Context: an optimization exercise on an open-source flow, tuned for small area. The choices shown serve that exercise and are no tape-out recipe.
At most, simulation tests tie the RTL to the original design; equivalence was not proved.
The series may have gaps, and a smaller design here may also do less where the tests do not look.
For runs 1, 2 and 4, only the layout was checked, not whether the RTL still works.

--- flow/design.v: outline only ---
// module hvsync: 24 lines
// module PushButton_Debouncer: 20 lines
// module dec_to_7seg: 19 lines
// module sign_to_7seg: 5 lines
// module inp_handler: 226 lines
// module polyeval: 9832 lines
// module storeval: 284 lines
// module xres: 80 lines
// module cfa: 4 lines
// module cha: 4 lines
// module caoi22: 3 lines
// module cxnor2: 3 lines
// module cxor2: 3 lines
// module cnand2: 3 lines
// module cor2: 3 lines
// module cinv: 3 lines
module inp_handler(SW, GPIO_0, HEX0, HEX1, HEX2, HEX3, HEX4, HEX5, clk, reset, MTL2_R, MTL2_G, MTL2_B, MTL2_HSD,
MTL2_VSD);
  // ...
==> flow/flow/run.sh <==
#!/bin/bash
# Layout flow: the standard layout (standard.sh), run on the design with
# the stand-in cell modules of the RTL (cfa, cha, ...) replaced by the
# sky130_fd_sc_hd cells they model (flow/cells.py), so that synthesis keeps
# the hand-built arithmetic instead of restructuring it. Everything else
# (synthesis script, settings, floorplan, placement, CTS, routing) is the
# standard flow's.
set -euo pipefail
here=$(pwd)
python3 flow/cells.py design.v design_cells.v > cells.log 2>&1
sed "s#^export VERILOG_FILES = .*#export VERILOG_FILES = $here/design_cells.v#" config.mk > config_cells.mk
grep -q "design_cells.v" config_cells.mk
sed "s#$here/config.mk#$here/config_cells.mk#g" standard.sh > standard_cells.sh
grep -q "config_cells.mk" standard_cells.sh
bash standard_cells.sh > flow.log 2>&1
==> flow/flow/cells.py <==
#!/usr/bin/env python3
"""Map the RTL's stand-in cell modules to the sky130_fd_sc_hd cells they model.

The RTL builds its arithmetic from small modules (cfa, cha, ...), each the
exact function of one library cell with the same port names. This drops
their definitions and instantiates the library cells instead, so synthesis
keeps that structure. Usage: cells.py IN.v OUT.v"""
import re
import sys

CELLS = {'cfa': 'fa_1', 'cha': 'ha_1', 'caoi22': 'a22oi_1', 'cxnor2': 'xnor2_1',
         'cxor2': 'xor2_1', 'cnand2': 'nand2_1', 'cor2': 'or2_1', 'cinv': 'inv_1'}

src = open(sys.argv[1]).read()
names = '|'.join(CELLS)
defs = re.compile(r'^\s*module\s+(' + names + r')\b.*?^\s*endmodule\b[^\n]*\n', re.S | re.M)
src, ndef = defs.subn('', src)
inst = re.compile(r'^(\s*)(' + names + r')(\s+\w+\s*\()', re.M)
counts = {}
def ren(m):
    counts[m.group(2)] = counts.get(m.group(2), 0) + 1
    return m.group(1) + 'sky130_fd_sc_hd__' + CELLS[m.group(2)] + m.group(3)
src = inst.sub(ren, src)
open(sys.argv[2], 'w').write(src)
print(f'removed {ndef} stand-in module definitions')
for k, v in sorted(counts.items()):
    print(f'{k} -> sky130_fd_sc_hd__{CELLS[k]}: {v} instances')
==> flow/standard.sh <==
#!/bin/bash
# synth_recipe.tcl (not shown) runs the flow's synth.tcl, then flattens the netlist and writes it again
# the make line also repeats each setting of config.mk as NAME=value (left out here)
make -C /OpenROAD-flow-scripts/flow DESIGN_CONFIG=/design/flow/config.mk WORK_HOME=/design/flow/orfs CLKGATE_MAP_FILE= SYNTH_SCRIPT=/design/flow/synth_recipe.tcl "${@:-finish}"
==> flow/config.mk <==
export PLATFORM = sky130hd
export DESIGN_NAME = inp_handler
export DESIGN_NICKNAME = inp_handler
export VERILOG_FILES = /design/flow/design.v
export SDC_FILE = /design/flow/constraint.sdc
export NUM_CORES = 8
export LEC_CHECK = 0
export ABC_AREA = 1
export CAP_MARGIN = 20
export CORE_MARGIN = 2
export CORE_UTILIZATION = 40
export SLEW_MARGIN = 20
==> flow/constraint.sdc <==
create_clock -name core_clock -period 80.0 [get_ports {clk}]
set_input_delay 16.0000 -clock core_clock [delete_from_list [all_inputs] [get_ports {clk}]]
set_output_delay 16.0000 -clock core_clock [all_outputs]
set_load 0.01 [all_outputs]
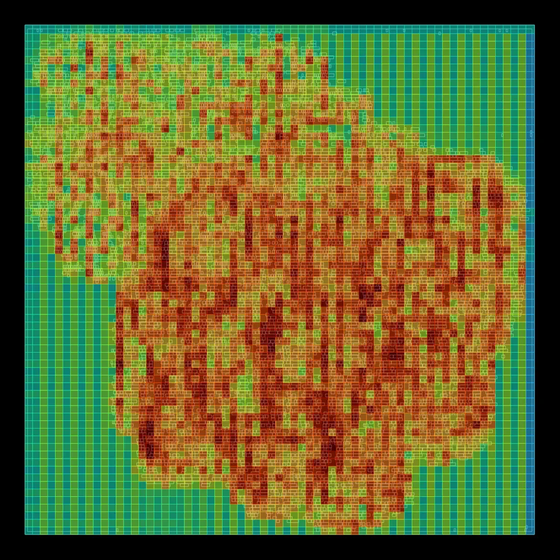
*Routing congestion map, run 1*
post-layout util: 43.9%
WL/cell: 25.3 microns
GRT Total Usage: 27.3%

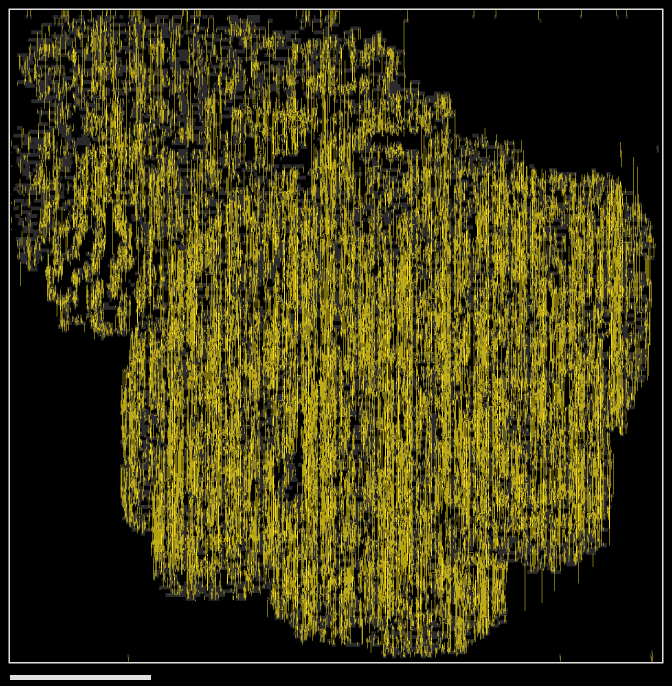
*The metal 2 layer, run 1*
Bar = 100 microns.
The longest straight run is 125 microns. The layer carries 138 mm of wire. The layer holds 46% of the routed length.
drt total wl: 300000 microns
met2 usage: 44.2%
Via Count: 72300

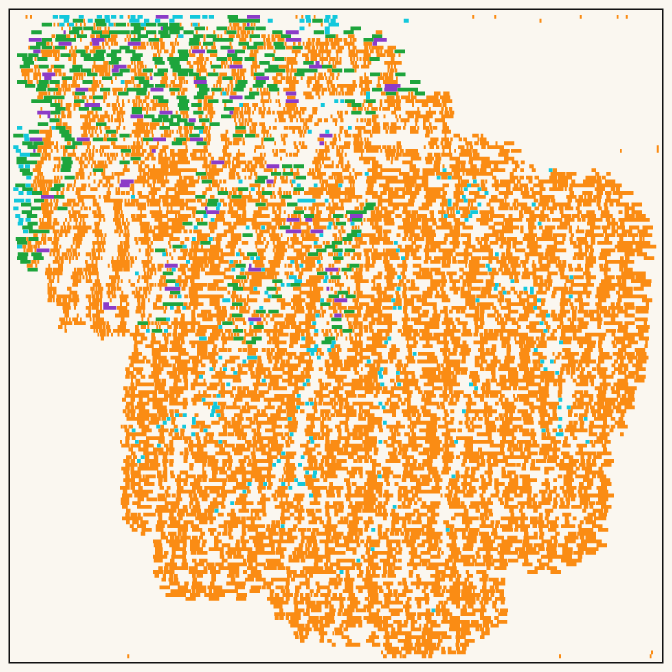
*Placed cells, one colour a class, run 1*
Cyan marks other buffers and delay cells, cells 316, share of their area 2.9%. Orange marks all other logic, cells 8288, share of their area 87%. Purple marks clock drivers and dummy loads, cells 75, share of their area 1.7%. Green marks flops, cells 381, share of their area 8.6%.

==> results.cfg, run 1 <==
[logic_synthesis]
synth_top_area_share_pct = 37.4
synth_area_leader_cell = fa_1
netlist_area_sq_um = 84400

[placed_design]
dp.cells = 11800
gp_congestion = 0.931
port-buffer-count = 68

[clocking]
post-cts-setup-buffers = 0
cts.htree.levels = 2
cts_tree = built
cts_resized = 0
cts_hold_buf = 0
cts_sinks = 381

[finish]
multi_input_area_sq_um = 74300
final_area_sq_um = 92100
buffers = 316
inverters = 677
largest_register_ffs = 136

[floorplan]
num_io_pins = 110
tap_cells = 2805
die_x_microns = 463
rows = 168

[critical_path]
crit_type = reg -> reg

[detailed_routing]
viasPerCell = 6.09
maxUsedRoutingLayer = met5

[global_route]
grt.busiest_layer = met2
antenna_found_initial = 7
met3_usage_pct = 6.30
use_met1_pct = 35.5

[timing]
rsz0062_at_grt = no
finalSetupTns_ns = 0

[status]
status = finished clean
==> run 2: too many edits to list; what changed since run 1 <==
flow/design.v: 10516 -> 10510 lines; modules unchanged: 12
  dec_to_7seg: edited, 19 -> 14 lines
  polyeval: edited, 9832 -> 9831 lines
  storeval: edited, 284 -> 284 lines
  xres: edited, 80 -> 80 lines
==> module xres as of run 2 <==
module xres(input [16:0] x, output [7:0] s);
  wire n6835, n6836;
  cha cn6835 (.A(x[0]), .B(x[5]), .COUT(n6835), .SUM(n6836));
  wire n6837, n6838;
  cfa cn6837 (.A(x[1]), .B(x[5]), .CIN(x[6]), .COUT(n6837), .SUM(n6838));
  wire n6839, n6840;
  cha cn6839 (.A(x[7]), .B(x[8]), .COUT(n6839), .SUM(n6840));
  wire n6841, n6842;
  cfa cn6841 (.A(x[2]), .B(x[5]), .CIN(x[6]), .COUT(n6841), .SUM(n6842));
  wire n6843, n6844;
  cfa cn6843 (.A(x[8]), .B(x[9]), .CIN(x[11]), .COUT(n6843), .SUM(n6844));
  wire n6845, n6846;
  cfa cn6845 (.A(x[3]), .B(x[6]), .CIN(x[9]), .COUT(n6845), .SUM(n6846));
  wire n6847, n6848;
  cha cn6847 (.A(x[4]), .B(x[10]), .COUT(n6847), .SUM(n6848));
  wire n6849, n6850;
  cfa cn6849 (.A(x[7]), .B(x[11]), .CIN(x[12]), .COUT(n6849), .SUM(n6850));
  wire n6851, n6852;
  cfa cn6851 (.A(x[11]), .B(x[15]), .CIN(x[16]), .COUT(n6851), .SUM(n6852));
  wire n6853, n6854;
  cha cn6853 (.A(n6835), .B(n6838), .COUT(n6853), .SUM(n6854));
  wire n6855, n6856;
  cfa cn6855 (.A(x[12]), .B(x[16]), .CIN(n6837), .COUT(n6855), .SUM(n6856));
  wire n6857, n6858;
  cfa cn6857 (.A(n6839), .B(n6842), .CIN(n6844), .COUT(n6857), .SUM(n6858));
  wire n6859, n6860;
  cfa cn6859 (.A(x[10]), .B(x[14]), .CIN(x[16]), .COUT(n6859), .SUM(n6860));
  wire n6861, n6862;
  cfa cn6861 (.A(n6841), .B(n6843), .CIN(n6846), .COUT(n6861), .SUM(n6862));
  wire n6863, n6864;
  cfa cn6863 (.A(x[11]), .B(x[12]), .CIN(x[13]), .COUT(n6863), .SUM(n6864));
  wire n6865, n6866;
  cfa cn6865 (.A(x[15]), .B(n6845), .CIN(n6848), .COUT(n6865), .SUM(n6866));
  wire n6867, n6868;
  cha cn6867 (.A(x[13]), .B(x[14]), .COUT(n6867), .SUM(n6868));
  wire n6869, n6870;
  cfa cn6869 (.A(n6840), .B(n6849), .CIN(n6852), .COUT(n6869), .SUM(n6870));
  wire n6871, n6872;
  cfa cn6871 (.A(n6851), .B(n6853), .CIN(n6856), .COUT(n6871), .SUM(n6872));
  wire n6873, n6874;
  cfa cn6873 (.A(n6855), .B(n6857), .CIN(n6860), .COUT(n6873), .SUM(n6874));
  wire n6875, n6876;
  cfa cn6875 (.A(n6859), .B(n6861), .CIN(n6864), .COUT(n6875), .SUM(n6876));
  wire n6877, n6878;
  cha cn6877 (.A(n6847), .B(n6863), .COUT(n6877), .SUM(n6878));
  wire n6879, n6880;
  cha cn6879 (.A(n6836), .B(n6850), .COUT(n6879), .SUM(n6880));
  wire n6881, n6882;
  cfa cn6881 (.A(n6854), .B(n6867), .CIN(n6870), .COUT(n6881), .SUM(n6882));
  wire n6883, n6884;
  cfa cn6883 (.A(n6858), .B(n6869), .CIN(n6872), .COUT(n6883), .SUM(n6884));
  wire n6885, n6886;
  cfa cn6885 (.A(n6862), .B(n6871), .CIN(n6874), .COUT(n6885), .SUM(n6886));
  wire n6887, n6888;
  cfa cn6887 (.A(n6866), .B(n6873), .CIN(n6876), .COUT(n6887), .SUM(n6888));
  wire n6889, n6890;
  cfa cn6889 (.A(n6865), .B(n6875), .CIN(n6878), .COUT(n6889), .SUM(n6890));
  wire n6891, n6892;
  cha cn6891 (.A(n6868), .B(n6880), .COUT(n6891), .SUM(n6892));
  wire n6893, n6894;
  cfa cn6893 (.A(n6879), .B(n6882), .CIN(n6891), .COUT(n6893), .SUM(n6894));
  wire n6895, n6896;
  cfa cn6895 (.A(n6881), .B(n6884), .CIN(n6893), .COUT(n6895), .SUM(n6896));
  wire n6897, n6898;
  cfa cn6897 (.A(n6883), .B(n6886), .CIN(n6895), .COUT(n6897), .SUM(n6898));
  wire n6899, n6900;
  cfa cn6899 (.A(n6885), .B(n6888), .CIN(n6897), .COUT(n6899), .SUM(n6900));
  wire n6901, n6902;
  cfa cn6901 (.A(n6887), .B(n6890), .CIN(n6899), .COUT(n6901), .SUM(n6902));
  wire n6903, n6904;
  cfa cn6903 (.A(n6877), .B(n6889), .CIN(n6901), .COUT(n6903), .SUM(n6904));
  assign s[0] = n6892;
  assign s[1] = n6894;
  assign s[2] = n6896;
  assign s[3] = n6898;
  assign s[4] = n6900;
  assign s[5] = n6902;
  assign s[6] = n6904;
  assign s[7] = n6903;
endmodule
==> module dec_to_7seg as of run 2 <==
module dec_to_7seg (out, in);
output [6:0] out;
input [3:0] in;
assign out = (in == 4'd0) ? 7'b1000000 :
	(in == 4'd1) ? 7'b1111001 :
	(in == 4'd2) ? 7'b0100100 :
	(in == 4'd3) ? 7'b0110000 :
	(in == 4'd4) ? 7'b0011001 :
	(in == 4'd5) ? 7'b0010010 :
	(in == 4'd6) ? 7'b0000010 :
	(in == 4'd7) ? 7'b1111000 :
	(in == 4'd8) ? 7'b0000000 :
	(in == 4'd9) ? 7'b0011000 : 7'b1111111;
endmodule
--- a/flow/config.mk
+++ b/flow/config.mk
@@ -10,3 +10,4 @@
 export CORE_MARGIN = 2
 export CORE_UTILIZATION = 40
+export CTS_BUF_LIST = sky130_fd_sc_hd__clkbuf_4 sky130_fd_sc_hd__clkbuf_8
 export SLEW_MARGIN = 20
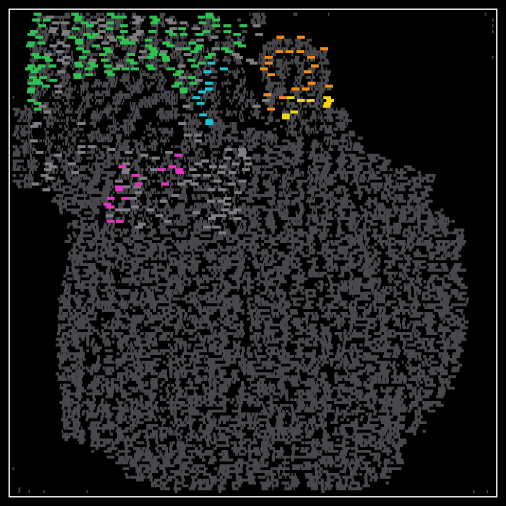
*Where the registers sit, run 2*
Other sequential cells in the stronger grey, the rest of the logic in the fainter grey.
Green marks debounce_loop.used.dber.q, placed flops 136, where upper left. Orange marks dd, placed flops 20, where top centre. Magenta marks C3, placed flops 17. Cyan marks raster.hpos, placed flops 11, where top centre. Yellow marks raster.vd, placed flops 10, where top centre.
Another 152 sequential cells are not coloured.
register area: 6930 sq um
post-layout util: 43.6%
Seq area share: 7.69%

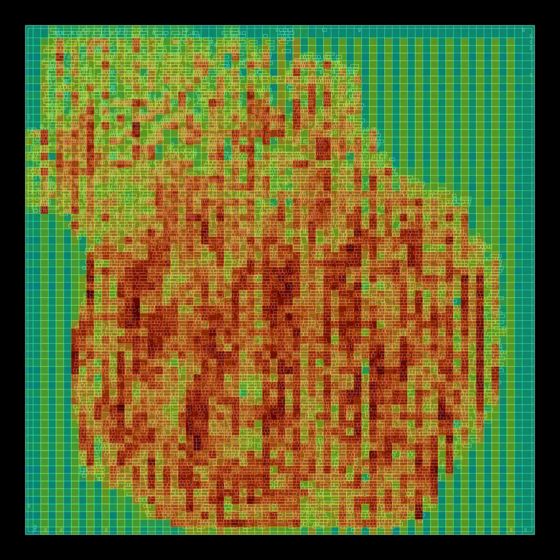
*Routing congestion map, run 2*
WL/cell: 25.7 microns
met2 usage: 43.7%
grt met1 use: 37.1%
M3 GR Usage: 6.72%
GRT Total Usage: 27.9%

==> results.cfg, run 2 <==
[job]
drv_cap = 0

[clocking]
cts_tree = built
clockBufferDepth = 3
post-cts-setup-buffers = 0
cts_sinks = 346
cts.htree.levels = 2
cts_hold_buf = 0
cts_root_buf = clkbuf_8
cts_resized = 0

[timing]
final_max_slew_viol_count = 0
finalSetupTns_ns = 0
rsz0062_at_grt = no

[floorplan]
tap_cells = 2704
die_x_microns = 460
rows = 167
core_area_sq_um = 207000
num_io_pins = 110

[logic_synthesis]
netlist_area_sq_um = 83000
synth_top_area_share_pct = 38.0

[finish]
multi_input_area_sq_um = 73400
final_area_sq_um = 90100
final_cell_mix = xnor2_1 (1602), fa_1 (1575), a22oi_1 (1342), nand2_1 (856), inv_1 (644)
multi_input_cells = 7550
inverters = 670
buffers = 324
clock_area_share_pct = 1.34
largest_register_ffs = 136

[placed_design]
dp.cells = 11600
gp_congestion = 0.940
port-buffer-count = 68

[global_route]
antenna_found_initial = 10
grt.busiest_layer = met2

[critical_path]
critPathMaxStageDelay_ns = 1.16
critPathMaxFanout = 78
crit_type = reg -> reg

[detailed_routing]
viasPerCell = 6.10
maxUsedRoutingLayer = met5
vias = 71300
routed_wl_microns = 300000

[status]
status = finished clean

[hold_path]
min_path_cells = 0
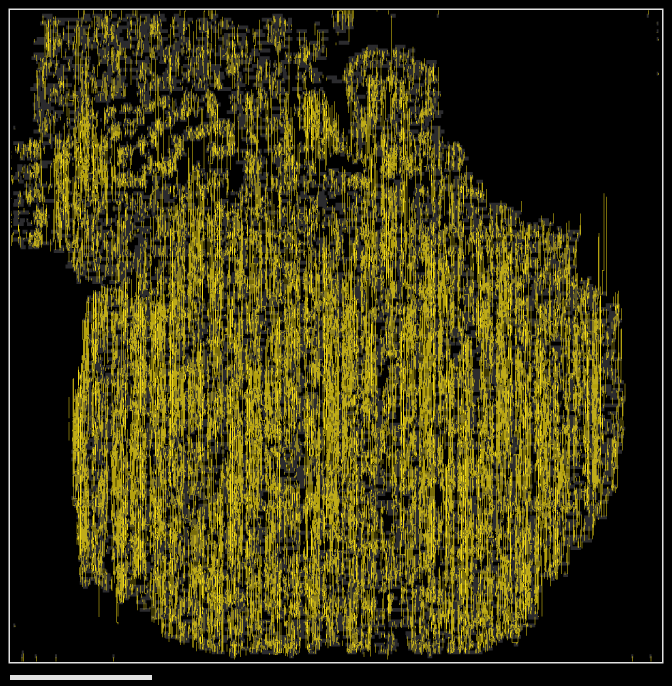
*The metal 2 layer, run 2*
Bar = 100 microns.
The longest straight run is 147 microns. The layer carries 134 mm of wire. The wires run mostly vertical. 9166 nets have wire on it. The layer holds 45% of the routed length.

--- run 3: outline of the changes from run 2 ---
flow/design.v: 10510 -> 11747 lines; modules unchanged: 12
  inp_handler: edited, 226 -> 210 lines
  polyeval: edited, 9831 -> 10888 lines
  storeval: edited, 284 -> 284 lines
  xres: edited, 80 -> 80 lines
  bin2bcd: new, 162 lines
  cand2: new, 3 lines
  ca222oi: new, 3 lines
  co21ai: new, 3 lines
  cnand2b: new, 3 lines
  ca22o: new, 3 lines
  ca21oi: new, 3 lines
  co21a: new, 3 lines
  cadd3: new, 13 lines
==> module ca22o as of run 3 <==
module ca22o(input A1, input A2, input B1, input B2, output X);
	assign X = (A1 & A2) | (B1 & B2);
endmodule
==> module bin2bcd as of run 3 <==
module bin2bcd(input [16:0] r, output [19:0] d);
  wire n7178;
  cxor2 cn7178 (.A(r[0]), .B(r[16]), .X(n7178));
  wire n7179;
  cxor2 cn7179 (.A(r[1]), .B(r[16]), .X(n7179));
  wire n7180;
  cxor2 cn7180 (.A(r[2]), .B(r[16]), .X(n7180));
  wire n7181;
  cxor2 cn7181 (.A(r[3]), .B(r[16]), .X(n7181));
  wire n7182;
  cxor2 cn7182 (.A(r[4]), .B(r[16]), .X(n7182));
  wire n7183;
  cxor2 cn7183 (.A(r[5]), .B(r[16]), .X(n7183));
  wire n7184;
  cxor2 cn7184 (.A(r[6]), .B(r[16]), .X(n7184));
  wire n7185;
  cxor2 cn7185 (.A(r[7]), .B(r[16]), .X(n7185));
  wire n7186;
  cxor2 cn7186 (.A(r[8]), .B(r[16]), .X(n7186));
  wire n7187;
  cxor2 cn7187 (.A(r[9]), .B(r[16]), .X(n7187));
  wire n7188;
  cxor2 cn7188 (.A(r[10]), .B(r[16]), .X(n7188));
  wire n7189;
  cxor2 cn7189 (.A(r[11]), .B(r[16]), .X(n7189));
  wire n7190;
  cxor2 cn7190 (.A(r[12]), .B(r[16]), .X(n7190));
  wire n7191;
  cxor2 cn7191 (.A(r[13]), .B(r[16]), .X(n7191));
  wire n7192;
  cxor2 cn7192 (.A(r[14]), .B(r[16]), .X(n7192));
  wire n7193;
  cxor2 cn7193 (.A(r[15]), .B(r[16]), .X(n7193));
  wire n7194, n7195;
  cha cn7194 (.A(n7178), .B(r[16]), .COUT(n7194), .SUM(n7195));
  wire n7196, n7197;
  cha cn7196 (.A(n7179), .B(n7194), .COUT(n7196), .SUM(n7197));
  wire n7198, n7199;
  cha cn7198 (.A(n7180), .B(n7196), .COUT(n7198), .SUM(n7199));
  wire n7200, n7201;
  cha cn7200 (.A(n7181), .B(n7198), .COUT(n7200), .SUM(n7201));
  wire n7202, n7203;
  cha cn7202 (.A(n7182), .B(n7200), .COUT(n7202), .SUM(n7203));
  wire n7204, n7205;
  cha cn7204 (.A(n7183), .B(n7202), .COUT(n7204), .SUM(n7205));
  wire n7206, n7207;
  cha cn7206 (.A(n7184), .B(n7204), .COUT(n7206), .SUM(n7207));
  wire n7208, n7209;
  cha cn7208 (.A(n7185), .B(n7206), .COUT(n7208), .SUM(n7209));
  wire n7210, n7211;
  cha cn7210 (.A(n7186), .B(n7208), .COUT(n7210), .SUM(n7211));
  wire n7212, n7213;
  cha cn7212 (.A(n7187), .B(n7210), .COUT(n7212), .SUM(n7213));
  wire n7214, n7215;
  cha cn7214 (.A(n7188), .B(n7212), .COUT(n7214), .SUM(n7215));
  wire n7216, n7217;
  cha cn7216 (.A(n7189), .B(n7214), .COUT(n7216), .SUM(n7217));
  wire n7218, n7219;
  cha cn7218 (.A(n7190), .B(n7216), .COUT(n7218), .SUM(n7219));
  wire n7220, n7221;
  cha cn7220 (.A(n7191), .B(n7218), .COUT(n7220), .SUM(n7221));
  wire n7222, n7223;
  cha cn7222 (.A(n7192), .B(n7220), .COUT(n7222), .SUM(n7223));
  wire n7224;
  cxor2 cn7224 (.A(n7193), .B(n7222), .X(n7224));
  wire bc7225 = n7224 & (n7223 | n7221);
  wire bc7226 = n7224 & ~n7223 & ~n7221;
  wire bc7227 = n7223 & (~n7224 | n7221);
  wire bc7228 = (~n7224 & n7221) | (n7224 & n7223 & ~n7221);
  wire n7229, n7230, n7231, n7232;
  cadd3 an7229 (.d({bc7226, bc7227, bc7228, n7219}), .o({n7232, n7231, n7230, n7229}));
  wire n7233, n7234, n7235, n7236;
  cadd3 an7233 (.d({n7231, n7230, n7229, n7217}), .o({n7236, n7235, n7234, n7233}));
  wire n7237, n7238, n7239, n7240;
  cadd3 an7237 (.d({n7235, n7234, n7233, n7215}), .o({n7240, n7239, n7238, n7237}));
  wire bc7241 = bc7225 & (n7232 | n7236);
  wire bc7242 = bc7225 & ~n7232 & ~n7236;
  wire bc7243 = n7232 & (~bc7225 | n7236);
  wire bc7244 = (~bc7225 & n7236) | (bc7225 & n7232 & ~n7236);
  wire n7245, n7246, n7247, n7248;
  cadd3 an7245 (.d({n7239, n7238, n7237, n7213}), .o({n7248, n7247, n7246, n7245}));
  wire n7249, n7250, n7251, n7252;
  cadd3 an7249 (.d({bc7242, bc7243, bc7244, n7240}), .o({n7252, n7251, n7250, n7249}));
  wire n7253, n7254, n7255, n7256;
  cadd3 an7253 (.d({n7247, n7246, n7245, n7211}), .o({n7256, n7255, n7254, n7253}));
  wire n7257, n7258, n7259, n7260;
  cadd3 an7257 (.d({n7251, n7250, n7249, n7248}), .o({n7260, n7259, n7258, n7257}));
  wire n7261, n7262, n7263, n7264;
  cadd3 an7261 (.d({n7255, n7254, n7253, n7209}), .o({n7264, n7263, n7262, n7261}));
  wire n7265, n7266, n7267, n7268;
  cadd3 an7265 (.d({n7259, n7258, n7257, n7256}), .o({n7268, n7267, n7266, n7265}));
  wire bc7269 = bc7241 & (n7252 | n7260);
  wire bc7270 = bc7241 & ~n7252 & ~n7260;
  wire bc7271 = n7252 & (~bc7241 | n7260);
  wire bc7272 = (~bc7241 & n7260) | (bc7241 & n7252 & ~n7260);
  wire n7273, n7274, n7275, n7276;
  cadd3 an7273 (.d({n7263, n7262, n7261, n7207}), .o({n7276, n7275, n7274, n7273}));
  wire n7277, n7278, n7279, n7280;
  cadd3 an7277 (.d({n7267, n7266, n7265, n7264}), .o({n7280, n7279, n7278, n7277}));
  wire n7281, n7282, n7283, n7284;
  cadd3 an7281 (.d({bc7270, bc7271, bc7272, n7268}), .o({n7284, n7283, n7282, n7281}));
  wire n7285, n7286, n7287, n7288;
  cadd3 an7285 (.d({n7275, n7274, n7273, n7205}), .o({n7288, n7287, n7286, n7285}));
  wire n7289, n7290, n7291, n7292;
  cadd3 an7289 (.d({n7279, n7278, n7277, n7276}), .o({n7292, n7291, n7290, n7289}));
  wire n7293, n7294, n7295, n7296;
  cadd3 an7293 (.d({n7283, n7282, n7281, n7280}), .o({n7296, n7295, n7294, n7293}));
  wire n7297, n7298, n7299, n7300;
  cadd3 an7297 (.d({n7287, n7286, n7285, n7203}), .o({n7300, n7299, n7298, n7297}));
  wire n7301, n7302, n7303, n7304;
  cadd3 an7301 (.d({n7291, n7290, n7289, n7288}), .o({n7304, n7303, n7302, n7301}));
  wire n7305, n7306, n7307, n7308;
  cadd3 an7305 (.d({n7295, n7294, n7293, n7292}), .o({n7308, n7307, n7306, n7305}));
  wire bc7309 = bc7269 & (n7284 | n7296);
  wire bc7310 = bc7269 & ~n7284 & ~n7296;
  wire bc7311 = n7284 & (~bc7269 | n7296);
  wire bc7312 = (~bc7269 & n7296) | (bc7269 & n7284 & ~n7296);
  wire n7313, n7314, n7315, n7316;
  cadd3 an7313 (.d({n7299, n7298, n7297, n7201}), .o({n7316, n7315, n7314, n7313}));
  wire n7317, n7318, n7319, n7320;
  cadd3 an7317 (.d({n7303, n7302, n7301, n7300}), .o({n7320, n7319, n7318, n7317}));
  wire n7321, n7322, n7323, n7324;
  cadd3 an7321 (.d({n7307, n7306, n7305, n7304}), .o({n7324, n7323, n7322, n7321}));
  wire n7325, n7326, n7327, n7328;
  cadd3 an7325 (.d({bc7310, bc7311, bc7312, n7308}), .o({n7328, n7327, n7326, n7325}));
  wire n7329, n7330, n7331, n7332;
  cadd3 an7329 (.d({n7315, n7314, n7313, n7199}), .o({n7332, n7331, n7330, n7329}));
  wire n7333, n7334, n7335, n7336;
  cadd3 an7333 (.d({n7319, n7318, n7317, n7316}), .o({n7336, n7335, n7334, n7333}));
  wire n7337, n7338, n7339, n7340;
  cadd3 an7337 (.d({n7323, n7322, n7321, n7320}), .o({n7340, n7339, n7338, n7337}));
  wire n7341, n7342, n7343, n7344;
  cadd3 an7341 (.d({n7327, n7326, n7325, n7324}), .o({n7344, n7343, n7342, n7341}));
  wire n7345, n7346, n7347, n7348;
  cadd3 an7345 (.d({n7331, n7330, n7329, n7197}), .o({n7348, n7347, n7346, n7345}));
  wire n7349, n7350, n7351, n7352;
  cadd3 an7349 (.d({n7335, n7334, n7333, n7332}), .o({n7352, n7351, n7350, n7349}));
  wire n7353, n7354, n7355, n7356;
  cadd3 an7353 (.d({n7339, n7338, n7337, n7336}), .o({n7356, n7355, n7354, n7353}));
  wire n7357, n7358, n7359, n7360;
  cadd3 an7357 (.d({n7343, n7342, n7341, n7340}), .o({n7360, n7359, n7358, n7357}));
  assign d[0] = n7195;
  assign d[1] = n7345;
  assign d[2] = n7346;
  assign d[3] = n7347;
  assign d[4] = n7348;
  assign d[5] = n7349;
  assign d[6] = n7350;
  assign d[7] = n7351;
  assign d[8] = n7352;
  assign d[9] = n7353;
  assign d[10] = n7354;
  assign d[11] = n7355;
  assign d[12] = n7356;
  assign d[13] = n7357;
  assign d[14] = n7358;
  assign d[15] = n7359;
  assign d[16] = n7360;
  assign d[17] = n7344;
  assign d[18] = n7328;
  assign d[19] = bc7309;
endmodule
==> module xres as of run 3 <==
module xres(input [16:0] x, output [7:0] s);
  wire n7108, n7109;
  cha cn7108 (.A(x[0]), .B(x[5]), .COUT(n7108), .SUM(n7109));
  wire n7110, n7111;
  cfa cn7110 (.A(x[1]), .B(x[5]), .CIN(x[6]), .COUT(n7110), .SUM(n7111));
  wire n7112, n7113;
  cha cn7112 (.A(x[7]), .B(x[8]), .COUT(n7112), .SUM(n7113));
  wire n7114, n7115;
  cfa cn7114 (.A(x[2]), .B(x[5]), .CIN(x[6]), .COUT(n7114), .SUM(n7115));
  wire n7116, n7117;
  cfa cn7116 (.A(x[8]), .B(x[9]), .CIN(x[11]), .COUT(n7116), .SUM(n7117));
  wire n7118, n7119;
  cfa cn7118 (.A(x[3]), .B(x[6]), .CIN(x[9]), .COUT(n7118), .SUM(n7119));
  wire n7120, n7121;
  cha cn7120 (.A(x[4]), .B(x[10]), .COUT(n7120), .SUM(n7121));
  wire n7122, n7123;
  cfa cn7122 (.A(x[7]), .B(x[11]), .CIN(x[12]), .COUT(n7122), .SUM(n7123));
  wire n7124, n7125;
  cfa cn7124 (.A(x[11]), .B(x[15]), .CIN(x[16]), .COUT(n7124), .SUM(n7125));
  wire n7126, n7127;
  cha cn7126 (.A(n7108), .B(n7111), .COUT(n7126), .SUM(n7127));
  wire n7128, n7129;
  cfa cn7128 (.A(x[12]), .B(x[16]), .CIN(n7110), .COUT(n7128), .SUM(n7129));
  wire n7130, n7131;
  cfa cn7130 (.A(n7112), .B(n7115), .CIN(n7117), .COUT(n7130), .SUM(n7131));
  wire n7132, n7133;
  cfa cn7132 (.A(x[10]), .B(x[14]), .CIN(x[16]), .COUT(n7132), .SUM(n7133));
  wire n7134, n7135;
  cfa cn7134 (.A(n7114), .B(n7116), .CIN(n7119), .COUT(n7134), .SUM(n7135));
  wire n7136, n7137;
  cfa cn7136 (.A(x[11]), .B(x[12]), .CIN(x[13]), .COUT(n7136), .SUM(n7137));
  wire n7138, n7139;
  cfa cn7138 (.A(x[15]), .B(n7118), .CIN(n7121), .COUT(n7138), .SUM(n7139));
  wire n7140, n7141;
  cha cn7140 (.A(x[13]), .B(x[14]), .COUT(n7140), .SUM(n7141));
  wire n7142, n7143;
  cfa cn7142 (.A(n7113), .B(n7122), .CIN(n7125), .COUT(n7142), .SUM(n7143));
  wire n7144, n7145;
  cfa cn7144 (.A(n7124), .B(n7126), .CIN(n7129), .COUT(n7144), .SUM(n7145));
  wire n7146, n7147;
  cfa cn7146 (.A(n7128), .B(n7130), .CIN(n7133), .COUT(n7146), .SUM(n7147));
  wire n7148, n7149;
  cfa cn7148 (.A(n7132), .B(n7134), .CIN(n7137), .COUT(n7148), .SUM(n7149));
  wire n7150, n7151;
  cha cn7150 (.A(n7120), .B(n7136), .COUT(n7150), .SUM(n7151));
  wire n7152, n7153;
  cha cn7152 (.A(n7109), .B(n7123), .COUT(n7152), .SUM(n7153));
  wire n7154, n7155;
  cfa cn7154 (.A(n7127), .B(n7140), .CIN(n7143), .COUT(n7154), .SUM(n7155));
  wire n7156, n7157;
  cfa cn7156 (.A(n7131), .B(n7142), .CIN(n7145), .COUT(n7156), .SUM(n7157));
  wire n7158, n7159;
  cfa cn7158 (.A(n7135), .B(n7144), .CIN(n7147), .COUT(n7158), .SUM(n7159));
  wire n7160, n7161;
  cfa cn7160 (.A(n7139), .B(n7146), .CIN(n7149), .COUT(n7160), .SUM(n7161));
  wire n7162, n7163;
  cfa cn7162 (.A(n7138), .B(n7148), .CIN(n7151), .COUT(n7162), .SUM(n7163));
  wire n7164, n7165;
  cha cn7164 (.A(n7141), .B(n7153), .COUT(n7164), .SUM(n7165));
  wire n7166, n7167;
  cfa cn7166 (.A(n7152), .B(n7155), .CIN(n7164), .COUT(n7166), .SUM(n7167));
  wire n7168, n7169;
  cfa cn7168 (.A(n7154), .B(n7157), .CIN(n7166), .COUT(n7168), .SUM(n7169));
  wire n7170, n7171;
  cfa cn7170 (.A(n7156), .B(n7159), .CIN(n7168), .COUT(n7170), .SUM(n7171));
  wire n7172, n7173;
  cfa cn7172 (.A(n7158), .B(n7161), .CIN(n7170), .COUT(n7172), .SUM(n7173));
  wire n7174, n7175;
  cfa cn7174 (.A(n7160), .B(n7163), .CIN(n7172), .COUT(n7174), .SUM(n7175));
  wire n7176, n7177;
  cfa cn7176 (.A(n7150), .B(n7162), .CIN(n7174), .COUT(n7176), .SUM(n7177));
  assign s[0] = n7165;
  assign s[1] = n7167;
  assign s[2] = n7169;
  assign s[3] = n7171;
  assign s[4] = n7173;
  assign s[5] = n7175;
  assign s[6] = n7177;
  assign s[7] = n7176;
endmodule
==> module ca222oi as of run 3 <==
module ca222oi(input A1, input A2, input B1, input B2, input C1, input C2, output Y);
	assign Y = ~((A1 & A2) | (B1 & B2) | (C1 & C2));
endmodule
==> module co21ai as of run 3 <==
module co21ai(input A1, input A2, input B1, output Y);
	assign Y = ~((A1 | A2) & B1);
endmodule
==> module cand2 as of run 3 <==
module cand2(input A, input B, output X);
	assign X = A & B;
endmodule
==> module cadd3 as of run 3 <==
module cadd3(input [3:0] d, output [3:0] o);
	wire t5, t0, t1, nd0, t3, t4;
	co21ai u0 (.A1(d[0]), .A2(d[1]), .B1(d[2]), .Y(t5));
	cnand2b u1 (.A_N(d[3]), .B(t5), .Y(o[3]));
	cnand2b u2 (.A_N(d[0]), .B(d[2]), .Y(t0));
	cnand2 u3 (.A(d[0]), .B(d[3]), .Y(t1));
	co21ai u4 (.A1(d[1]), .A2(t0), .B1(t1), .Y(o[2]));
	cinv u5 (.A(d[0]), .Y(nd0));
	ca22o u6 (.A1(nd0), .A2(d[3]), .B1(t0), .B2(d[1]), .X(o[1]));
	ca21oi u7 (.A1(d[2]), .A2(d[1]), .B1(d[3]), .Y(t3));
	co21a u8 (.A1(d[2]), .A2(d[3]), .B1(d[0]), .X(t4));
	ca21oi u9 (.A1(nd0), .A2(t3), .B1(t4), .Y(o[0]));
endmodule
==> module cnand2b as of run 3 <==
module cnand2b(input A_N, input B, output Y);
	assign Y = ~(~A_N & B);
endmodule
==> module ca21oi as of run 3 <==
module ca21oi(input A1, input A2, input B1, output Y);
	assign Y = ~((A1 & A2) | B1);
endmodule
==> module co21a as of run 3 <==
module co21a(input A1, input A2, input B1, output X);
	assign X = (A1 | A2) & B1;
endmodule
--- a/flow/flow/cells.py
+++ b/flow/flow/cells.py
@@ -9,5 +9,6 @@
 import sys
 
-CELLS = {'cfa': 'fa_1', 'cha': 'ha_1', 'caoi22': 'a22oi_1', 'cxnor2': 'xnor2_1',
+CELLS = {'co21ai': 'o21ai_0', 'cnand2b': 'nand2b_1', 'ca22o': 'a22o_1', 'ca21oi': 'a21oi_1',
+         'co21a': 'o21a_1', 'ca222oi': 'a222oi_1', 'cand2': 'and2_1', 'cfa': 'fa_1', 'cha': 'ha_1', 'caoi22': 'a22oi_1', 'cxnor2': 'xnor2_1',
          'cxor2': 'xor2_1', 'cnand2': 'nand2_1', 'cor2': 'or2_1', 'cinv': 'inv_1'}
 
--- a/flow/config.mk
+++ b/flow/config.mk
@@ -10,4 +10,3 @@
 export CORE_MARGIN = 2
 export CORE_UTILIZATION = 40
-export CTS_BUF_LIST = sky130_fd_sc_hd__clkbuf_4 sky130_fd_sc_hd__clkbuf_8
 export SLEW_MARGIN = 20
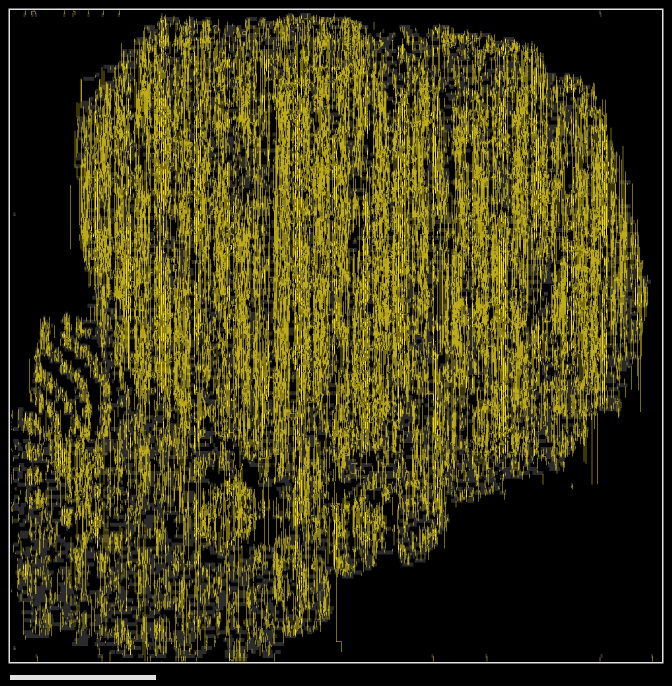
*The metal 2 layer, run 3*
Bar = 100 microns.
The layer carries 132 mm of wire. The layer holds 45% of the routed length. The wires run mostly vertical.

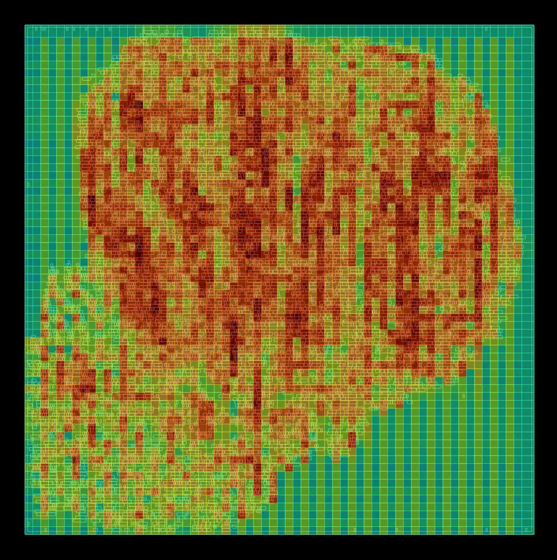
*Routing congestion map, run 3*
met2 usage: 45.6%
WL/cell: 24.9 microns
M3 GR Usage: 6.47%
GRT busiest layer: met2
grt met1 use: 37.4%

==> results.cfg, run 3 <==
[status]
status = finished clean

[clocking]
cts.htree.levels = 2
cts_root_buf = clkbuf_16
cts_sinks = 346
cts_resized = 0
post-cts-setup-buffers = 0
cts_tree = built
clockBufferDepth = 3

[global_route]
antenna_found_initial = 5
grt_pass1_vias = 74800
grt-ovfl-total = 0
grt_usage_pct = 28.4

[finish]
fin_util_pct = 43.8
inverters = 654
clock_area_share_pct = 1.71
buffers = 314
final_cell_mix = nand2_1 (2145), fa_1 (1287), xor2_1 (913), a222oi_1 (881), inv_1 (634)
sh_seq_area_pct = 8.14
multi_input_area_sq_um = 68400
largest_register_ffs = 136
multi_input_cells = 7750
final_area_sq_um = 85100

[logic_synthesis]
avgSynthCellArea_sq_um = 8.81
synth-compound-area-share_pct = 17.7
netlist_area_sq_um = 78000
yosys.area_share.simple_pct = 16.3
synth_top_area_share_pct = 33.0
synth_area_leader_cell = fa_1

[job]
drv_cap = 0

[floorplan]
num_io_pins = 110
tap_cells = 2542
die_x_microns = 445
rows = 162
core_area_sq_um = 194000

[placed_design]
hpwlAfterDp_microns = 201000
gp_congestion = 0.917
dp.cells = 11600
port-buffer-count = 68

[critical_path]
crit_type = reg -> reg
critPathMaxStageDelay_ns = 1.14
critPathMaxFanout = 50
required_ns = 80.44

[detailed_routing]
met2_length_microns = 132000
drt_iter0_markers = 14100
maxUsedRoutingLayer = met5
vias = 74200
routed_wl_microns = 291000
viasPerCell = 6.36
drt-met1-wl_microns = 113000

[hold_path]
min_path_cells = 2

[timing]
rsz0062_at_grt = no
finalSetupTns_ns = 0
finalHoldViolations = 0
final_max_slew_viol_count = 0
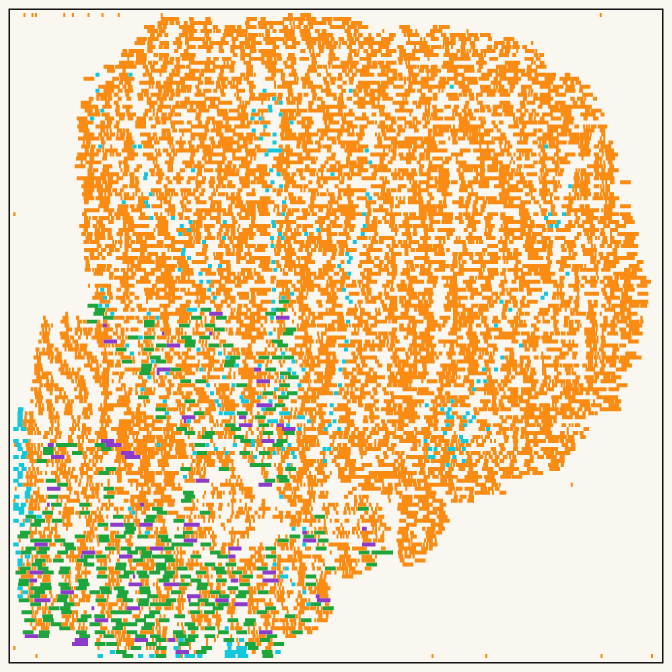
*Placed cells, one colour a class, run 3*
Purple marks clock drivers and dummy loads, cells 72, share of their area 1.8%. Green marks flops, cells 346, share of their area 8.5%. Cyan marks other buffers and delay cells, cells 314, share of their area 3.2%. Orange marks all other logic, cells 8404, share of their area 87%.

## Run 4: large edit since run 3, in outline
flow/design.v: 11747 -> 11104 lines; modules unchanged: 21
  polyeval: edited, 10888 -> 10255 lines
  storeval: edited, 284 -> 284 lines
  xres: edited, 80 -> 70 lines
  bin2bcd: edited, 162 -> 162 lines
==> module storeval as of run 4 <==
module storeval(input [3:0] c0, input [3:0] c1, input [3:0] c2, input [3:0] c3,
  input [3:0] c4, input p, output [16:0] sv);
  wire sn6499 = ~p;
  wire se6500 = c0[3] & (c0[2] | c0[1]);
  wire su6501 = c0[0] ^ sn6499;
  wire su6502 = c0[1] ^ sn6499;
  wire su6503 = c0[2] ^ sn6499;
  wire su6504 = c0[3] ^ sn6499;
  wire su6505 = se6500 ^ sn6499;
  wire n6506;
  cinv cn6506 (.A(su6505), .Y(n6506));
  wire se6507 = c1[3] & (c1[2] | c1[1]);
  wire su6508 = c1[0] ^ sn6499;
  wire su6509 = c1[1] ^ sn6499;
  wire su6510 = c1[2] ^ sn6499;
  wire su6511 = c1[3] ^ sn6499;
  wire su6512 = se6507 ^ sn6499;
  wire n6513;
  cinv cn6513 (.A(su6512), .Y(n6513));
  wire n6514;
  cinv cn6514 (.A(su6512), .Y(n6514));
  wire se6515 = c2[3] & (c2[2] | c2[1]);
  wire su6516 = c2[0] ^ sn6499;
  wire su6517 = c2[1] ^ sn6499;
  wire su6518 = c2[2] ^ sn6499;
  wire su6519 = c2[3] ^ sn6499;
  wire su6520 = se6515 ^ sn6499;
  wire n6521;
  cinv cn6521 (.A(su6520), .Y(n6521));
  wire n6522;
  cinv cn6522 (.A(su6520), .Y(n6522));
  wire n6523;
  cinv cn6523 (.A(su6520), .Y(n6523));
  wire se6524 = c3[3] & (c3[2] | c3[1]);
  wire su6525 = c3[0] ^ sn6499;
  wire su6526 = c3[1] ^ sn6499;
  wire su6527 = c3[2] ^ sn6499;
  wire su6528 = c3[3] ^ sn6499;
  wire su6529 = se6524 ^ sn6499;
  wire n6530;
  cinv cn6530 (.A(su6529), .Y(n6530));
  wire n6531;
  cinv cn6531 (.A(su6525), .Y(n6531));
  wire n6532;
  cinv cn6532 (.A(su6526), .Y(n6532));
  wire n6533;
  cinv cn6533 (.A(su6527), .Y(n6533));
  wire n6534;
  cinv cn6534 (.A(su6528), .Y(n6534));
  wire n6535;
  cinv cn6535 (.A(su6529), .Y(n6535));
  wire n6536;
  cinv cn6536 (.A(n6535), .Y(n6536));
  wire n6537;
  cinv cn6537 (.A(su6525), .Y(n6537));
  wire n6538;
  cinv cn6538 (.A(su6526), .Y(n6538));
  wire n6539;
  cinv cn6539 (.A(su6527), .Y(n6539));
  wire n6540;
  cinv cn6540 (.A(su6528), .Y(n6540));
  wire n6541;
  cinv cn6541 (.A(su6529), .Y(n6541));
  wire n6542;
  cinv cn6542 (.A(n6541), .Y(n6542));
  wire se6543 = c4[3] & (c4[2] | c4[1]);
  wire su6544 = c4[0] ^ sn6499;
  wire su6545 = c4[1] ^ sn6499;
  wire su6546 = c4[2] ^ sn6499;
  wire su6547 = c4[3] ^ sn6499;
  wire su6548 = se6543 ^ sn6499;
  wire n6549;
  cinv cn6549 (.A(su6548), .Y(n6549));
  wire n6550;
  cinv cn6550 (.A(su6544), .Y(n6550));
  wire n6551;
  cinv cn6551 (.A(su6545), .Y(n6551));
  wire n6552;
  cinv cn6552 (.A(su6546), .Y(n6552));
  wire n6553;
  cinv cn6553 (.A(su6547), .Y(n6553));
  wire n6554;
  cinv cn6554 (.A(su6548), .Y(n6554));
  wire n6555;
  cinv cn6555 (.A(n6554), .Y(n6555));
  wire n6556;
  cinv cn6556 (.A(su6548), .Y(n6556));
  wire sx6557 = se6500 ^ sn6499;
  wire sx6558 = se6507 ^ sn6499;
  wire sx6559 = se6507 ^ sn6499;
  wire sx6560 = se6515 ^ sn6499;
  wire sx6561 = se6524 ^ sn6499;
  wire sx6562 = se6543 ^ sn6499;
  wire n6563, n6564;
  cfa cn6563 (.A(su6502), .B(su6508), .CIN(sn6499), .COUT(n6563), .SUM(n6564));
  wire n6565, n6566;
  cfa cn6565 (.A(su6503), .B(su6509), .CIN(su6516), .COUT(n6565), .SUM(n6566));
  wire n6567, n6568;
  cfa cn6567 (.A(su6504), .B(su6508), .CIN(su6510), .COUT(n6567), .SUM(n6568));
  wire n6569;
  cxnor2 cn6569 (.A(su6517), .B(n6537), .Y(n6569));
  wire n6570;
  cor2 cn6570 (.A(su6517), .B(n6537), .X(n6570));
  wire n6571, n6572;
  cfa cn6571 (.A(n6506), .B(su6509), .CIN(su6511), .COUT(n6571), .SUM(n6572));
  wire n6573, n6574;
  cfa cn6573 (.A(su6518), .B(n6531), .CIN(n6538), .COUT(n6573), .SUM(n6574));
  wire n6575, n6576;
  cfa cn6575 (.A(su6510), .B(n6514), .CIN(su6516), .COUT(n6575), .SUM(n6576));
  wire n6577, n6578;
  cfa cn6577 (.A(su6519), .B(n6532), .CIN(n6539), .COUT(n6577), .SUM(n6578));
  wire n6579;
  cxnor2 cn6579 (.A(su6545), .B(sn6499), .Y(n6579));
  wire n6580;
  cor2 cn6580 (.A(su6545), .B(sn6499), .X(n6580));
  wire n6581, n6582;
  cfa cn6581 (.A(su6511), .B(su6516), .CIN(su6517), .COUT(n6581), .SUM(n6582));
  wire n6583, n6584;
  cfa cn6583 (.A(n6523), .B(n6533), .CIN(n6540), .COUT(n6583), .SUM(n6584));
  wire n6585, n6586;
  cfa cn6585 (.A(n6513), .B(su6517), .CIN(su6518), .COUT(n6585), .SUM(n6586));
  wire n6587, n6588;
  cfa cn6587 (.A(n6534), .B(n6542), .CIN(su6547), .COUT(n6587), .SUM(n6588));
  wire n6589, n6590;
  cfa cn6589 (.A(su6518), .B(su6519), .CIN(n6536), .COUT(n6589), .SUM(n6590));
  wire n6591, n6592;
  cfa cn6591 (.A(n6550), .B(n6556), .CIN(sn6499), .COUT(n6591), .SUM(n6592));
  wire n6593, n6594;
  cfa cn6593 (.A(su6519), .B(n6522), .CIN(n6551), .COUT(n6593), .SUM(n6594));
  wire n6595, n6596;
  cfa cn6595 (.A(n6521), .B(su6525), .CIN(n6552), .COUT(n6595), .SUM(n6596));
  wire n6597, n6598;
  cfa cn6597 (.A(su6526), .B(su6544), .CIN(n6553), .COUT(n6597), .SUM(n6598));
  wire n6599, n6600;
  cfa cn6599 (.A(su6527), .B(su6545), .CIN(n6555), .COUT(n6599), .SUM(n6600));
  wire n6601, n6602;
  cfa cn6601 (.A(su6528), .B(su6544), .CIN(su6546), .COUT(n6601), .SUM(n6602));
  wire n6603;
  cxnor2 cn6603 (.A(sn6499), .B(sx6558), .Y(n6603));
  wire n6604;
  cor2 cn6604 (.A(sn6499), .B(sx6558), .X(n6604));
  wire n6605, n6606;
  cfa cn6605 (.A(n6530), .B(su6545), .CIN(su6547), .COUT(n6605), .SUM(n6606));
  wire n6607, n6608;
  cfa cn6607 (.A(su6546), .B(n6549), .CIN(sx6559), .COUT(n6607), .SUM(n6608));
  wire n6609, n6610;
  cfa cn6609 (.A(su6547), .B(sx6562), .CIN(sn6499), .COUT(n6609), .SUM(n6610));
  wire n6611, n6612;
  cfa cn6611 (.A(n6563), .B(n6566), .CIN(sn6499), .COUT(n6611), .SUM(n6612));
  wire n6613, n6614;
  cfa cn6613 (.A(n6565), .B(n6568), .CIN(n6569), .COUT(n6613), .SUM(n6614));
  wire n6615, n6616;
  cfa cn6615 (.A(n6567), .B(n6570), .CIN(n6572), .COUT(n6615), .SUM(n6616));
  wire n6617, n6618;
  cfa cn6617 (.A(n6571), .B(n6573), .CIN(n6576), .COUT(n6617), .SUM(n6618));
  wire n6619, n6620;
  cfa cn6619 (.A(n6575), .B(n6577), .CIN(n6580), .COUT(n6619), .SUM(n6620));
  wire n6621, n6622;
  cfa cn6621 (.A(n6582), .B(n6584), .CIN(su6546), .COUT(n6621), .SUM(n6622));
  wire n6623, n6624;
  cfa cn6623 (.A(n6581), .B(n6583), .CIN(n6586), .COUT(n6623), .SUM(n6624));
  wire n6625, n6626;
  cfa cn6625 (.A(n6585), .B(n6587), .CIN(n6590), .COUT(n6625), .SUM(n6626));
  wire n6627, n6628;
  cfa cn6627 (.A(n6589), .B(n6591), .CIN(n6594), .COUT(n6627), .SUM(n6628));
  wire n6629;
  cxnor2 cn6629 (.A(n6593), .B(n6596), .Y(n6629));
  wire n6630;
  cor2 cn6630 (.A(n6593), .B(n6596), .X(n6630));
  wire n6631, n6632;
  cfa cn6631 (.A(n6595), .B(n6598), .CIN(sn6499), .COUT(n6631), .SUM(n6632));
  wire n6633, n6634;
  cfa cn6633 (.A(n6597), .B(n6600), .CIN(sx6557), .COUT(n6633), .SUM(n6634));
  wire n6635, n6636;
  cfa cn6635 (.A(n6599), .B(n6602), .CIN(n6603), .COUT(n6635), .SUM(n6636));
  wire n6637, n6638;
  cfa cn6637 (.A(n6601), .B(n6604), .CIN(n6606), .COUT(n6637), .SUM(n6638));
  wire n6639, n6640;
  cfa cn6639 (.A(n6605), .B(n6608), .CIN(sx6561), .COUT(n6639), .SUM(n6640));
  wire n6641;
  cxnor2 cn6641 (.A(n6607), .B(n6610), .Y(n6641));
  wire n6642;
  cor2 cn6642 (.A(n6607), .B(n6610), .X(n6642));
  wire n6643, n6644;
  cfa cn6643 (.A(n6613), .B(n6616), .CIN(n6574), .COUT(n6643), .SUM(n6644));
  wire n6645, n6646;
  cfa cn6645 (.A(n6615), .B(n6618), .CIN(n6578), .COUT(n6645), .SUM(n6646));
  wire n6647, n6648;
  cfa cn6647 (.A(n6617), .B(n6620), .CIN(n6622), .COUT(n6647), .SUM(n6648));
  wire n6649, n6650;
  cfa cn6649 (.A(n6619), .B(n6621), .CIN(n6624), .COUT(n6649), .SUM(n6650));
  wire n6651, n6652;
  cfa cn6651 (.A(n6623), .B(n6626), .CIN(n6592), .COUT(n6651), .SUM(n6652));
  wire n6653, n6654;
  cfa cn6653 (.A(n6625), .B(n6628), .CIN(sn6499), .COUT(n6653), .SUM(n6654));
  wire n6655, n6656;
  cfa cn6655 (.A(n6631), .B(n6634), .CIN(sn6499), .COUT(n6655), .SUM(n6656));
  wire n6657, n6658;
  cfa cn6657 (.A(n6635), .B(n6638), .CIN(sx6560), .COUT(n6657), .SUM(n6658));
  wire n6659, n6660;
  cfa cn6659 (.A(n6637), .B(n6640), .CIN(sn6499), .COUT(n6659), .SUM(n6660));
  wire n6661, n6662;
  cfa cn6661 (.A(n6643), .B(n6646), .CIN(n6579), .COUT(n6661), .SUM(n6662));
  wire n6663, n6664;
  cfa cn6663 (.A(n6645), .B(n6648), .CIN(sn6499), .COUT(n6663), .SUM(n6664));
  wire n6665, n6666;
  cfa cn6665 (.A(n6647), .B(n6650), .CIN(n6588), .COUT(n6665), .SUM(n6666));
  wire n6667;
  cxnor2 cn6667 (.A(n6649), .B(n6652), .Y(n6667));
  wire n6668;
  cor2 cn6668 (.A(n6649), .B(n6652), .X(n6668));
  wire n6669;
  cxnor2 cn6669 (.A(n6651), .B(n6654), .Y(n6669));
  wire n6670;
  cor2 cn6670 (.A(n6651), .B(n6654), .X(n6670));
  wire n6671, n6672;
  cfa cn6671 (.A(n6653), .B(n6627), .CIN(n6629), .COUT(n6671), .SUM(n6672));
  wire n6673, n6674;
  cfa cn6673 (.A(n6655), .B(n6633), .CIN(n6636), .COUT(n6673), .SUM(n6674));
  wire n6675, n6676;
  cfa cn6675 (.A(n6659), .B(n6639), .CIN(n6641), .COUT(n6675), .SUM(n6676));
  wire n6677;
  cxnor2 cn6677 (.A(n6663), .B(n6666), .Y(n6677));
  wire n6678;
  cor2 cn6678 (.A(n6663), .B(n6666), .X(n6678));
  wire n6679, n6680;
  cfa cn6679 (.A(n6671), .B(n6630), .CIN(n6632), .COUT(n6679), .SUM(n6680));
  wire n6681, n6682;
  cfa cn6681 (.A(n6678), .B(n6665), .CIN(n6667), .COUT(n6681), .SUM(n6682));
  wire n6683, n6684;
  cfa cn6683 (.A(n6681), .B(n6668), .CIN(n6669), .COUT(n6683), .SUM(n6684));
  wire n6685, n6686;
  cfa cn6685 (.A(n6683), .B(n6670), .CIN(n6672), .COUT(n6685), .SUM(n6686));
  wire n6687, n6688;
  cha cn6687 (.A(su6501), .B(sn6499), .COUT(n6687), .SUM(n6688));
  wire n6689, n6690;
  cha cn6689 (.A(n6564), .B(n6687), .COUT(n6689), .SUM(n6690));
  wire n6691, n6692;
  cha cn6691 (.A(n6612), .B(n6689), .COUT(n6691), .SUM(n6692));
  wire n6693, n6694;
  cfa cn6693 (.A(n6611), .B(n6614), .CIN(n6691), .COUT(n6693), .SUM(n6694));
  wire n6695, n6696;
  cfa cn6695 (.A(n6644), .B(su6544), .CIN(n6693), .COUT(n6695), .SUM(n6696));
  wire n6697, n6698;
  cha cn6697 (.A(n6662), .B(n6695), .COUT(n6697), .SUM(n6698));
  wire n6699, n6700;
  cfa cn6699 (.A(n6661), .B(n6664), .CIN(n6697), .COUT(n6699), .SUM(n6700));
  wire n6701, n6702;
  cha cn6701 (.A(n6677), .B(n6699), .COUT(n6701), .SUM(n6702));
  wire n6703, n6704;
  cha cn6703 (.A(n6682), .B(n6701), .COUT(n6703), .SUM(n6704));
  wire n6705, n6706;
  cha cn6705 (.A(n6684), .B(n6703), .COUT(n6705), .SUM(n6706));
  wire n6707, n6708;
  cha cn6707 (.A(n6686), .B(n6705), .COUT(n6707), .SUM(n6708));
  wire n6709, n6710;
  cfa cn6709 (.A(n6685), .B(n6680), .CIN(n6707), .COUT(n6709), .SUM(n6710));
  wire n6711, n6712;
  cfa cn6711 (.A(n6679), .B(n6656), .CIN(n6709), .COUT(n6711), .SUM(n6712));
  wire n6713, n6714;
  cha cn6713 (.A(n6674), .B(n6711), .COUT(n6713), .SUM(n6714));
  wire n6715, n6716;
  cfa cn6715 (.A(n6673), .B(n6658), .CIN(n6713), .COUT(n6715), .SUM(n6716));
  wire n6717, n6718;
  cfa cn6717 (.A(n6657), .B(n6660), .CIN(n6715), .COUT(n6717), .SUM(n6718));
  wire n6719 = n6676 ^ n6717;
  assign sv[0] = n6688;
  assign sv[1] = n6690;
  assign sv[2] = n6692;
  assign sv[3] = n6694;
  assign sv[4] = n6696;
  assign sv[5] = n6698;
  assign sv[6] = n6700;
  assign sv[7] = n6702;
  assign sv[8] = n6704;
  assign sv[9] = n6706;
  assign sv[10] = n6708;
  assign sv[11] = n6710;
  assign sv[12] = n6712;
  assign sv[13] = n6714;
  assign sv[14] = n6716;
  assign sv[15] = n6718;
  assign sv[16] = n6719;
endmodule
--- a/flow/flow/run.sh
+++ b/flow/flow/run.sh
@@ -11,4 +11,6 @@
 sed "s#^export VERILOG_FILES = .*#export VERILOG_FILES = $here/design_cells.v#" config.mk > config_cells.mk
 grep -q "design_cells.v" config_cells.mk
+# port buffers: the smallest buffer cell (the ports drive or see light loads)
+echo "export BUFFER_PORTS_ARGS = -buffer_cell sky130_fd_sc_hd__buf_1" >> config_cells.mk
 sed "s#$here/config.mk#$here/config_cells.mk#g" standard.sh > standard_cells.sh
 grep -q "config_cells.mk" standard_cells.sh
--- a/flow/config.mk
+++ b/flow/config.mk
@@ -9,4 +9,6 @@
 export CAP_MARGIN = 20
 export CORE_MARGIN = 2
-export CORE_UTILIZATION = 40
+export CORE_UTILIZATION = 60
+export CTS_BUF_LIST = sky130_fd_sc_hd__clkbuf_4 sky130_fd_sc_hd__clkbuf_8
+export PLACE_DENSITY = 0.7
 export SLEW_MARGIN = 20
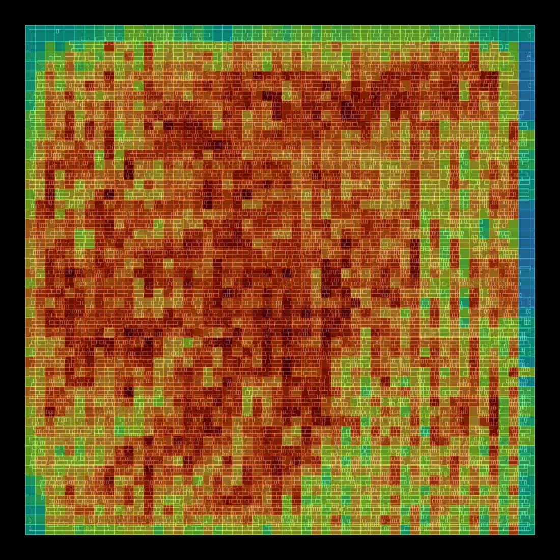
*Routing congestion map, run 4*
M3 GR Usage: 11.3%
met2 usage: 64.6%
WL/cell: 26.2 microns
GRT Total Usage: 42.6%
grt met1 use: 54.5%

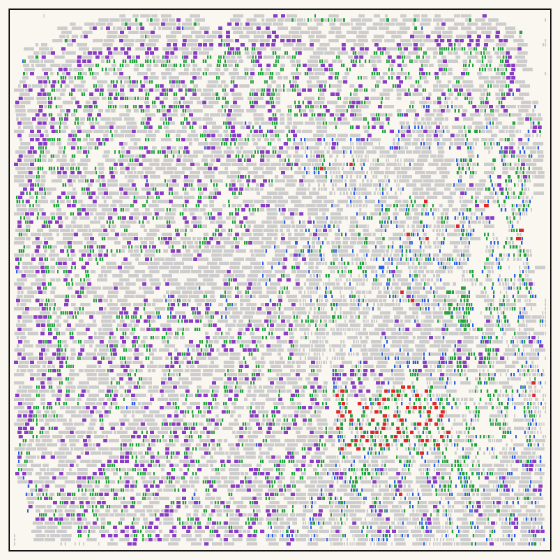
*Logic cells by family, run 4*
Red marks AND-OR and OR-AND gates, cells 74, most used o21a_1. Purple marks XOR/XNOR gates, cells 1188, most used xor2_1, where widely spread. Green marks NAND gates, cells 2251, most used nand2_1, where widely spread. Blue marks inverters, cells 651, most used inv_1.

==> results.cfg, run 4 <==
[job]
drv_cap = 0

[detailed_routing]
maxUsedRoutingLayer = met5
routed_wl_microns = 273000
drt_iter0_markers = 14600
met2_length_microns = 118000

[placed_design]
gp_congestion = 0.975
port-buffer-count = 68

[clocking]
cts_hold_buf = 0
cts_sinks = 346
post-cts-setup-buffers = 0
cts_root_buf = clkbuf_8
clockBufferDepth = 3

[global_route]
grt_pass1_vias = 71800
antenna_found_initial = 2
grt.busiest_layer = met2

[critical_path]
required_ns = 80.51
crit_type = reg -> reg
critPathMaxStageDelay_ns = 0.90
critPathMaxFanout = 147

[timing]
rsz0062_at_grt = no
finalSetupTns_ns = 0
finalHoldViolations = 0

[logic_synthesis]
avgSynthCellArea_sq_um = 8.76
synth-compound-area-share_pct = 17.4

[finish]
multi_input_cells = 7388
buffers = 284
inverters = 651
largest_register_ffs = 136
seq_area_sq_um = 6930
fin_util_pct = 64.5
clock_area_share_pct = 1.79
multi_input_area_sq_um = 64800
sh_seq_area_pct = 8.70

[hold_path]
min_path_cells = 2

[floorplan]
core_area_sq_um = 123000
tap_cells = 1637
num_io_pins = 110
die_x_microns = 356

[status]
status = finished clean
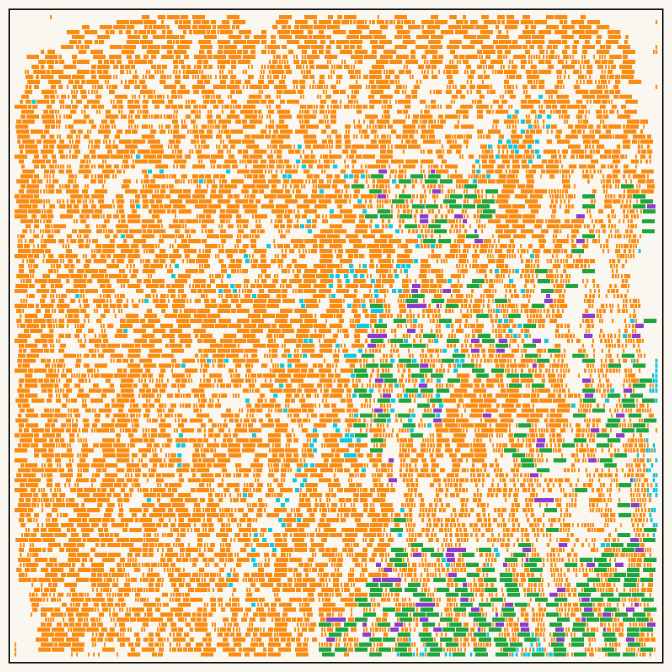
*Placed cells, one colour a class, run 4*
Orange marks all other logic, cells 8039, share of their area 87%. Purple marks clock drivers and dummy loads, cells 104, share of their area 1.8%. Cyan marks other buffers and delay cells, cells 284, share of their area 2.5%. Green marks flops, cells 346, share of their area 8.9%.

--- run 5: outline of the changes from run 4 ---
flow/design.v: 11104 -> 11130 lines; modules unchanged: 22
  PushButton_Debouncer: edited, 20 -> 44 lines
  polyeval: edited, 10255 -> 10255 lines
  cadd3: edited, 13 -> 6 lines
  cnor2: new, 3 lines
  cand3b: new, 3 lines
  cand3: new, 3 lines
==> module cnor2 as of run 5 <==
module cnor2(input A, input B, output Y);
	assign Y = ~(A | B);
endmodule
==> module cadd3 as of run 5 <==
module cadd3(input [3:0] d, output [3:0] o);
	assign o = {d[3] | (d[2] & d[0]) | (d[2] & d[1]),
		(d[3] & d[0]) | (d[2] & ~d[1] & ~d[0]),
		(d[3] & ~d[0]) | (~d[2] & d[1]) | (d[1] & d[0]),
		(d[3] & ~d[0]) | (~d[3] & ~d[2] & d[0]) | (d[2] & d[1] & ~d[0])};
endmodule
==> module PushButton_Debouncer as of run 5 <==
module PushButton_Debouncer(
    input clk,
    input rst,       
    input PB,        
    output PB_up     
);
reg s0n, s1, st;     
reg q0, qn1, q2, qn3, q4, qn5, q6, qn7;    
wire s0n_d, s1_d, idle, go, ngo, n02, n46, z4, z3, z, last, t1, t2, t3, fbn, f, gn, st_d;
wire q0_d, qn1_d, q2_d, qn3_d, q4_d, qn5_d, q6_d, qn7_d;
cor2 u0 (.A(rst), .B(PB), .X(s0n_d));
cnor2 u1 (.A(rst), .B(s0n), .Y(s1_d));
cxnor2 u2 (.A(st), .B(s1), .Y(idle));
cnor2 u3 (.A(rst), .B(idle), .Y(go));                 
cinv u4 (.A(go), .Y(ngo));
cnor2 u5 (.A(ngo), .B(fbn), .Y(q0_d));
cnand2 u6 (.A(go), .B(q0), .Y(qn1_d));
cnor2 u7 (.A(ngo), .B(qn1), .Y(q2_d));
cnand2 u8 (.A(go), .B(q2), .Y(qn3_d));
cnor2 u9 (.A(ngo), .B(qn3), .Y(q4_d));
cnand2 u10 (.A(go), .B(q4), .Y(qn5_d));
cnor2 u11 (.A(ngo), .B(qn5), .Y(q6_d));
cnand2 u12 (.A(go), .B(q6), .Y(qn7_d));
cnor2 u13 (.A(q0), .B(q2), .Y(n02));
cand3 u14 (.A(n02), .B(qn1), .C(qn3), .X(z4));       
cnor2 u25 (.A(q4), .B(q6), .Y(n46));
cand2 u26 (.A(n46), .B(qn5), .X(z3));                
cand2 u15 (.A(z4), .B(z3), .X(z));
cand3b u16 (.A_N(qn7), .B(z4), .C(z3), .X(last));
cxor2 u17 (.A(qn7), .B(qn5), .X(t1));
cxor2 u18 (.A(q4), .B(qn3), .X(t2));
cxor2 u19 (.A(t1), .B(t2), .X(t3));
cxor2 u20 (.A(t3), .B(z), .X(fbn));                   
cand2 u21 (.A(go), .B(last), .X(f));                  
cxnor2 u22 (.A(st), .B(f), .Y(gn));
cnor2 u23 (.A(rst), .B(gn), .Y(st_d));
cand2 u24 (.A(f), .B(st), .X(PB_up));
always @(posedge clk) begin
    s0n <= s0n_d;
    s1 <= s1_d;
    {qn7, q6, qn5, q4, qn3, q2, qn1, q0} <= {qn7_d, q6_d, qn5_d, q4_d, qn3_d, q2_d, qn1_d, q0_d};
    st <= st_d;
end
endmodule
==> module cand3b as of run 5 <==
module cand3b(input A_N, input B, input C, output X);
	assign X = ~A_N & B & C;
endmodule
==> module cand3 as of run 5 <==
module cand3(input A, input B, input C, output X);
	assign X = A & B & C;
endmodule
==> flow/run.sh (new file) <==
#!/bin/bash
# synth_recipe.tcl (not shown) runs the flow's synth.tcl, then flattens the netlist and writes it again
# the make line also repeats each setting of config.mk as NAME=value (left out here)
make -C /OpenROAD-flow-scripts/flow DESIGN_CONFIG=/design/flow/config.mk WORK_HOME=/design/flow/orfs CLKGATE_MAP_FILE= SYNTH_SCRIPT=/design/flow/synth_recipe.tcl finish
--- a/flow/config.mk
+++ b/flow/config.mk
@@ -6,9 +6,9 @@
 export NUM_CORES = 8
 export LEC_CHECK = 0
-export ABC_AREA = 1
 export CAP_MARGIN = 20
 export CORE_MARGIN = 2
-export CORE_UTILIZATION = 60
+export CORE_UTILIZATION = 40
 export CTS_BUF_LIST = sky130_fd_sc_hd__clkbuf_4 sky130_fd_sc_hd__clkbuf_8
-export PLACE_DENSITY = 0.7
 export SLEW_MARGIN = 20
+export SYNTH_HIERARCHICAL = 1
+export SYNTH_MINIMUM_KEEP_SIZE = 0
removed: flow/flow/run.sh
removed: flow/flow/cells.py
removed: flow/standard.sh
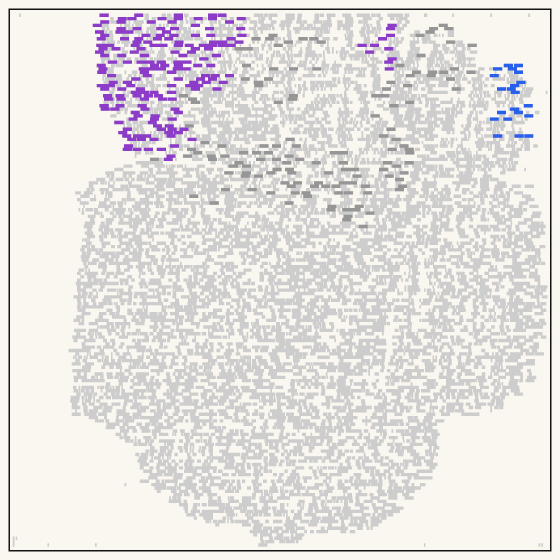
*Hierarchy map of the flops, run 5*
Other sequential cells in the stronger grey, the rest of the logic in the fainter grey.
Purple marks debounce_loop, placed flops 187, where upper left. Blue marks raster, placed flops 21, where upper right.
Another 138 sequential cells are not coloured.

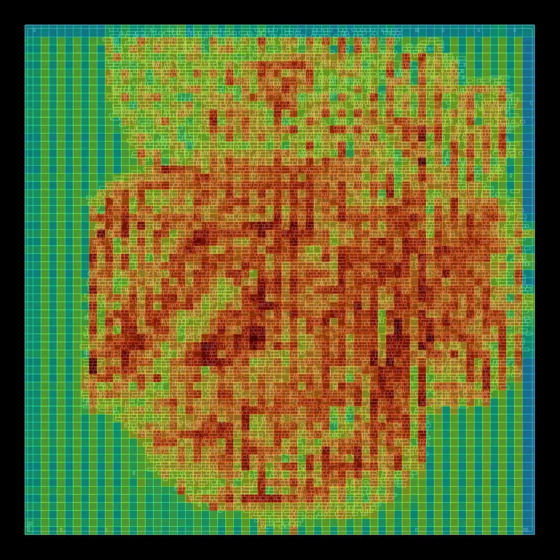
*Routing congestion map, run 5*
M3 GR Usage: 6.28%
WL/cell: 25.0 microns
grt met1 use: 36.9%
GRT Total Usage: 27.1%
met2 usage: 41.8%

==> results.cfg, run 5 <==
[placed_design]
dp.cells = 10700
gp_congestion = 0.945
hpwlAfterDp_microns = 186000
port-buffer-count = 68

[critical_path]
regToRegSetupSlack_ns = 41.71
critPathMaxFanout = 63
cp_slowest_cell = xor2_1
required_ns = 80.55

[logic_synthesis]
netlist_area_sq_um = 75400
avgSynthCellArea_sq_um = 9.31

[timing]
fmax_mhz = 25.7
final_max_slew_viol_count = 0
rsz0062_at_grt = no
finalSetupTns_ns = 0
finalHoldViolations = 0

[finish]
seq_area_sq_um = 6930
sh_seq_area_pct = 8.55
buffers = 287
multi_input_cells = 7236
final_cell_mix = nand2_1 (1880), fa_1 (1249), xor2_1 (1000), a222oi_1 (800), dfxtp_1 (346)
final_area_sq_um = 81000
multi_input_area_sq_um = 66300
largest_register_ffs = 20
inverters = 297

[hold_path]
min_path_cells = 0

[clocking]
cts.htree.levels = 2
post-cts-setup-buffers = 0
cts_tree = built
cts_resized = 0
cts_hold_buf = 0
clockBufferDepth = 3
cts_sinks = 346

[detailed_routing]
maxUsedRoutingLayer = met5
routed_wl_microns = 268000
vias = 68100
met2_length_microns = 119000
drt-met1-wl_microns = 106000
drt_iter0_markers = 12800
viasPerCell = 6.33

[floorplan]
die_x_microns = 438
num_io_pins = 110
core_area_sq_um = 188000
rows = 159
die_area_sq_um = 192000
tap_cells = 2495

[job]
drv_cap = 0

[global_route]
grt.busiest_layer = met2
grt_pass1_vias = 67300

[status]
status = finished clean
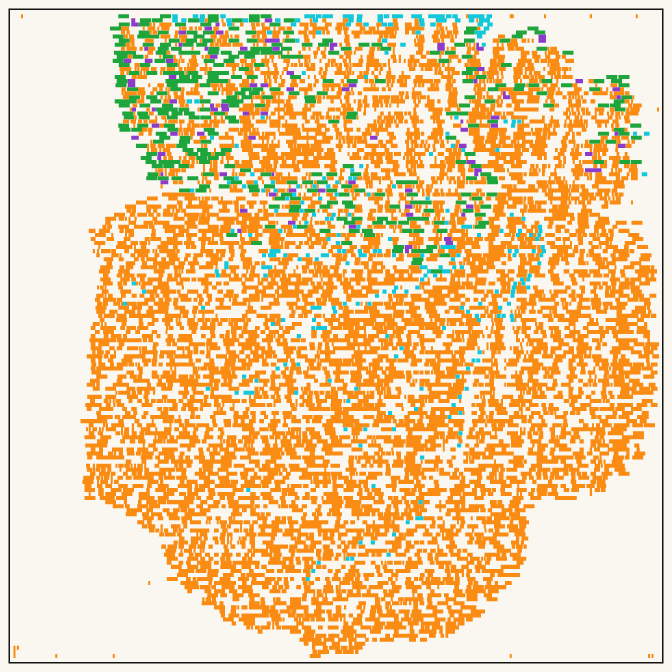
*Placed cells, one colour a class, run 5*
Cyan marks other buffers and delay cells, cells 287, share of their area 3.1%. Orange marks all other logic, cells 7533, share of their area 87%. Green marks flops, cells 346, share of their area 8.9%. Purple marks clock drivers and dummy loads, cells 92, share of their area 1.5%.

## Run 6: large edit since run 5, in outline
flow/design.v: 11130 -> 11108 lines; modules unchanged: 20
  inp_handler: edited, 210 -> 10486 lines
  storeval: edited, 284 -> 284 lines
  xres: edited, 70 -> 70 lines
  bin2bcd: edited, 162 -> 162 lines
  removed: hvsync, dec_to_7seg, sign_to_7seg, polyeval
==> module bin2bcd as of run 6 <==
module bin2bcd(input [16:0] r, output [19:0] d);
  wire g_n6780;
  cxor2 cg_n6780 (.A(r[0]), .B(r[16]), .X(g_n6780));
  wire g_n6781;
  cxor2 cg_n6781 (.A(r[1]), .B(r[16]), .X(g_n6781));
  wire g_n6782;
  cxor2 cg_n6782 (.A(r[2]), .B(r[16]), .X(g_n6782));
  wire g_n6783;
  cxor2 cg_n6783 (.A(r[3]), .B(r[16]), .X(g_n6783));
  wire g_n6784;
  cxor2 cg_n6784 (.A(r[4]), .B(r[16]), .X(g_n6784));
  wire g_n6785;
  cxor2 cg_n6785 (.A(r[5]), .B(r[16]), .X(g_n6785));
  wire g_n6786;
  cxor2 cg_n6786 (.A(r[6]), .B(r[16]), .X(g_n6786));
  wire g_n6787;
  cxor2 cg_n6787 (.A(r[7]), .B(r[16]), .X(g_n6787));
  wire g_n6788;
  cxor2 cg_n6788 (.A(r[8]), .B(r[16]), .X(g_n6788));
  wire g_n6789;
  cxor2 cg_n6789 (.A(r[9]), .B(r[16]), .X(g_n6789));
  wire g_n6790;
  cxor2 cg_n6790 (.A(r[10]), .B(r[16]), .X(g_n6790));
  wire g_n6791;
  cxor2 cg_n6791 (.A(r[11]), .B(r[16]), .X(g_n6791));
  wire g_n6792;
  cxor2 cg_n6792 (.A(r[12]), .B(r[16]), .X(g_n6792));
  wire g_n6793;
  cxor2 cg_n6793 (.A(r[13]), .B(r[16]), .X(g_n6793));
  wire g_n6794;
  cxor2 cg_n6794 (.A(r[14]), .B(r[16]), .X(g_n6794));
  wire g_n6795;
  cxor2 cg_n6795 (.A(r[15]), .B(r[16]), .X(g_n6795));
  wire g_n6796, g_n6797;
  cha cg_n6796 (.A(g_n6780), .B(r[16]), .COUT(g_n6796), .SUM(g_n6797));
  wire g_n6798, g_n6799;
  cha cg_n6798 (.A(g_n6781), .B(g_n6796), .COUT(g_n6798), .SUM(g_n6799));
  wire g_n6800, g_n6801;
  cha cg_n6800 (.A(g_n6782), .B(g_n6798), .COUT(g_n6800), .SUM(g_n6801));
  wire g_n6802, g_n6803;
  cha cg_n6802 (.A(g_n6783), .B(g_n6800), .COUT(g_n6802), .SUM(g_n6803));
  wire g_n6804, g_n6805;
  cha cg_n6804 (.A(g_n6784), .B(g_n6802), .COUT(g_n6804), .SUM(g_n6805));
  wire g_n6806, g_n6807;
  cha cg_n6806 (.A(g_n6785), .B(g_n6804), .COUT(g_n6806), .SUM(g_n6807));
  wire g_n6808, g_n6809;
  cha cg_n6808 (.A(g_n6786), .B(g_n6806), .COUT(g_n6808), .SUM(g_n6809));
  wire g_n6810, g_n6811;
  cha cg_n6810 (.A(g_n6787), .B(g_n6808), .COUT(g_n6810), .SUM(g_n6811));
  wire g_n6812, g_n6813;
  cha cg_n6812 (.A(g_n6788), .B(g_n6810), .COUT(g_n6812), .SUM(g_n6813));
  wire g_n6814, g_n6815;
  cha cg_n6814 (.A(g_n6789), .B(g_n6812), .COUT(g_n6814), .SUM(g_n6815));
  wire g_n6816, g_n6817;
  cha cg_n6816 (.A(g_n6790), .B(g_n6814), .COUT(g_n6816), .SUM(g_n6817));
  wire g_n6818, g_n6819;
  cha cg_n6818 (.A(g_n6791), .B(g_n6816), .COUT(g_n6818), .SUM(g_n6819));
  wire g_n6820, g_n6821;
  cha cg_n6820 (.A(g_n6792), .B(g_n6818), .COUT(g_n6820), .SUM(g_n6821));
  wire g_n6822, g_n6823;
  cha cg_n6822 (.A(g_n6793), .B(g_n6820), .COUT(g_n6822), .SUM(g_n6823));
  wire g_n6824, g_n6825;
  cha cg_n6824 (.A(g_n6794), .B(g_n6822), .COUT(g_n6824), .SUM(g_n6825));
  wire g_n6826;
  cxor2 cg_n6826 (.A(g_n6795), .B(g_n6824), .X(g_n6826));
  wire g_bc6827 = g_n6826 & (g_n6825 | g_n6823);
  wire g_bc6828 = g_n6826 & ~g_n6825 & ~g_n6823;
  wire g_bc6829 = g_n6825 & (~g_n6826 | g_n6823);
  wire g_bc6830 = (~g_n6826 & g_n6823) | (g_n6826 & g_n6825 & ~g_n6823);
  wire g_n6831, g_n6832, g_n6833, g_n6834;
  cadd3 ag_n6831 (.d({g_bc6828, g_bc6829, g_bc6830, g_n6821}), .o({g_n6834, g_n6833, g_n6832, g_n6831}));
  wire g_n6835, g_n6836, g_n6837, g_n6838;
  cadd3 ag_n6835 (.d({g_n6833, g_n6832, g_n6831, g_n6819}), .o({g_n6838, g_n6837, g_n6836, g_n6835}));
  wire g_n6839, g_n6840, g_n6841, g_n6842;
  cadd3 ag_n6839 (.d({g_n6837, g_n6836, g_n6835, g_n6817}), .o({g_n6842, g_n6841, g_n6840, g_n6839}));
  wire g_bc6843 = g_bc6827 & (g_n6834 | g_n6838);
  wire g_bc6844 = g_bc6827 & ~g_n6834 & ~g_n6838;
  wire g_bc6845 = g_n6834 & (~g_bc6827 | g_n6838);
  wire g_bc6846 = (~g_bc6827 & g_n6838) | (g_bc6827 & g_n6834 & ~g_n6838);
  wire g_n6847, g_n6848, g_n6849, g_n6850;
  cadd3 ag_n6847 (.d({g_n6841, g_n6840, g_n6839, g_n6815}), .o({g_n6850, g_n6849, g_n6848, g_n6847}));
  wire g_n6851, g_n6852, g_n6853, g_n6854;
  cadd3 ag_n6851 (.d({g_bc6844, g_bc6845, g_bc6846, g_n6842}), .o({g_n6854, g_n6853, g_n6852, g_n6851}));
  wire g_n6855, g_n6856, g_n6857, g_n6858;
  cadd3 ag_n6855 (.d({g_n6849, g_n6848, g_n6847, g_n6813}), .o({g_n6858, g_n6857, g_n6856, g_n6855}));
  wire g_n6859, g_n6860, g_n6861, g_n6862;
  cadd3 ag_n6859 (.d({g_n6853, g_n6852, g_n6851, g_n6850}), .o({g_n6862, g_n6861, g_n6860, g_n6859}));
  wire g_n6863, g_n6864, g_n6865, g_n6866;
  cadd3 ag_n6863 (.d({g_n6857, g_n6856, g_n6855, g_n6811}), .o({g_n6866, g_n6865, g_n6864, g_n6863}));
  wire g_n6867, g_n6868, g_n6869, g_n6870;
  cadd3 ag_n6867 (.d({g_n6861, g_n6860, g_n6859, g_n6858}), .o({g_n6870, g_n6869, g_n6868, g_n6867}));
  wire g_bc6871 = g_bc6843 & (g_n6854 | g_n6862);
  wire g_bc6872 = g_bc6843 & ~g_n6854 & ~g_n6862;
  wire g_bc6873 = g_n6854 & (~g_bc6843 | g_n6862);
  wire g_bc6874 = (~g_bc6843 & g_n6862) | (g_bc6843 & g_n6854 & ~g_n6862);
  wire g_n6875, g_n6876, g_n6877, g_n6878;
  cadd3 ag_n6875 (.d({g_n6865, g_n6864, g_n6863, g_n6809}), .o({g_n6878, g_n6877, g_n6876, g_n6875}));
  wire g_n6879, g_n6880, g_n6881, g_n6882;
  cadd3 ag_n6879 (.d({g_n6869, g_n6868, g_n6867, g_n6866}), .o({g_n6882, g_n6881, g_n6880, g_n6879}));
  wire g_n6883, g_n6884, g_n6885, g_n6886;
  cadd3 ag_n6883 (.d({g_bc6872, g_bc6873, g_bc6874, g_n6870}), .o({g_n6886, g_n6885, g_n6884, g_n6883}));
  wire g_n6887, g_n6888, g_n6889, g_n6890;
  cadd3 ag_n6887 (.d({g_n6877, g_n6876, g_n6875, g_n6807}), .o({g_n6890, g_n6889, g_n6888, g_n6887}));
  wire g_n6891, g_n6892, g_n6893, g_n6894;
  cadd3 ag_n6891 (.d({g_n6881, g_n6880, g_n6879, g_n6878}), .o({g_n6894, g_n6893, g_n6892, g_n6891}));
  wire g_n6895, g_n6896, g_n6897, g_n6898;
  cadd3 ag_n6895 (.d({g_n6885, g_n6884, g_n6883, g_n6882}), .o({g_n6898, g_n6897, g_n6896, g_n6895}));
  wire g_n6899, g_n6900, g_n6901, g_n6902;
  cadd3 ag_n6899 (.d({g_n6889, g_n6888, g_n6887, g_n6805}), .o({g_n6902, g_n6901, g_n6900, g_n6899}));
  wire g_n6903, g_n6904, g_n6905, g_n6906;
  cadd3 ag_n6903 (.d({g_n6893, g_n6892, g_n6891, g_n6890}), .o({g_n6906, g_n6905, g_n6904, g_n6903}));
  wire g_n6907, g_n6908, g_n6909, g_n6910;
  cadd3 ag_n6907 (.d({g_n6897, g_n6896, g_n6895, g_n6894}), .o({g_n6910, g_n6909, g_n6908, g_n6907}));
  wire g_bc6911 = g_bc6871 & (g_n6886 | g_n6898);
  wire g_bc6912 = g_bc6871 & ~g_n6886 & ~g_n6898;
  wire g_bc6913 = g_n6886 & (~g_bc6871 | g_n6898);
  wire g_bc6914 = (~g_bc6871 & g_n6898) | (g_bc6871 & g_n6886 & ~g_n6898);
  wire g_n6915, g_n6916, g_n6917, g_n6918;
  cadd3 ag_n6915 (.d({g_n6901, g_n6900, g_n6899, g_n6803}), .o({g_n6918, g_n6917, g_n6916, g_n6915}));
  wire g_n6919, g_n6920, g_n6921, g_n6922;
  cadd3 ag_n6919 (.d({g_n6905, g_n6904, g_n6903, g_n6902}), .o({g_n6922, g_n6921, g_n6920, g_n6919}));
  wire g_n6923, g_n6924, g_n6925, g_n6926;
  cadd3 ag_n6923 (.d({g_n6909, g_n6908, g_n6907, g_n6906}), .o({g_n6926, g_n6925, g_n6924, g_n6923}));
  wire g_n6927, g_n6928, g_n6929, g_n6930;
  cadd3 ag_n6927 (.d({g_bc6912, g_bc6913, g_bc6914, g_n6910}), .o({g_n6930, g_n6929, g_n6928, g_n6927}));
  wire g_n6931, g_n6932, g_n6933, g_n6934;
  cadd3 ag_n6931 (.d({g_n6917, g_n6916, g_n6915, g_n6801}), .o({g_n6934, g_n6933, g_n6932, g_n6931}));
  wire g_n6935, g_n6936, g_n6937, g_n6938;
  cadd3 ag_n6935 (.d({g_n6921, g_n6920, g_n6919, g_n6918}), .o({g_n6938, g_n6937, g_n6936, g_n6935}));
  wire g_n6939, g_n6940, g_n6941, g_n6942;
  cadd3 ag_n6939 (.d({g_n6925, g_n6924, g_n6923, g_n6922}), .o({g_n6942, g_n6941, g_n6940, g_n6939}));
  wire g_n6943, g_n6944, g_n6945, g_n6946;
  cadd3 ag_n6943 (.d({g_n6929, g_n6928, g_n6927, g_n6926}), .o({g_n6946, g_n6945, g_n6944, g_n6943}));
  wire g_n6947, g_n6948, g_n6949, g_n6950;
  cadd3 ag_n6947 (.d({g_n6933, g_n6932, g_n6931, g_n6799}), .o({g_n6950, g_n6949, g_n6948, g_n6947}));
  wire g_n6951, g_n6952, g_n6953, g_n6954;
  cadd3 ag_n6951 (.d({g_n6937, g_n6936, g_n6935, g_n6934}), .o({g_n6954, g_n6953, g_n6952, g_n6951}));
  wire g_n6955, g_n6956, g_n6957, g_n6958;
  cadd3 ag_n6955 (.d({g_n6941, g_n6940, g_n6939, g_n6938}), .o({g_n6958, g_n6957, g_n6956, g_n6955}));
  wire g_n6959, g_n6960, g_n6961, g_n6962;
  cadd3 ag_n6959 (.d({g_n6945, g_n6944, g_n6943, g_n6942}), .o({g_n6962, g_n6961, g_n6960, g_n6959}));
  assign d[0] = g_n6797;
  assign d[1] = g_n6947;
  assign d[2] = g_n6948;
  assign d[3] = g_n6949;
  assign d[4] = g_n6950;
  assign d[5] = g_n6951;
  assign d[6] = g_n6952;
  assign d[7] = g_n6953;
  assign d[8] = g_n6954;
  assign d[9] = g_n6955;
  assign d[10] = g_n6956;
  assign d[11] = g_n6957;
  assign d[12] = g_n6958;
  assign d[13] = g_n6959;
  assign d[14] = g_n6960;
  assign d[15] = g_n6961;
  assign d[16] = g_n6962;
  assign d[17] = g_n6946;
  assign d[18] = g_n6930;
  assign d[19] = g_bc6911;
endmodule
--- a/flow/config.mk
+++ b/flow/config.mk
@@ -10,4 +10,6 @@
 export CORE_UTILIZATION = 40
 export CTS_BUF_LIST = sky130_fd_sc_hd__clkbuf_4 sky130_fd_sc_hd__clkbuf_8
+export CTS_CLUSTER_DIAMETER = 80
+export CTS_CLUSTER_SIZE = 14
 export SLEW_MARGIN = 20
 export SYNTH_HIERARCHICAL = 1
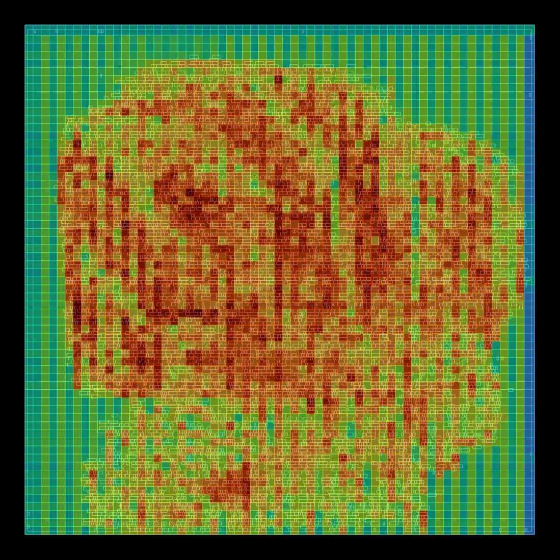
*Routing congestion map, run 6*
M3 GR Usage: 5.72%
post-layout util: 43.2%

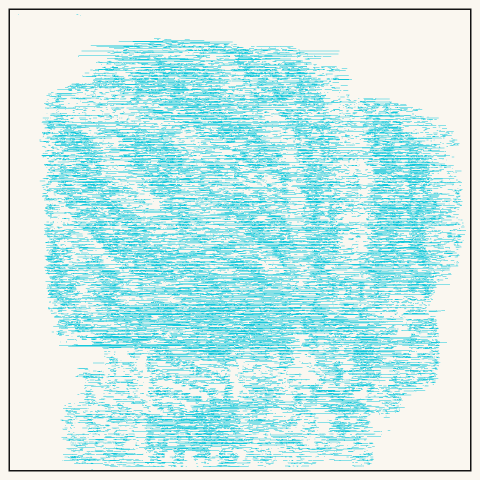
*M1 wires, run 6*
8984 nets have wire on it. The layer holds 39% of the routed length. The longest straight run is 94.3 microns. The wires run mostly horizontal.

==> results.cfg, run 6 <==
[floorplan]
tap_cells = 2480
die_x_microns = 437
die_area_sq_um = 191000
num_io_pins = 110
core_area_sq_um = 186000

[detailed_routing]
drt-met1-wl_microns = 104000
post_drt_wl_per_cell_microns = 24.7
routed_wl_microns = 265000
maxUsedRoutingLayer = met5
vias = 67800

[placed_design]
dp.cells = 10700
hpwlAfterDp_microns = 188000
gp_congestion = 0.923
port-buffer-count = 68

[timing]
rsz0062_at_grt = no
final_max_slew_viol_count = 0
fmax_mhz = 25.4
finalSetupTns_ns = 0

[logic_synthesis]
netlist_area_sq_um = 74800
synth-compound-area-share_pct = 17.7
yosys.area_share.simple_pct = 16.3
avgSynthCellArea_sq_um = 9.23
synth_top_area_share_pct = 33.4

[global_route]
antenna_found_initial = 7
grt_usage_pct = 27.2
use_met1_pct = 36.8
grt.met2_usage_pct = 43.1
grt-ovfl-total = 0
grt.busiest_layer = met2
grt_pass1_vias = 69100

[critical_path]
required_ns = 80.51
critPathMaxFanout = 48
crit_type = reg -> reg
regToRegSetupSlack_ns = 40.63
cp_slowest_cell = dfxtp_1
critPathMaxStageDelay_ns = 1.01

[finish]
seq_area_sq_um = 6930
multi_input_cells = 7319
final_cell_mix = nand2_1 (1912), fa_1 (1249), xor2_1 (997), a222oi_1 (800), dfxtp_1 (346)
clock_area_share_pct = 0.535
inverters = 289

[hold_path]
min_path_cells = 1

[clocking]
cts_root_buf = clkbuf_8
cts.htree.levels = 1
cts_sinks = 346
cts_tree = built
post-cts-setup-buffers = 0
cts_resized = 0
clockBufferDepth = 3

[status]
status = finished clean
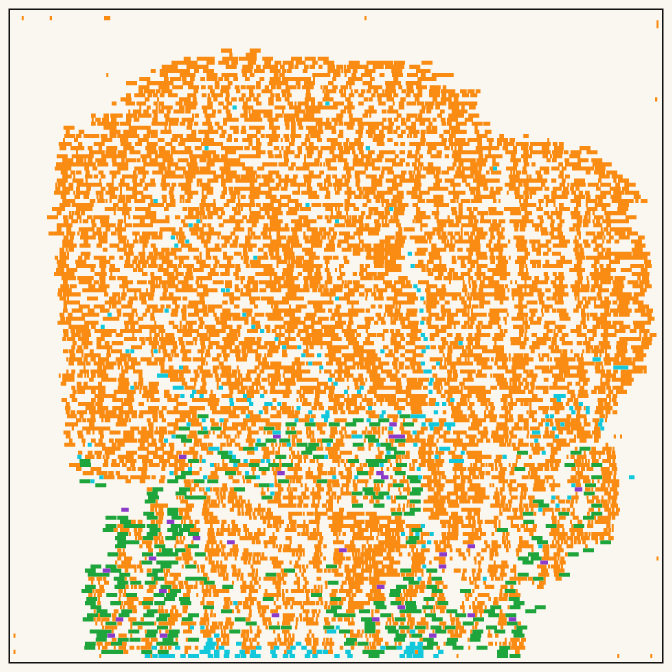
*Placed cells, one colour a class, run 6*
Orange marks all other logic, cells 7608, share of their area 87%. Green marks flops, cells 346, share of their area 9.0%. Purple marks clock drivers and dummy loads, cells 30, share of their area 0.56%. Cyan marks other buffers and delay cells, cells 267, share of their area 3.0%.
Seq area share: 8.63%
final instance area: 80300 sq um
row count: 158

--- run 7 (diff from run 6) ---
--- a/flow/config.mk
+++ b/flow/config.mk
@@ -9,8 +9,6 @@
 export CORE_MARGIN = 2
 export CORE_UTILIZATION = 40
 export CTS_BUF_LIST = sky130_fd_sc_hd__clkbuf_4 sky130_fd_sc_hd__clkbuf_8
-export CTS_CLUSTER_DIAMETER = 80
-export CTS_CLUSTER_SIZE = 14
 export SLEW_MARGIN = 20
 export SYNTH_HIERARCHICAL = 1
 export SYNTH_MINIMUM_KEEP_SIZE = 0
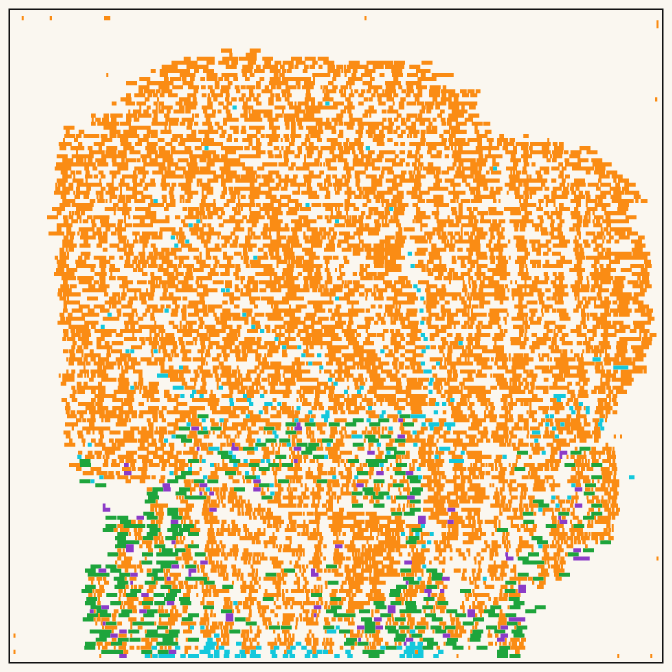
*Placed cells, one colour a class, run 7*
Purple marks clock drivers and dummy loads, cells 94, share of their area 1.5%. Orange marks all other logic, cells 7608, share of their area 87%. Green marks flops, cells 346, share of their area 8.9%. Cyan marks other buffers and delay cells, cells 267, share of their area 3.0%.
Seq area share: 8.55%
core area: 186000 sq um
final instance area: 81000 sq um
post-layout util: 43.6%

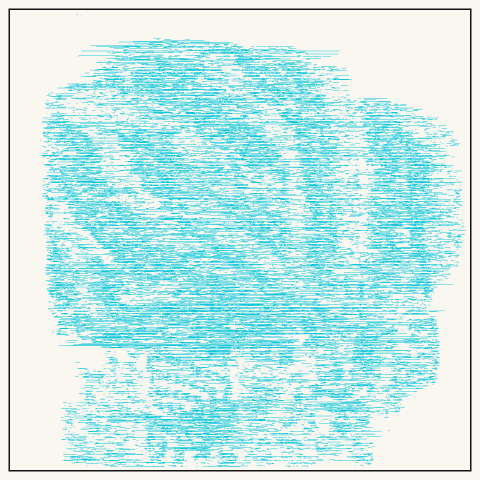
*M1 wires, run 7*
The wires run mostly horizontal. The layer holds 39% of the routed length. The layer carries 104 mm of wire.

==> results.cfg, run 7 <==
[logic_synthesis]
avgSynthCellArea_sq_um = 9.23
yosys.area_share.simple_pct = 16.3
synth-compound-area-share_pct = 17.7
synth_area_leader_cell = fa_1
synth_top_area_share_pct = 33.4
synth_cell_type_count = 92
netlist_area_sq_um = 74800

[critical_path]
cp_slowest_cell = dfxtp_1
reg2reg_depth = 85
crit_type = reg -> reg
required_ns = 80.48
critPathMaxStageDelay_ns = 1.01
critPathMaxFanout = 48
regToRegSetupSlack_ns = 40.54

[clocking]
cts.htree.levels = 2
cts_tree = built
post-cts-setup-buffers = 0
cts.clk_slew.worst_paths_ns = 0.07
cts_root_buf = clkbuf_8
clockBufferDepth = 3
cts_hold_buf = 0
cts_sinks = 346
cts_resized = 0

[floorplan]
die_x_microns = 437
rows = 158
die_area_sq_um = 191000
tap_cells = 2480

[timing]
finalHoldViolations = 0
finalSetupTns_ns = 0
final_max_slew_viol_count = 0
fmax_mhz = 25.3
relSlewSlack_pct = 19.8
rsz0062_at_grt = no

[global_route]
met3_usage_pct = 6.09
grt-ovfl-total = 0
grt_usage_pct = 27.2
grt.busiest_layer = met2

[detailed_routing]
met2_length_microns = 120000
drt-met1-wl_microns = 104000
viasPerCell = 6.30
drt_iter0_markers = 12600
maxUsedRoutingLayer = met5
post_drt_wl_per_cell_microns = 24.5

[placed_design]
dp.cells = 10700
hpwlAfterDp_microns = 188000
port-buffer-count = 68
gp_congestion = 0.923

[job]
drv_cap = 0

[status]
status = finished clean

[finish]
clock_area_share_pct = 1.40
largest_register_ffs = 20
final_cell_mix = nand2_1 (1912), fa_1 (1249), xor2_1 (997), a222oi_1 (800), dfxtp_1 (346)
multi_input_area_sq_um = 66400
multi_input_cells = 7319
buffers = 267

[hold_path]
min_path_cells = 1
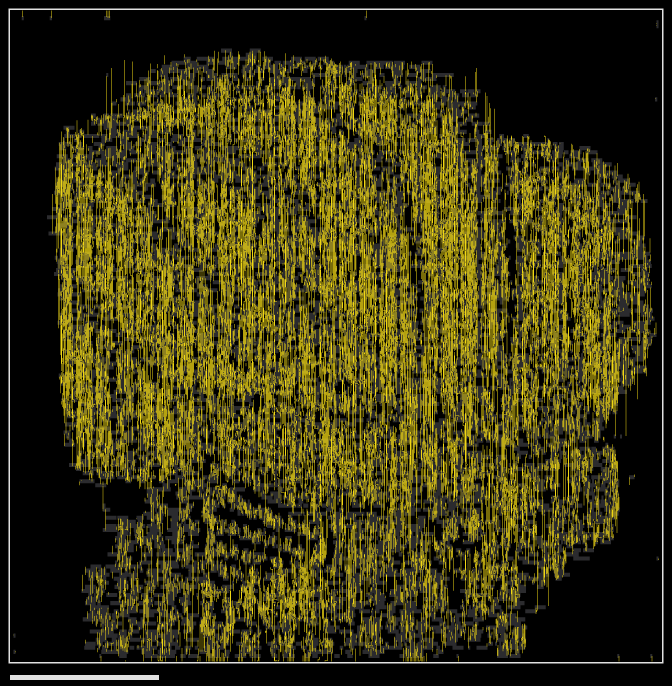
*The metal 2 layer, run 7*
Bar = 100 microns.
The layer holds 45% of the routed length. 7804 nets have wire on it. The layer carries 120 mm of wire.
Via Count: 68000
drt total wl: 265000 microns
met2 usage: 43.0%

--- run 8 (diff from run 7) ---
--- a/flow/config.mk
+++ b/flow/config.mk
@@ -9,6 +9,8 @@
 export CORE_MARGIN = 2
 export CORE_UTILIZATION = 40
 export CTS_BUF_LIST = sky130_fd_sc_hd__clkbuf_4 sky130_fd_sc_hd__clkbuf_8
+export CTS_CLUSTER_DIAMETER = 70
+export CTS_CLUSTER_SIZE = 11
 export SLEW_MARGIN = 20
 export SYNTH_HIERARCHICAL = 1
 export SYNTH_MINIMUM_KEEP_SIZE = 0
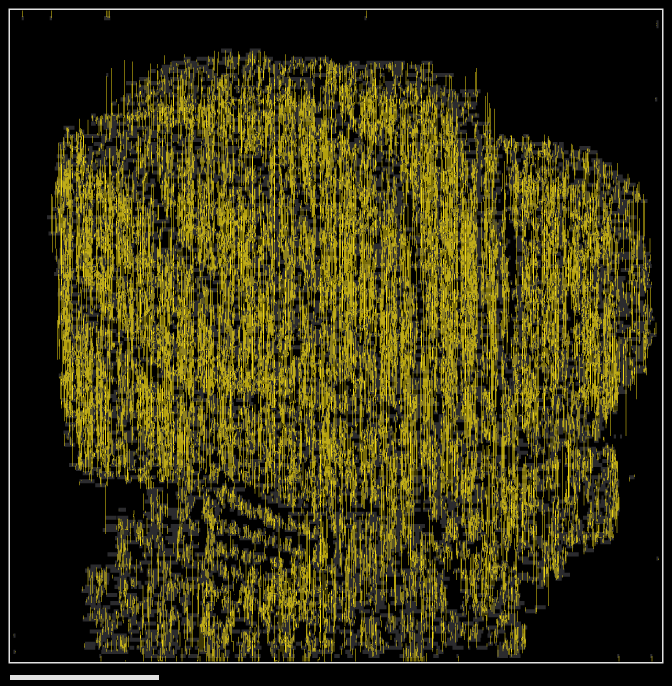
*The metal 2 layer, run 8*
Bar = 100 microns.
7767 nets have wire on it. The layer carries 119 mm of wire. The layer holds 45% of the routed length.
Via Count: 67700
met2 usage: 43.2%
drt total wl: 264000 microns

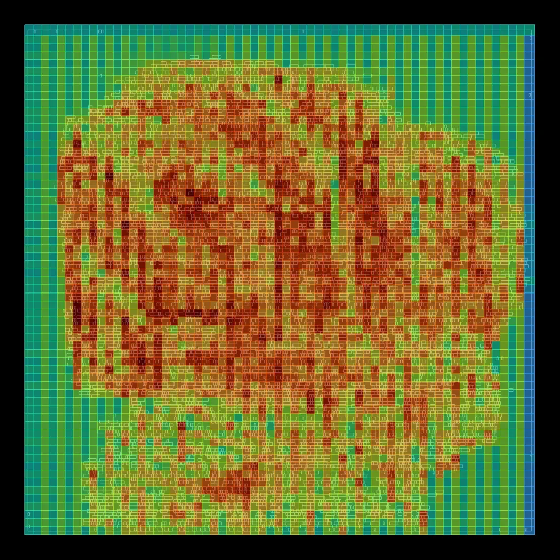
*Routing congestion map, run 8*
post-layout util: 43.3%
GRT Total Usage: 27.2%
grt met1 use: 36.8%

==> results.cfg, run 8 <==
[status]
status = finished clean

[logic_synthesis]
synth-compound-area-share_pct = 17.7
synth_area_leader_cell = fa_1
yosys.area_share.simple_pct = 16.3
netlist_area_sq_um = 74800
synth_cell_type_count = 92

[critical_path]
reg2reg_depth = 85
critPathMaxFanout = 48
critPathMaxStageDelay_ns = 1.01
required_ns = 80.45

[timing]
fmax_mhz = 25.4
rsz0062_at_grt = no
final_max_slew_viol_count = 0
relSlewSlack_pct = 22.9
finalHoldViolations = 0

[finish]
sh_seq_area_pct = 8.61
seq_area_sq_um = 6930
final_area_sq_um = 80400
final_cell_mix = nand2_1 (1912), fa_1 (1249), xor2_1 (997), a222oi_1 (800), dfxtp_1 (346)
multi_input_area_sq_um = 66400
clock_area_share_pct = 0.717
inverters = 289

[placed_design]
dp.cells = 10700
gp_congestion = 0.923

[clocking]
cts_resized = 0
cts_tree = built
cts.clk_slew.worst_paths_ns = 0.10
cts.htree.levels = 2
cts_sinks = 346
cts_hold_buf = 0

[global_route]
antenna_found_initial = 7
grt-ovfl-total = 0

[detailed_routing]
post_drt_wl_per_cell_microns = 24.6
maxUsedRoutingLayer = met5
viasPerCell = 6.30

[floorplan]
core_area_sq_um = 186000
num_io_pins = 110
die_area_sq_um = 191000
die_x_microns = 437

[job]
drv_cap = 0
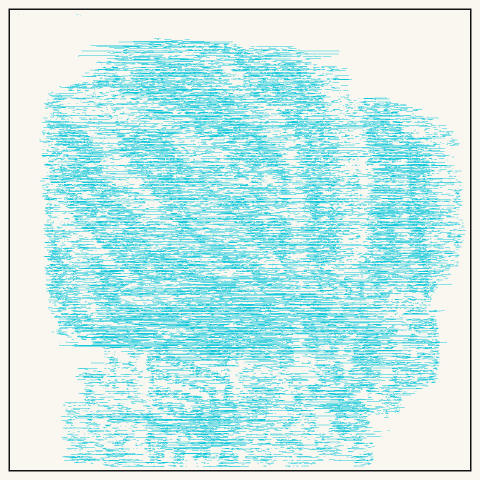
*M1 wires, run 8*
The layer holds 40% of the routed length. 9003 nets have wire on it. The longest straight run is 90.2 microns.

--- run 9 (diff from run 8) ---
--- a/flow/config.mk
+++ b/flow/config.mk
@@ -8,9 +8,9 @@
 export CAP_MARGIN = 20
 export CORE_MARGIN = 2
 export CORE_UTILIZATION = 40
-export CTS_BUF_LIST = sky130_fd_sc_hd__clkbuf_4 sky130_fd_sc_hd__clkbuf_8
+export CTS_BUF_LIST = sky130_fd_sc_hd__clkbuf_8
 export CTS_CLUSTER_DIAMETER = 70
-export CTS_CLUSTER_SIZE = 11
+export CTS_CLUSTER_SIZE = 16
 export SLEW_MARGIN = 20
 export SYNTH_HIERARCHICAL = 1
 export SYNTH_MINIMUM_KEEP_SIZE = 0
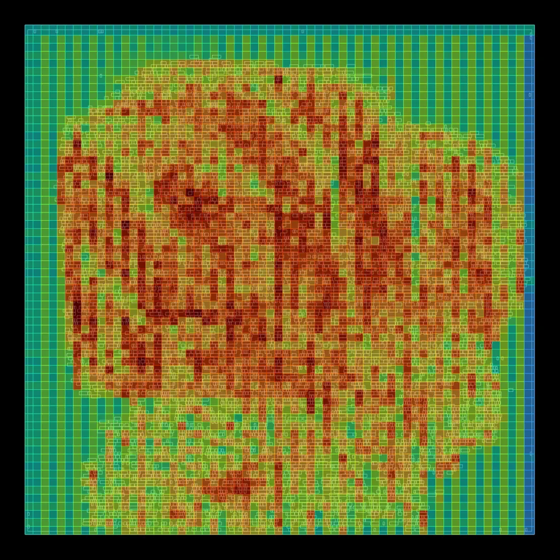
*Routing congestion map, run 9*
WL/cell: 24.6 microns
M3 GR Usage: 5.89%
grt met1 use: 36.7%
met2 usage: 43.0%
GRT Total Usage: 27.2%

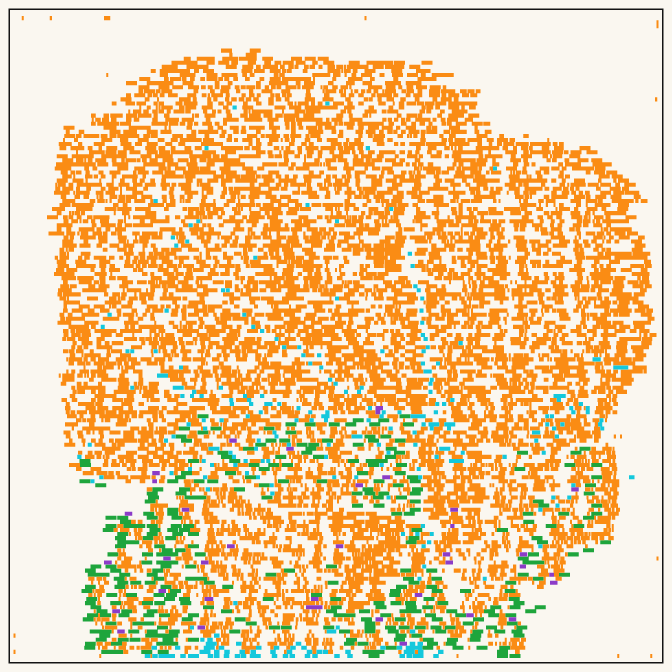
*Placed cells, one colour a class, run 9*
Green marks flops, cells 346, share of their area 9.0%. Purple marks clock drivers and dummy loads, cells 36, share of their area 0.64%. Orange marks all other logic, cells 7608, share of their area 87%. Cyan marks other buffers and delay cells, cells 267, share of their area 3.0%.

==> results.cfg, run 9 <==
[placed_design]
hpwlAfterDp_microns = 188000
dp.cells = 10700

[logic_synthesis]
avgSynthCellArea_sq_um = 9.23
yosys_warnings = 8
netlist_area_sq_um = 74800
synth_area_leader_cell = fa_1
yosys.area_share.simple_pct = 16.3
synth_cell_type_count = 92
synth_top_area_share_pct = 33.4

[floorplan]
rows = 158
core_area_sq_um = 186000
die_area_sq_um = 191000
die_x_microns = 437
tap_cells = 2480

[finish]
final_cell_mix = nand2_1 (1912), fa_1 (1249), xor2_1 (997), a222oi_1 (800), dfxtp_1 (346)
buffers = 267
mostFrequentLayoutCell = nand2_1
largest_register_ffs = 20
sh_seq_area_pct = 8.62
inverters = 289
multi_input_cells = 7319
final_area_sq_um = 80300

[detailed_routing]
drt-met1-wl_microns = 104000
viasPerCell = 6.31
met2_length_microns = 120000
maxUsedRoutingLayer = met5

[clocking]
post-cts-setup-buffers = 0
cts.htree.levels = 1
clockBufferDepth = 3
cts_resized = 0
cts_hold_buf = 0
cts_tree = built
cts.clk_slew.worst_paths_ns = 0.10
clk_latency_ns = 0.67
cts_root_buf = clkbuf_8
cts_sinks = 346

[timing]
final_max_slew_viol_count = 0
finalSetupTns_ns = 0
rsz0062_at_grt = no
fmax_mhz = 25.3
relSlewSlack_pct = 21.9
fin_skew_ns = 0.0475

[critical_path]
critPathMaxFanout = 48
regToRegSetupSlack_ns = 40.52
crit_type = reg -> reg
reg2reg_depth = 85
cp_slowest_cell = dfxtp_1
critPathMaxStageDelay_ns = 1.01
required_ns = 80.51

[status]
status = finished clean

[global_route]
grt.busiest_layer = met2
grt_pass1_vias = 69200
grt-ovfl-total = 0
antenna_found_initial = 7

[job]
drv_cap = 0

[hold_path]
min_path_cells = 1
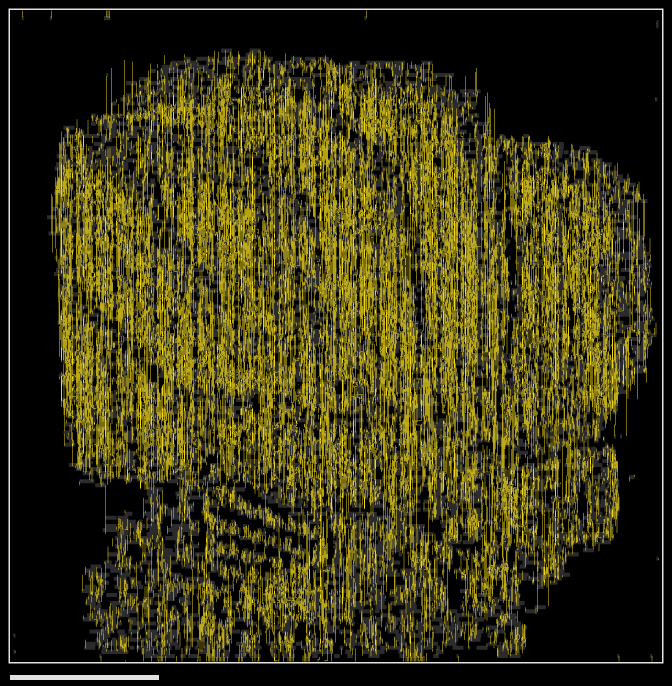
*The metal 2 layer, run 9*
Bar = 100 microns.
7785 nets have wire on it. The longest straight run is 144 microns. The layer holds 45% of the routed length.
drt total wl: 264000 microns
Via Count: 67800

--- run 10 (diff from run 9) ---
==> flow/flow/run.sh (new file) <==
#!/bin/bash
set -euo pipefail
here=$(pwd)
cp config.mk config_layout.mk
echo "export BUFFER_PORTS_ARGS = -buffer_cell sky130_fd_sc_hd__buf_1" >> config_layout.mk
echo "export CTS_ARGS = -sink_clustering_enable -repair_clock_nets -sink_clustering_size 11 -sink_clustering_max_diameter 70 -buf_list {sky130_fd_sc_hd__clkbuf_4 sky130_fd_sc_hd__clkbuf_8} -dont_use_dummy_load" >> config_layout.mk
sed "s#$here/config.mk#$here/config_layout.mk#g" standard.sh > standard_layout.sh
grep -q "config_layout.mk" standard_layout.sh
bash standard_layout.sh > flow.log 2>&1
==> flow/standard.sh (new file) <==
#!/bin/bash
# synth_recipe.tcl (not shown) runs the flow's synth.tcl, then flattens the netlist and writes it again
# the make line also repeats each setting of config.mk as NAME=value (left out here)
make -C /OpenROAD-flow-scripts/flow DESIGN_CONFIG=/design/flow/config.mk WORK_HOME=/design/flow/orfs CLKGATE_MAP_FILE= SYNTH_SCRIPT=/design/flow/synth_recipe.tcl "${@:-finish}"
--- a/flow/config.mk
+++ b/flow/config.mk
@@ -8,9 +8,9 @@
 export CAP_MARGIN = 20
 export CORE_MARGIN = 2
 export CORE_UTILIZATION = 40
-export CTS_BUF_LIST = sky130_fd_sc_hd__clkbuf_8
+export CTS_BUF_LIST = sky130_fd_sc_hd__clkbuf_4 sky130_fd_sc_hd__clkbuf_8
 export CTS_CLUSTER_DIAMETER = 70
-export CTS_CLUSTER_SIZE = 16
+export CTS_CLUSTER_SIZE = 11
 export SLEW_MARGIN = 20
 export SYNTH_HIERARCHICAL = 1
 export SYNTH_MINIMUM_KEEP_SIZE = 0
removed: flow/run.sh
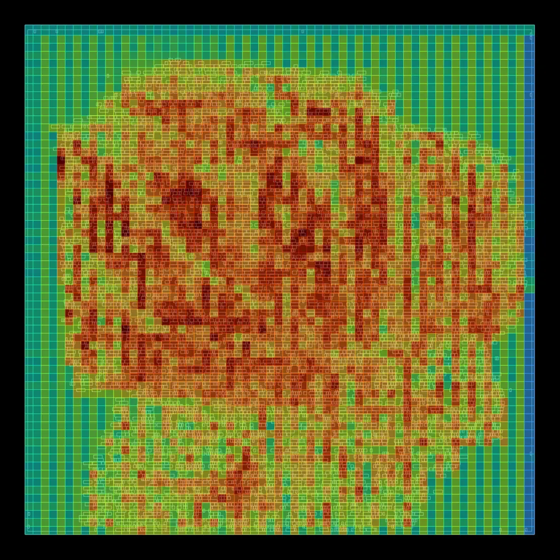
*Routing congestion map, run 10*
grt met1 use: 37.0%
met2 usage: 42.7%
WL/cell: 24.7 microns
M3 GR Usage: 6.00%
GRT Total Usage: 27.2%

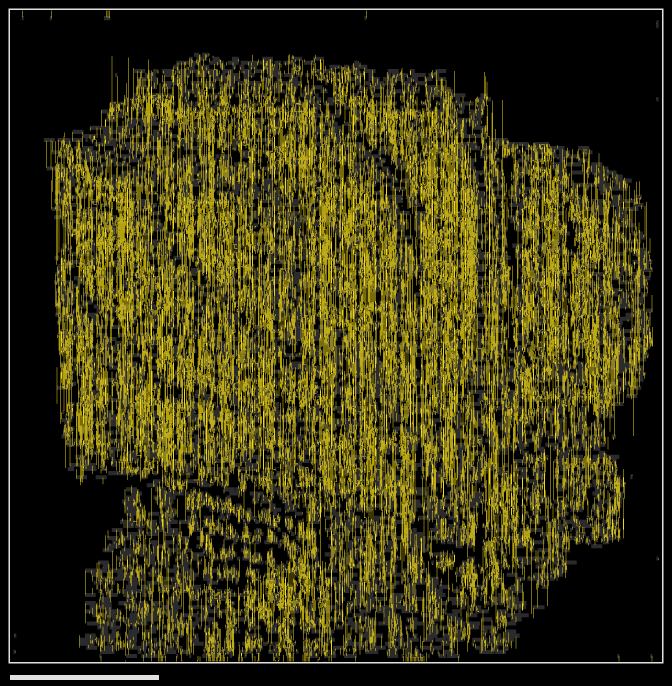
*The metal 2 layer, run 10*
Bar = 100 microns.
The layer holds 45% of the routed length. The wires run mostly vertical. The longest straight run is 118 microns. 7827 nets have wire on it. The layer carries 118 mm of wire.

==> results.cfg, run 10 <==
[detailed_routing]
vias = 67900
maxUsedRoutingLayer = met5
viasPerCell = 6.32
routed_wl_microns = 265000
drt_iter0_markers = 13000

[floorplan]
die_x_microns = 437
die_area_sq_um = 191000
tap_cells = 2480
num_io_pins = 110

[clocking]
cts_root_buf = clkbuf_8
cts.htree.levels = 2
cts.clk_slew.worst_paths_ns = 0.09
clk_latency_ns = 0.62
cts_sinks = 346
post-cts-setup-buffers = 0

[placed_design]
hpwlAfterDp_microns = 189000
dp.cells = 10700
port-buffer-count = 68

[logic_synthesis]
netlist_area_sq_um = 74800
synth_top_area_share_pct = 33.4

[finish]
multi_input_area_sq_um = 66400
mostFrequentLayoutCell = nand2_1
inverters = 289
seq_area_sq_um = 6930
final_cell_mix = nand2_1 (1912), fa_1 (1249), xor2_1 (998), a222oi_1 (800), dfxtp_1 (345)

[timing]
finalHoldViolations = 0
finalSetupTns_ns = 0
relSlewSlack_pct = 20.8

[global_route]
antenna_found_initial = 1
grt_pass1_vias = 68400

[hold_path]
min_path_cells = 1

[critical_path]
reg2reg_depth = 84
regToRegSetupSlack_ns = 41.43

[status]
status = finished clean

[job]
drv_cap = 0
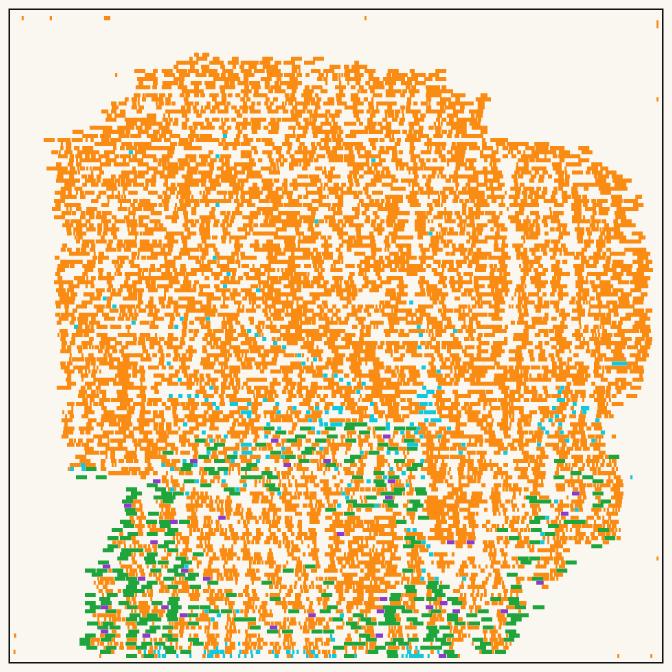
*Placed cells, one colour a class, run 10*
Orange marks all other logic, cells 7608, share of their area 88%. Green marks flops, cells 346, share of their area 9.0%. Cyan marks other buffers and delay cells, cells 263, share of their area 2.4%. Purple marks cells driving clock nets, cells 37, share of their area 0.66%.
post-layout util: 43.0%
final instance area: 79800 sq um
Seq area share: 8.68%

--- run 11 (diff from run 10) ---
==> flow/flow/run.sh (replaced) <==
#!/bin/bash
# Layout flow: the standard layout (standard.sh) with the standard
# synthesis, changed only in two layout settings: the port buffers use the
# smallest buffer cell (the ports drive or see only light loads), and clock
# tree synthesis adds no dummy loads (the clock buffers the flow asks for are
# kept). Every other step is the standard flow's.
set -euo pipefail
here=$(pwd)
cp config.mk config_layout.mk
echo "export BUFFER_PORTS_ARGS = -buffer_cell sky130_fd_sc_hd__buf_1" >> config_layout.mk
echo "export CTS_ARGS = -sink_clustering_enable -repair_clock_nets -buf_list {sky130_fd_sc_hd__clkbuf_4 sky130_fd_sc_hd__clkbuf_8} -dont_use_dummy_load" >> config_layout.mk
sed "s#$here/config.mk#$here/config_layout.mk#g" standard.sh > standard_layout.sh
grep -q "config_layout.mk" standard_layout.sh
bash standard_layout.sh > flow.log 2>&1
--- a/flow/config.mk
+++ b/flow/config.mk
@@ -9,8 +9,6 @@
 export CORE_MARGIN = 2
 export CORE_UTILIZATION = 40
 export CTS_BUF_LIST = sky130_fd_sc_hd__clkbuf_4 sky130_fd_sc_hd__clkbuf_8
-export CTS_CLUSTER_DIAMETER = 70
-export CTS_CLUSTER_SIZE = 11
 export SLEW_MARGIN = 20
 export SYNTH_HIERARCHICAL = 1
 export SYNTH_MINIMUM_KEEP_SIZE = 0
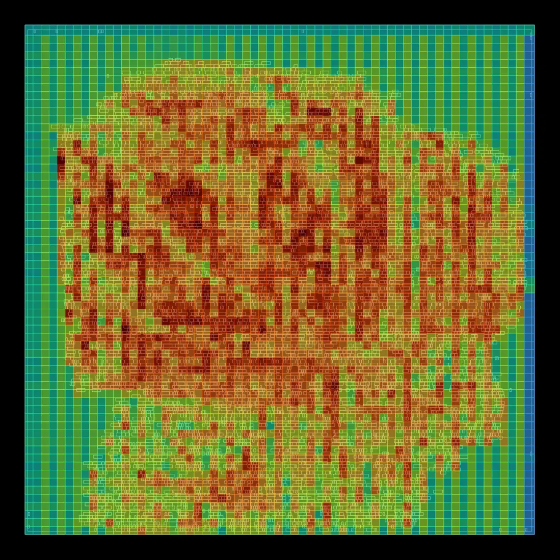
*Routing congestion map, run 11*
GRT Total Usage: 27.2%
grt met1 use: 36.9%
WL/cell: 24.6 microns
post-layout util: 43.1%
M3 GR Usage: 6.05%

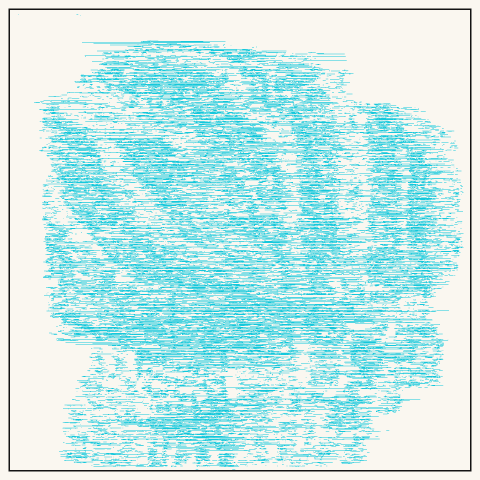
*M1 wires, run 11*
The longest straight run is 103 microns. 9011 nets have wire on it. The wires run mostly horizontal. The layer carries 105 mm of wire. The layer holds 40% of the routed length.
drt total wl: 265000 microns
Via Count: 68000

==> results.cfg, run 11 <==
[status]
status = finished clean

[placed_design]
dp.cells = 10700
gp_congestion = 0.919
port-buffer-count = 68

[job]
drv_cap = 0

[global_route]
antenna_found_initial = 0
grt.met2_usage_pct = 42.5

[logic_synthesis]
avgSynthCellArea_sq_um = 9.23
yosys_warnings = 8
synth-compound-area-share_pct = 17.7
synth_area_leader_cell = fa_1

[finish]
final_cell_mix = nand2_1 (1912), fa_1 (1249), xor2_1 (998), a222oi_1 (800), dfxtp_1 (345)
largest_register_ffs = 20
multi_input_area_sq_um = 66400
final_area_sq_um = 80100
multi_input_cells = 7319
inverters = 289

[timing]
final_max_slew_viol_count = 0
rsz0062_at_grt = no

[floorplan]
core_area_sq_um = 186000
num_io_pins = 110
rows = 158

[clocking]
cts_root_buf = clkbuf_8
cts.clk_slew.worst_paths_ns = 0.06
clockBufferDepth = 3
post-cts-setup-buffers = 0
cts_tree = built
cts_hold_buf = 0
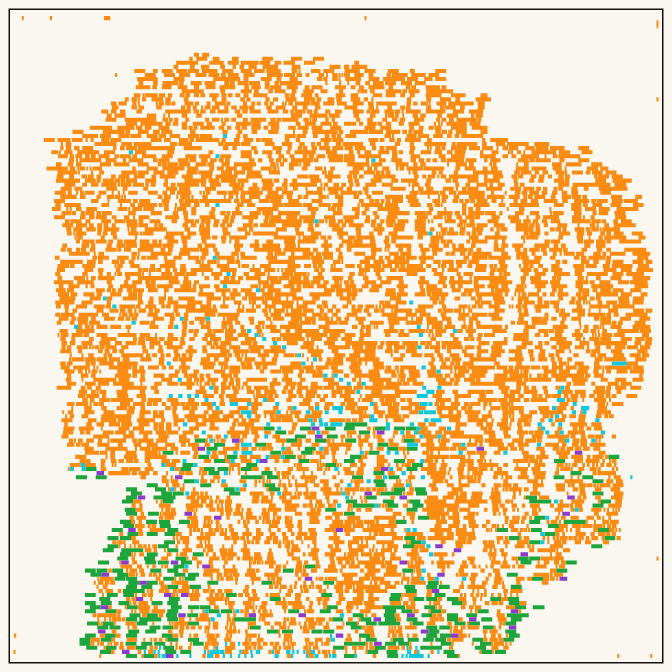
*Placed cells, one colour a class, run 11*
Purple marks cells driving clock nets, cells 52, share of their area 0.93%. Cyan marks other buffers and delay cells, cells 263, share of their area 2.4%. Green marks flops, cells 346, share of their area 9.0%. Orange marks all other logic, cells 7608, share of their area 88%.


==> screenshots <==
Where the registers sit.
Other sequential cells in the stronger grey, the rest of the logic in the fainter grey.
panel A
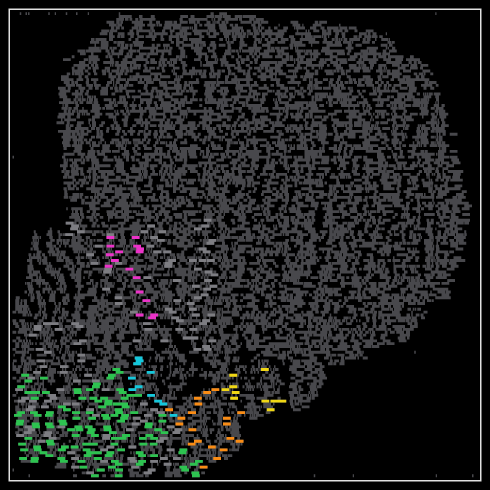
panel B
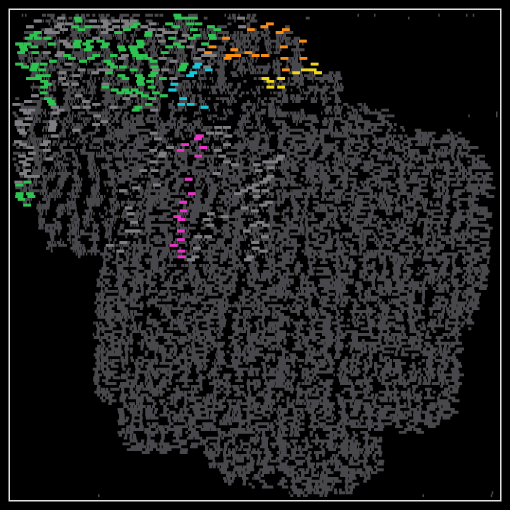
panel C
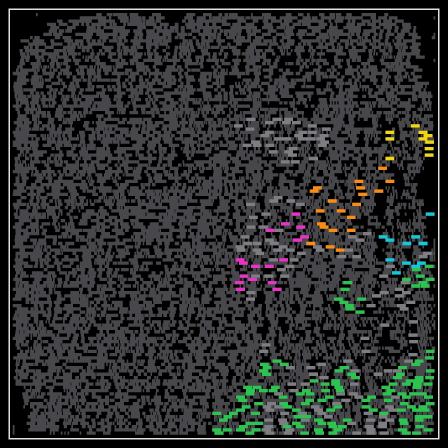
run 4 -> panel C
run 1 -> panel B
run 3 -> panel A

Key to panel A:
Cyan marks raster.hpos, placed flops 11, where lower left. Green marks debounce_loop.used.dber.q, placed flops 136, where lower left. Orange marks dd, placed flops 20, where bottom centre. Magenta marks C3, placed flops 17, where middle left. Yellow marks raster.vd, placed flops 10, where bottom centre.


## Gallery

The metal 2 layer.
Bar = 100 microns.
Plate I
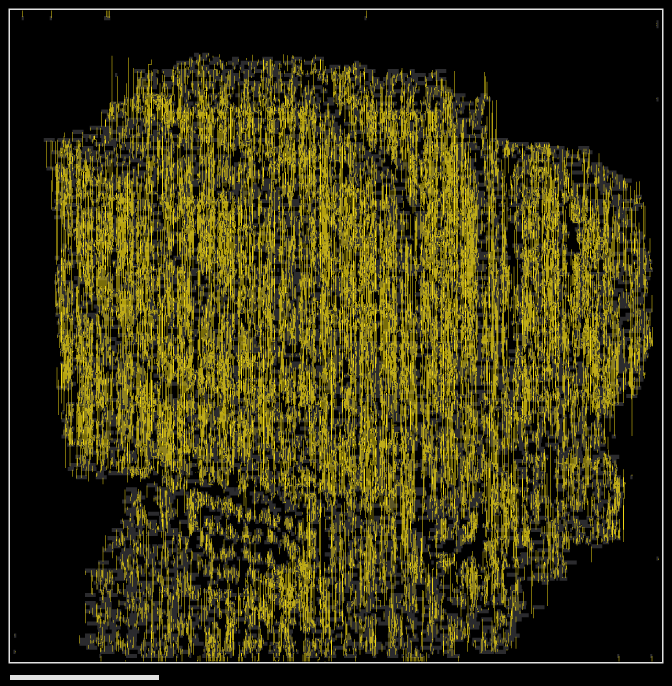
Plate II
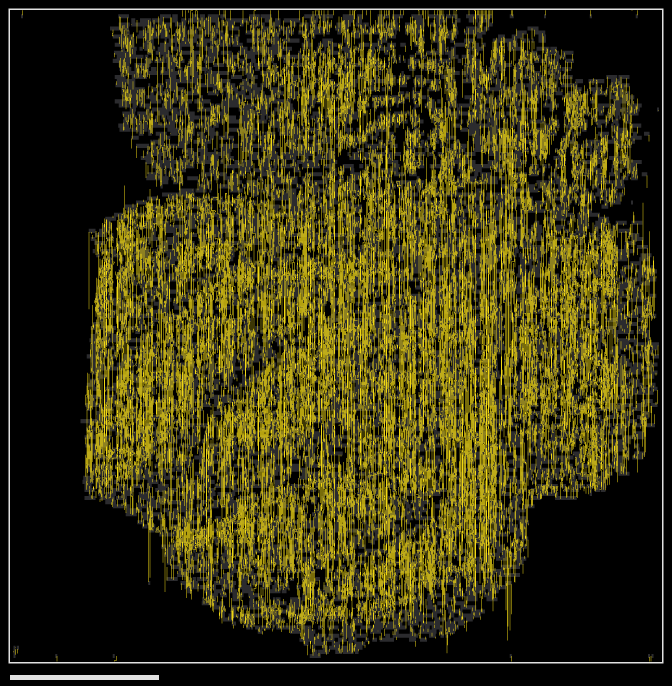
Plate III
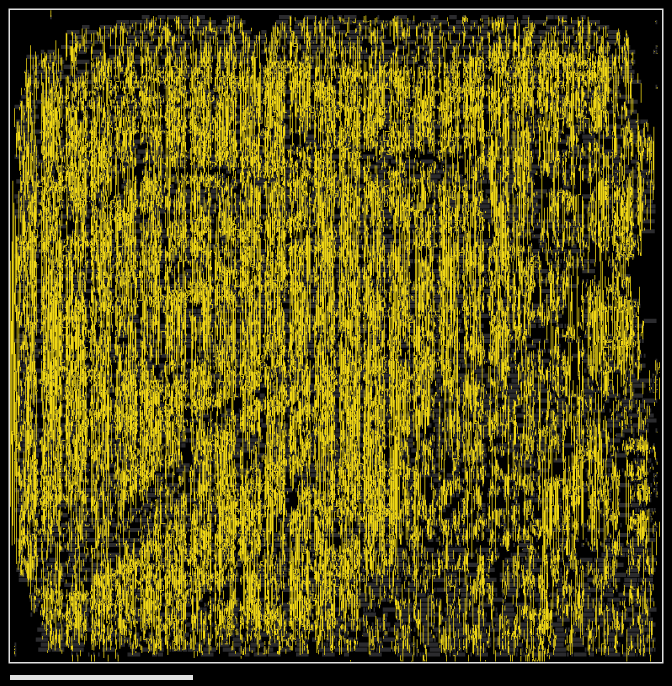
The one with the smallest die is Plate III.
Plate III comes from run 4.
Plate II comes from run 5.
Plate I comes from run 11.

==> what the ideal ports hide <==
The flow's constraints put no driver on any port. The routed layouts listed below were extracted and timed again, unchanged, in two steps. Step 1 sets driving cells, clkbuf_16 on the clock port and buf_2 on the other inputs (assumed; they add their load-dependent delay and slew). Step 2 moves the port delays by t, midway between the first and last clock arrival at a register: inputs arrive t later, outputs are due t later. That takes back most of the time a late clock gives input paths. a / b / c = ideal ports / drivers / drivers and shift; a / b = the first two.
run | t, ns | setup WS [ns] | worst hold slack (ns) | latest minus earliest clock arrival (ns) | worst data-port slew with drivers (ns)
run 1 | 0.647 | 44.989 / 44.989 / 44.989 | 0.396 / 0.396 / 0.396 | 0.037 / 0.037 | 0.04
run 2 | 0.722 | 45.301 / 45.301 / 45.301 | 0.407 / 0.407 / 0.407 | 0.058 / 0.058 | 0.04
run 3 | 0.627 | 43.304 / 43.304 / 43.304 | 0.407 / 0.407 / 0.407 | 0.059 / 0.059 | 0.04
run 4 | 0.724 | 40.711 / 40.711 / 40.711 | 0.409 / 0.409 / 0.409 | 0.055 / 0.054 | 0.05
run 5 | 0.702 | 41.076 / 41.106 / 40.405 | 0.374 / 0.374 / 0.374 | 0.037 / 0.037 | 0.06
run 6 | 0.690 | 40.634 / 40.634 / 40.362 | 0.367 / 0.367 / 0.367 | 0.049 / 0.049 | 0.05
run 7 | 0.676 | 40.544 / 40.544 / 40.355 | 0.374 / 0.374 / 0.374 | 0.028 / 0.028 | 0.05
run 8 | 0.646 | 40.614 / 40.614 / 40.372 | 0.372 / 0.372 / 0.372 | 0.032 / 0.032 | 0.05
run 9 | 0.694 | 40.520 / 40.520 / 40.415 | 0.386 / 0.386 / 0.386 | 0.048 / 0.048 | 0.05
run 10 | 0.629 | 41.430 / 41.430 / 41.382 | 0.378 / 0.378 / 0.378 | 0.083 / 0.083 | 0.05
run 11 | 0.652 | 41.290 / 41.290 / 41.290 | 0.369 / 0.369 / 0.369 | 0.096 / 0.096 | 0.05
After both steps setup and hold are still met in every run listed. The setup slack of run 5, which loses most, moves by +0.030 ns with the drivers and by -0.671 ns with both steps.
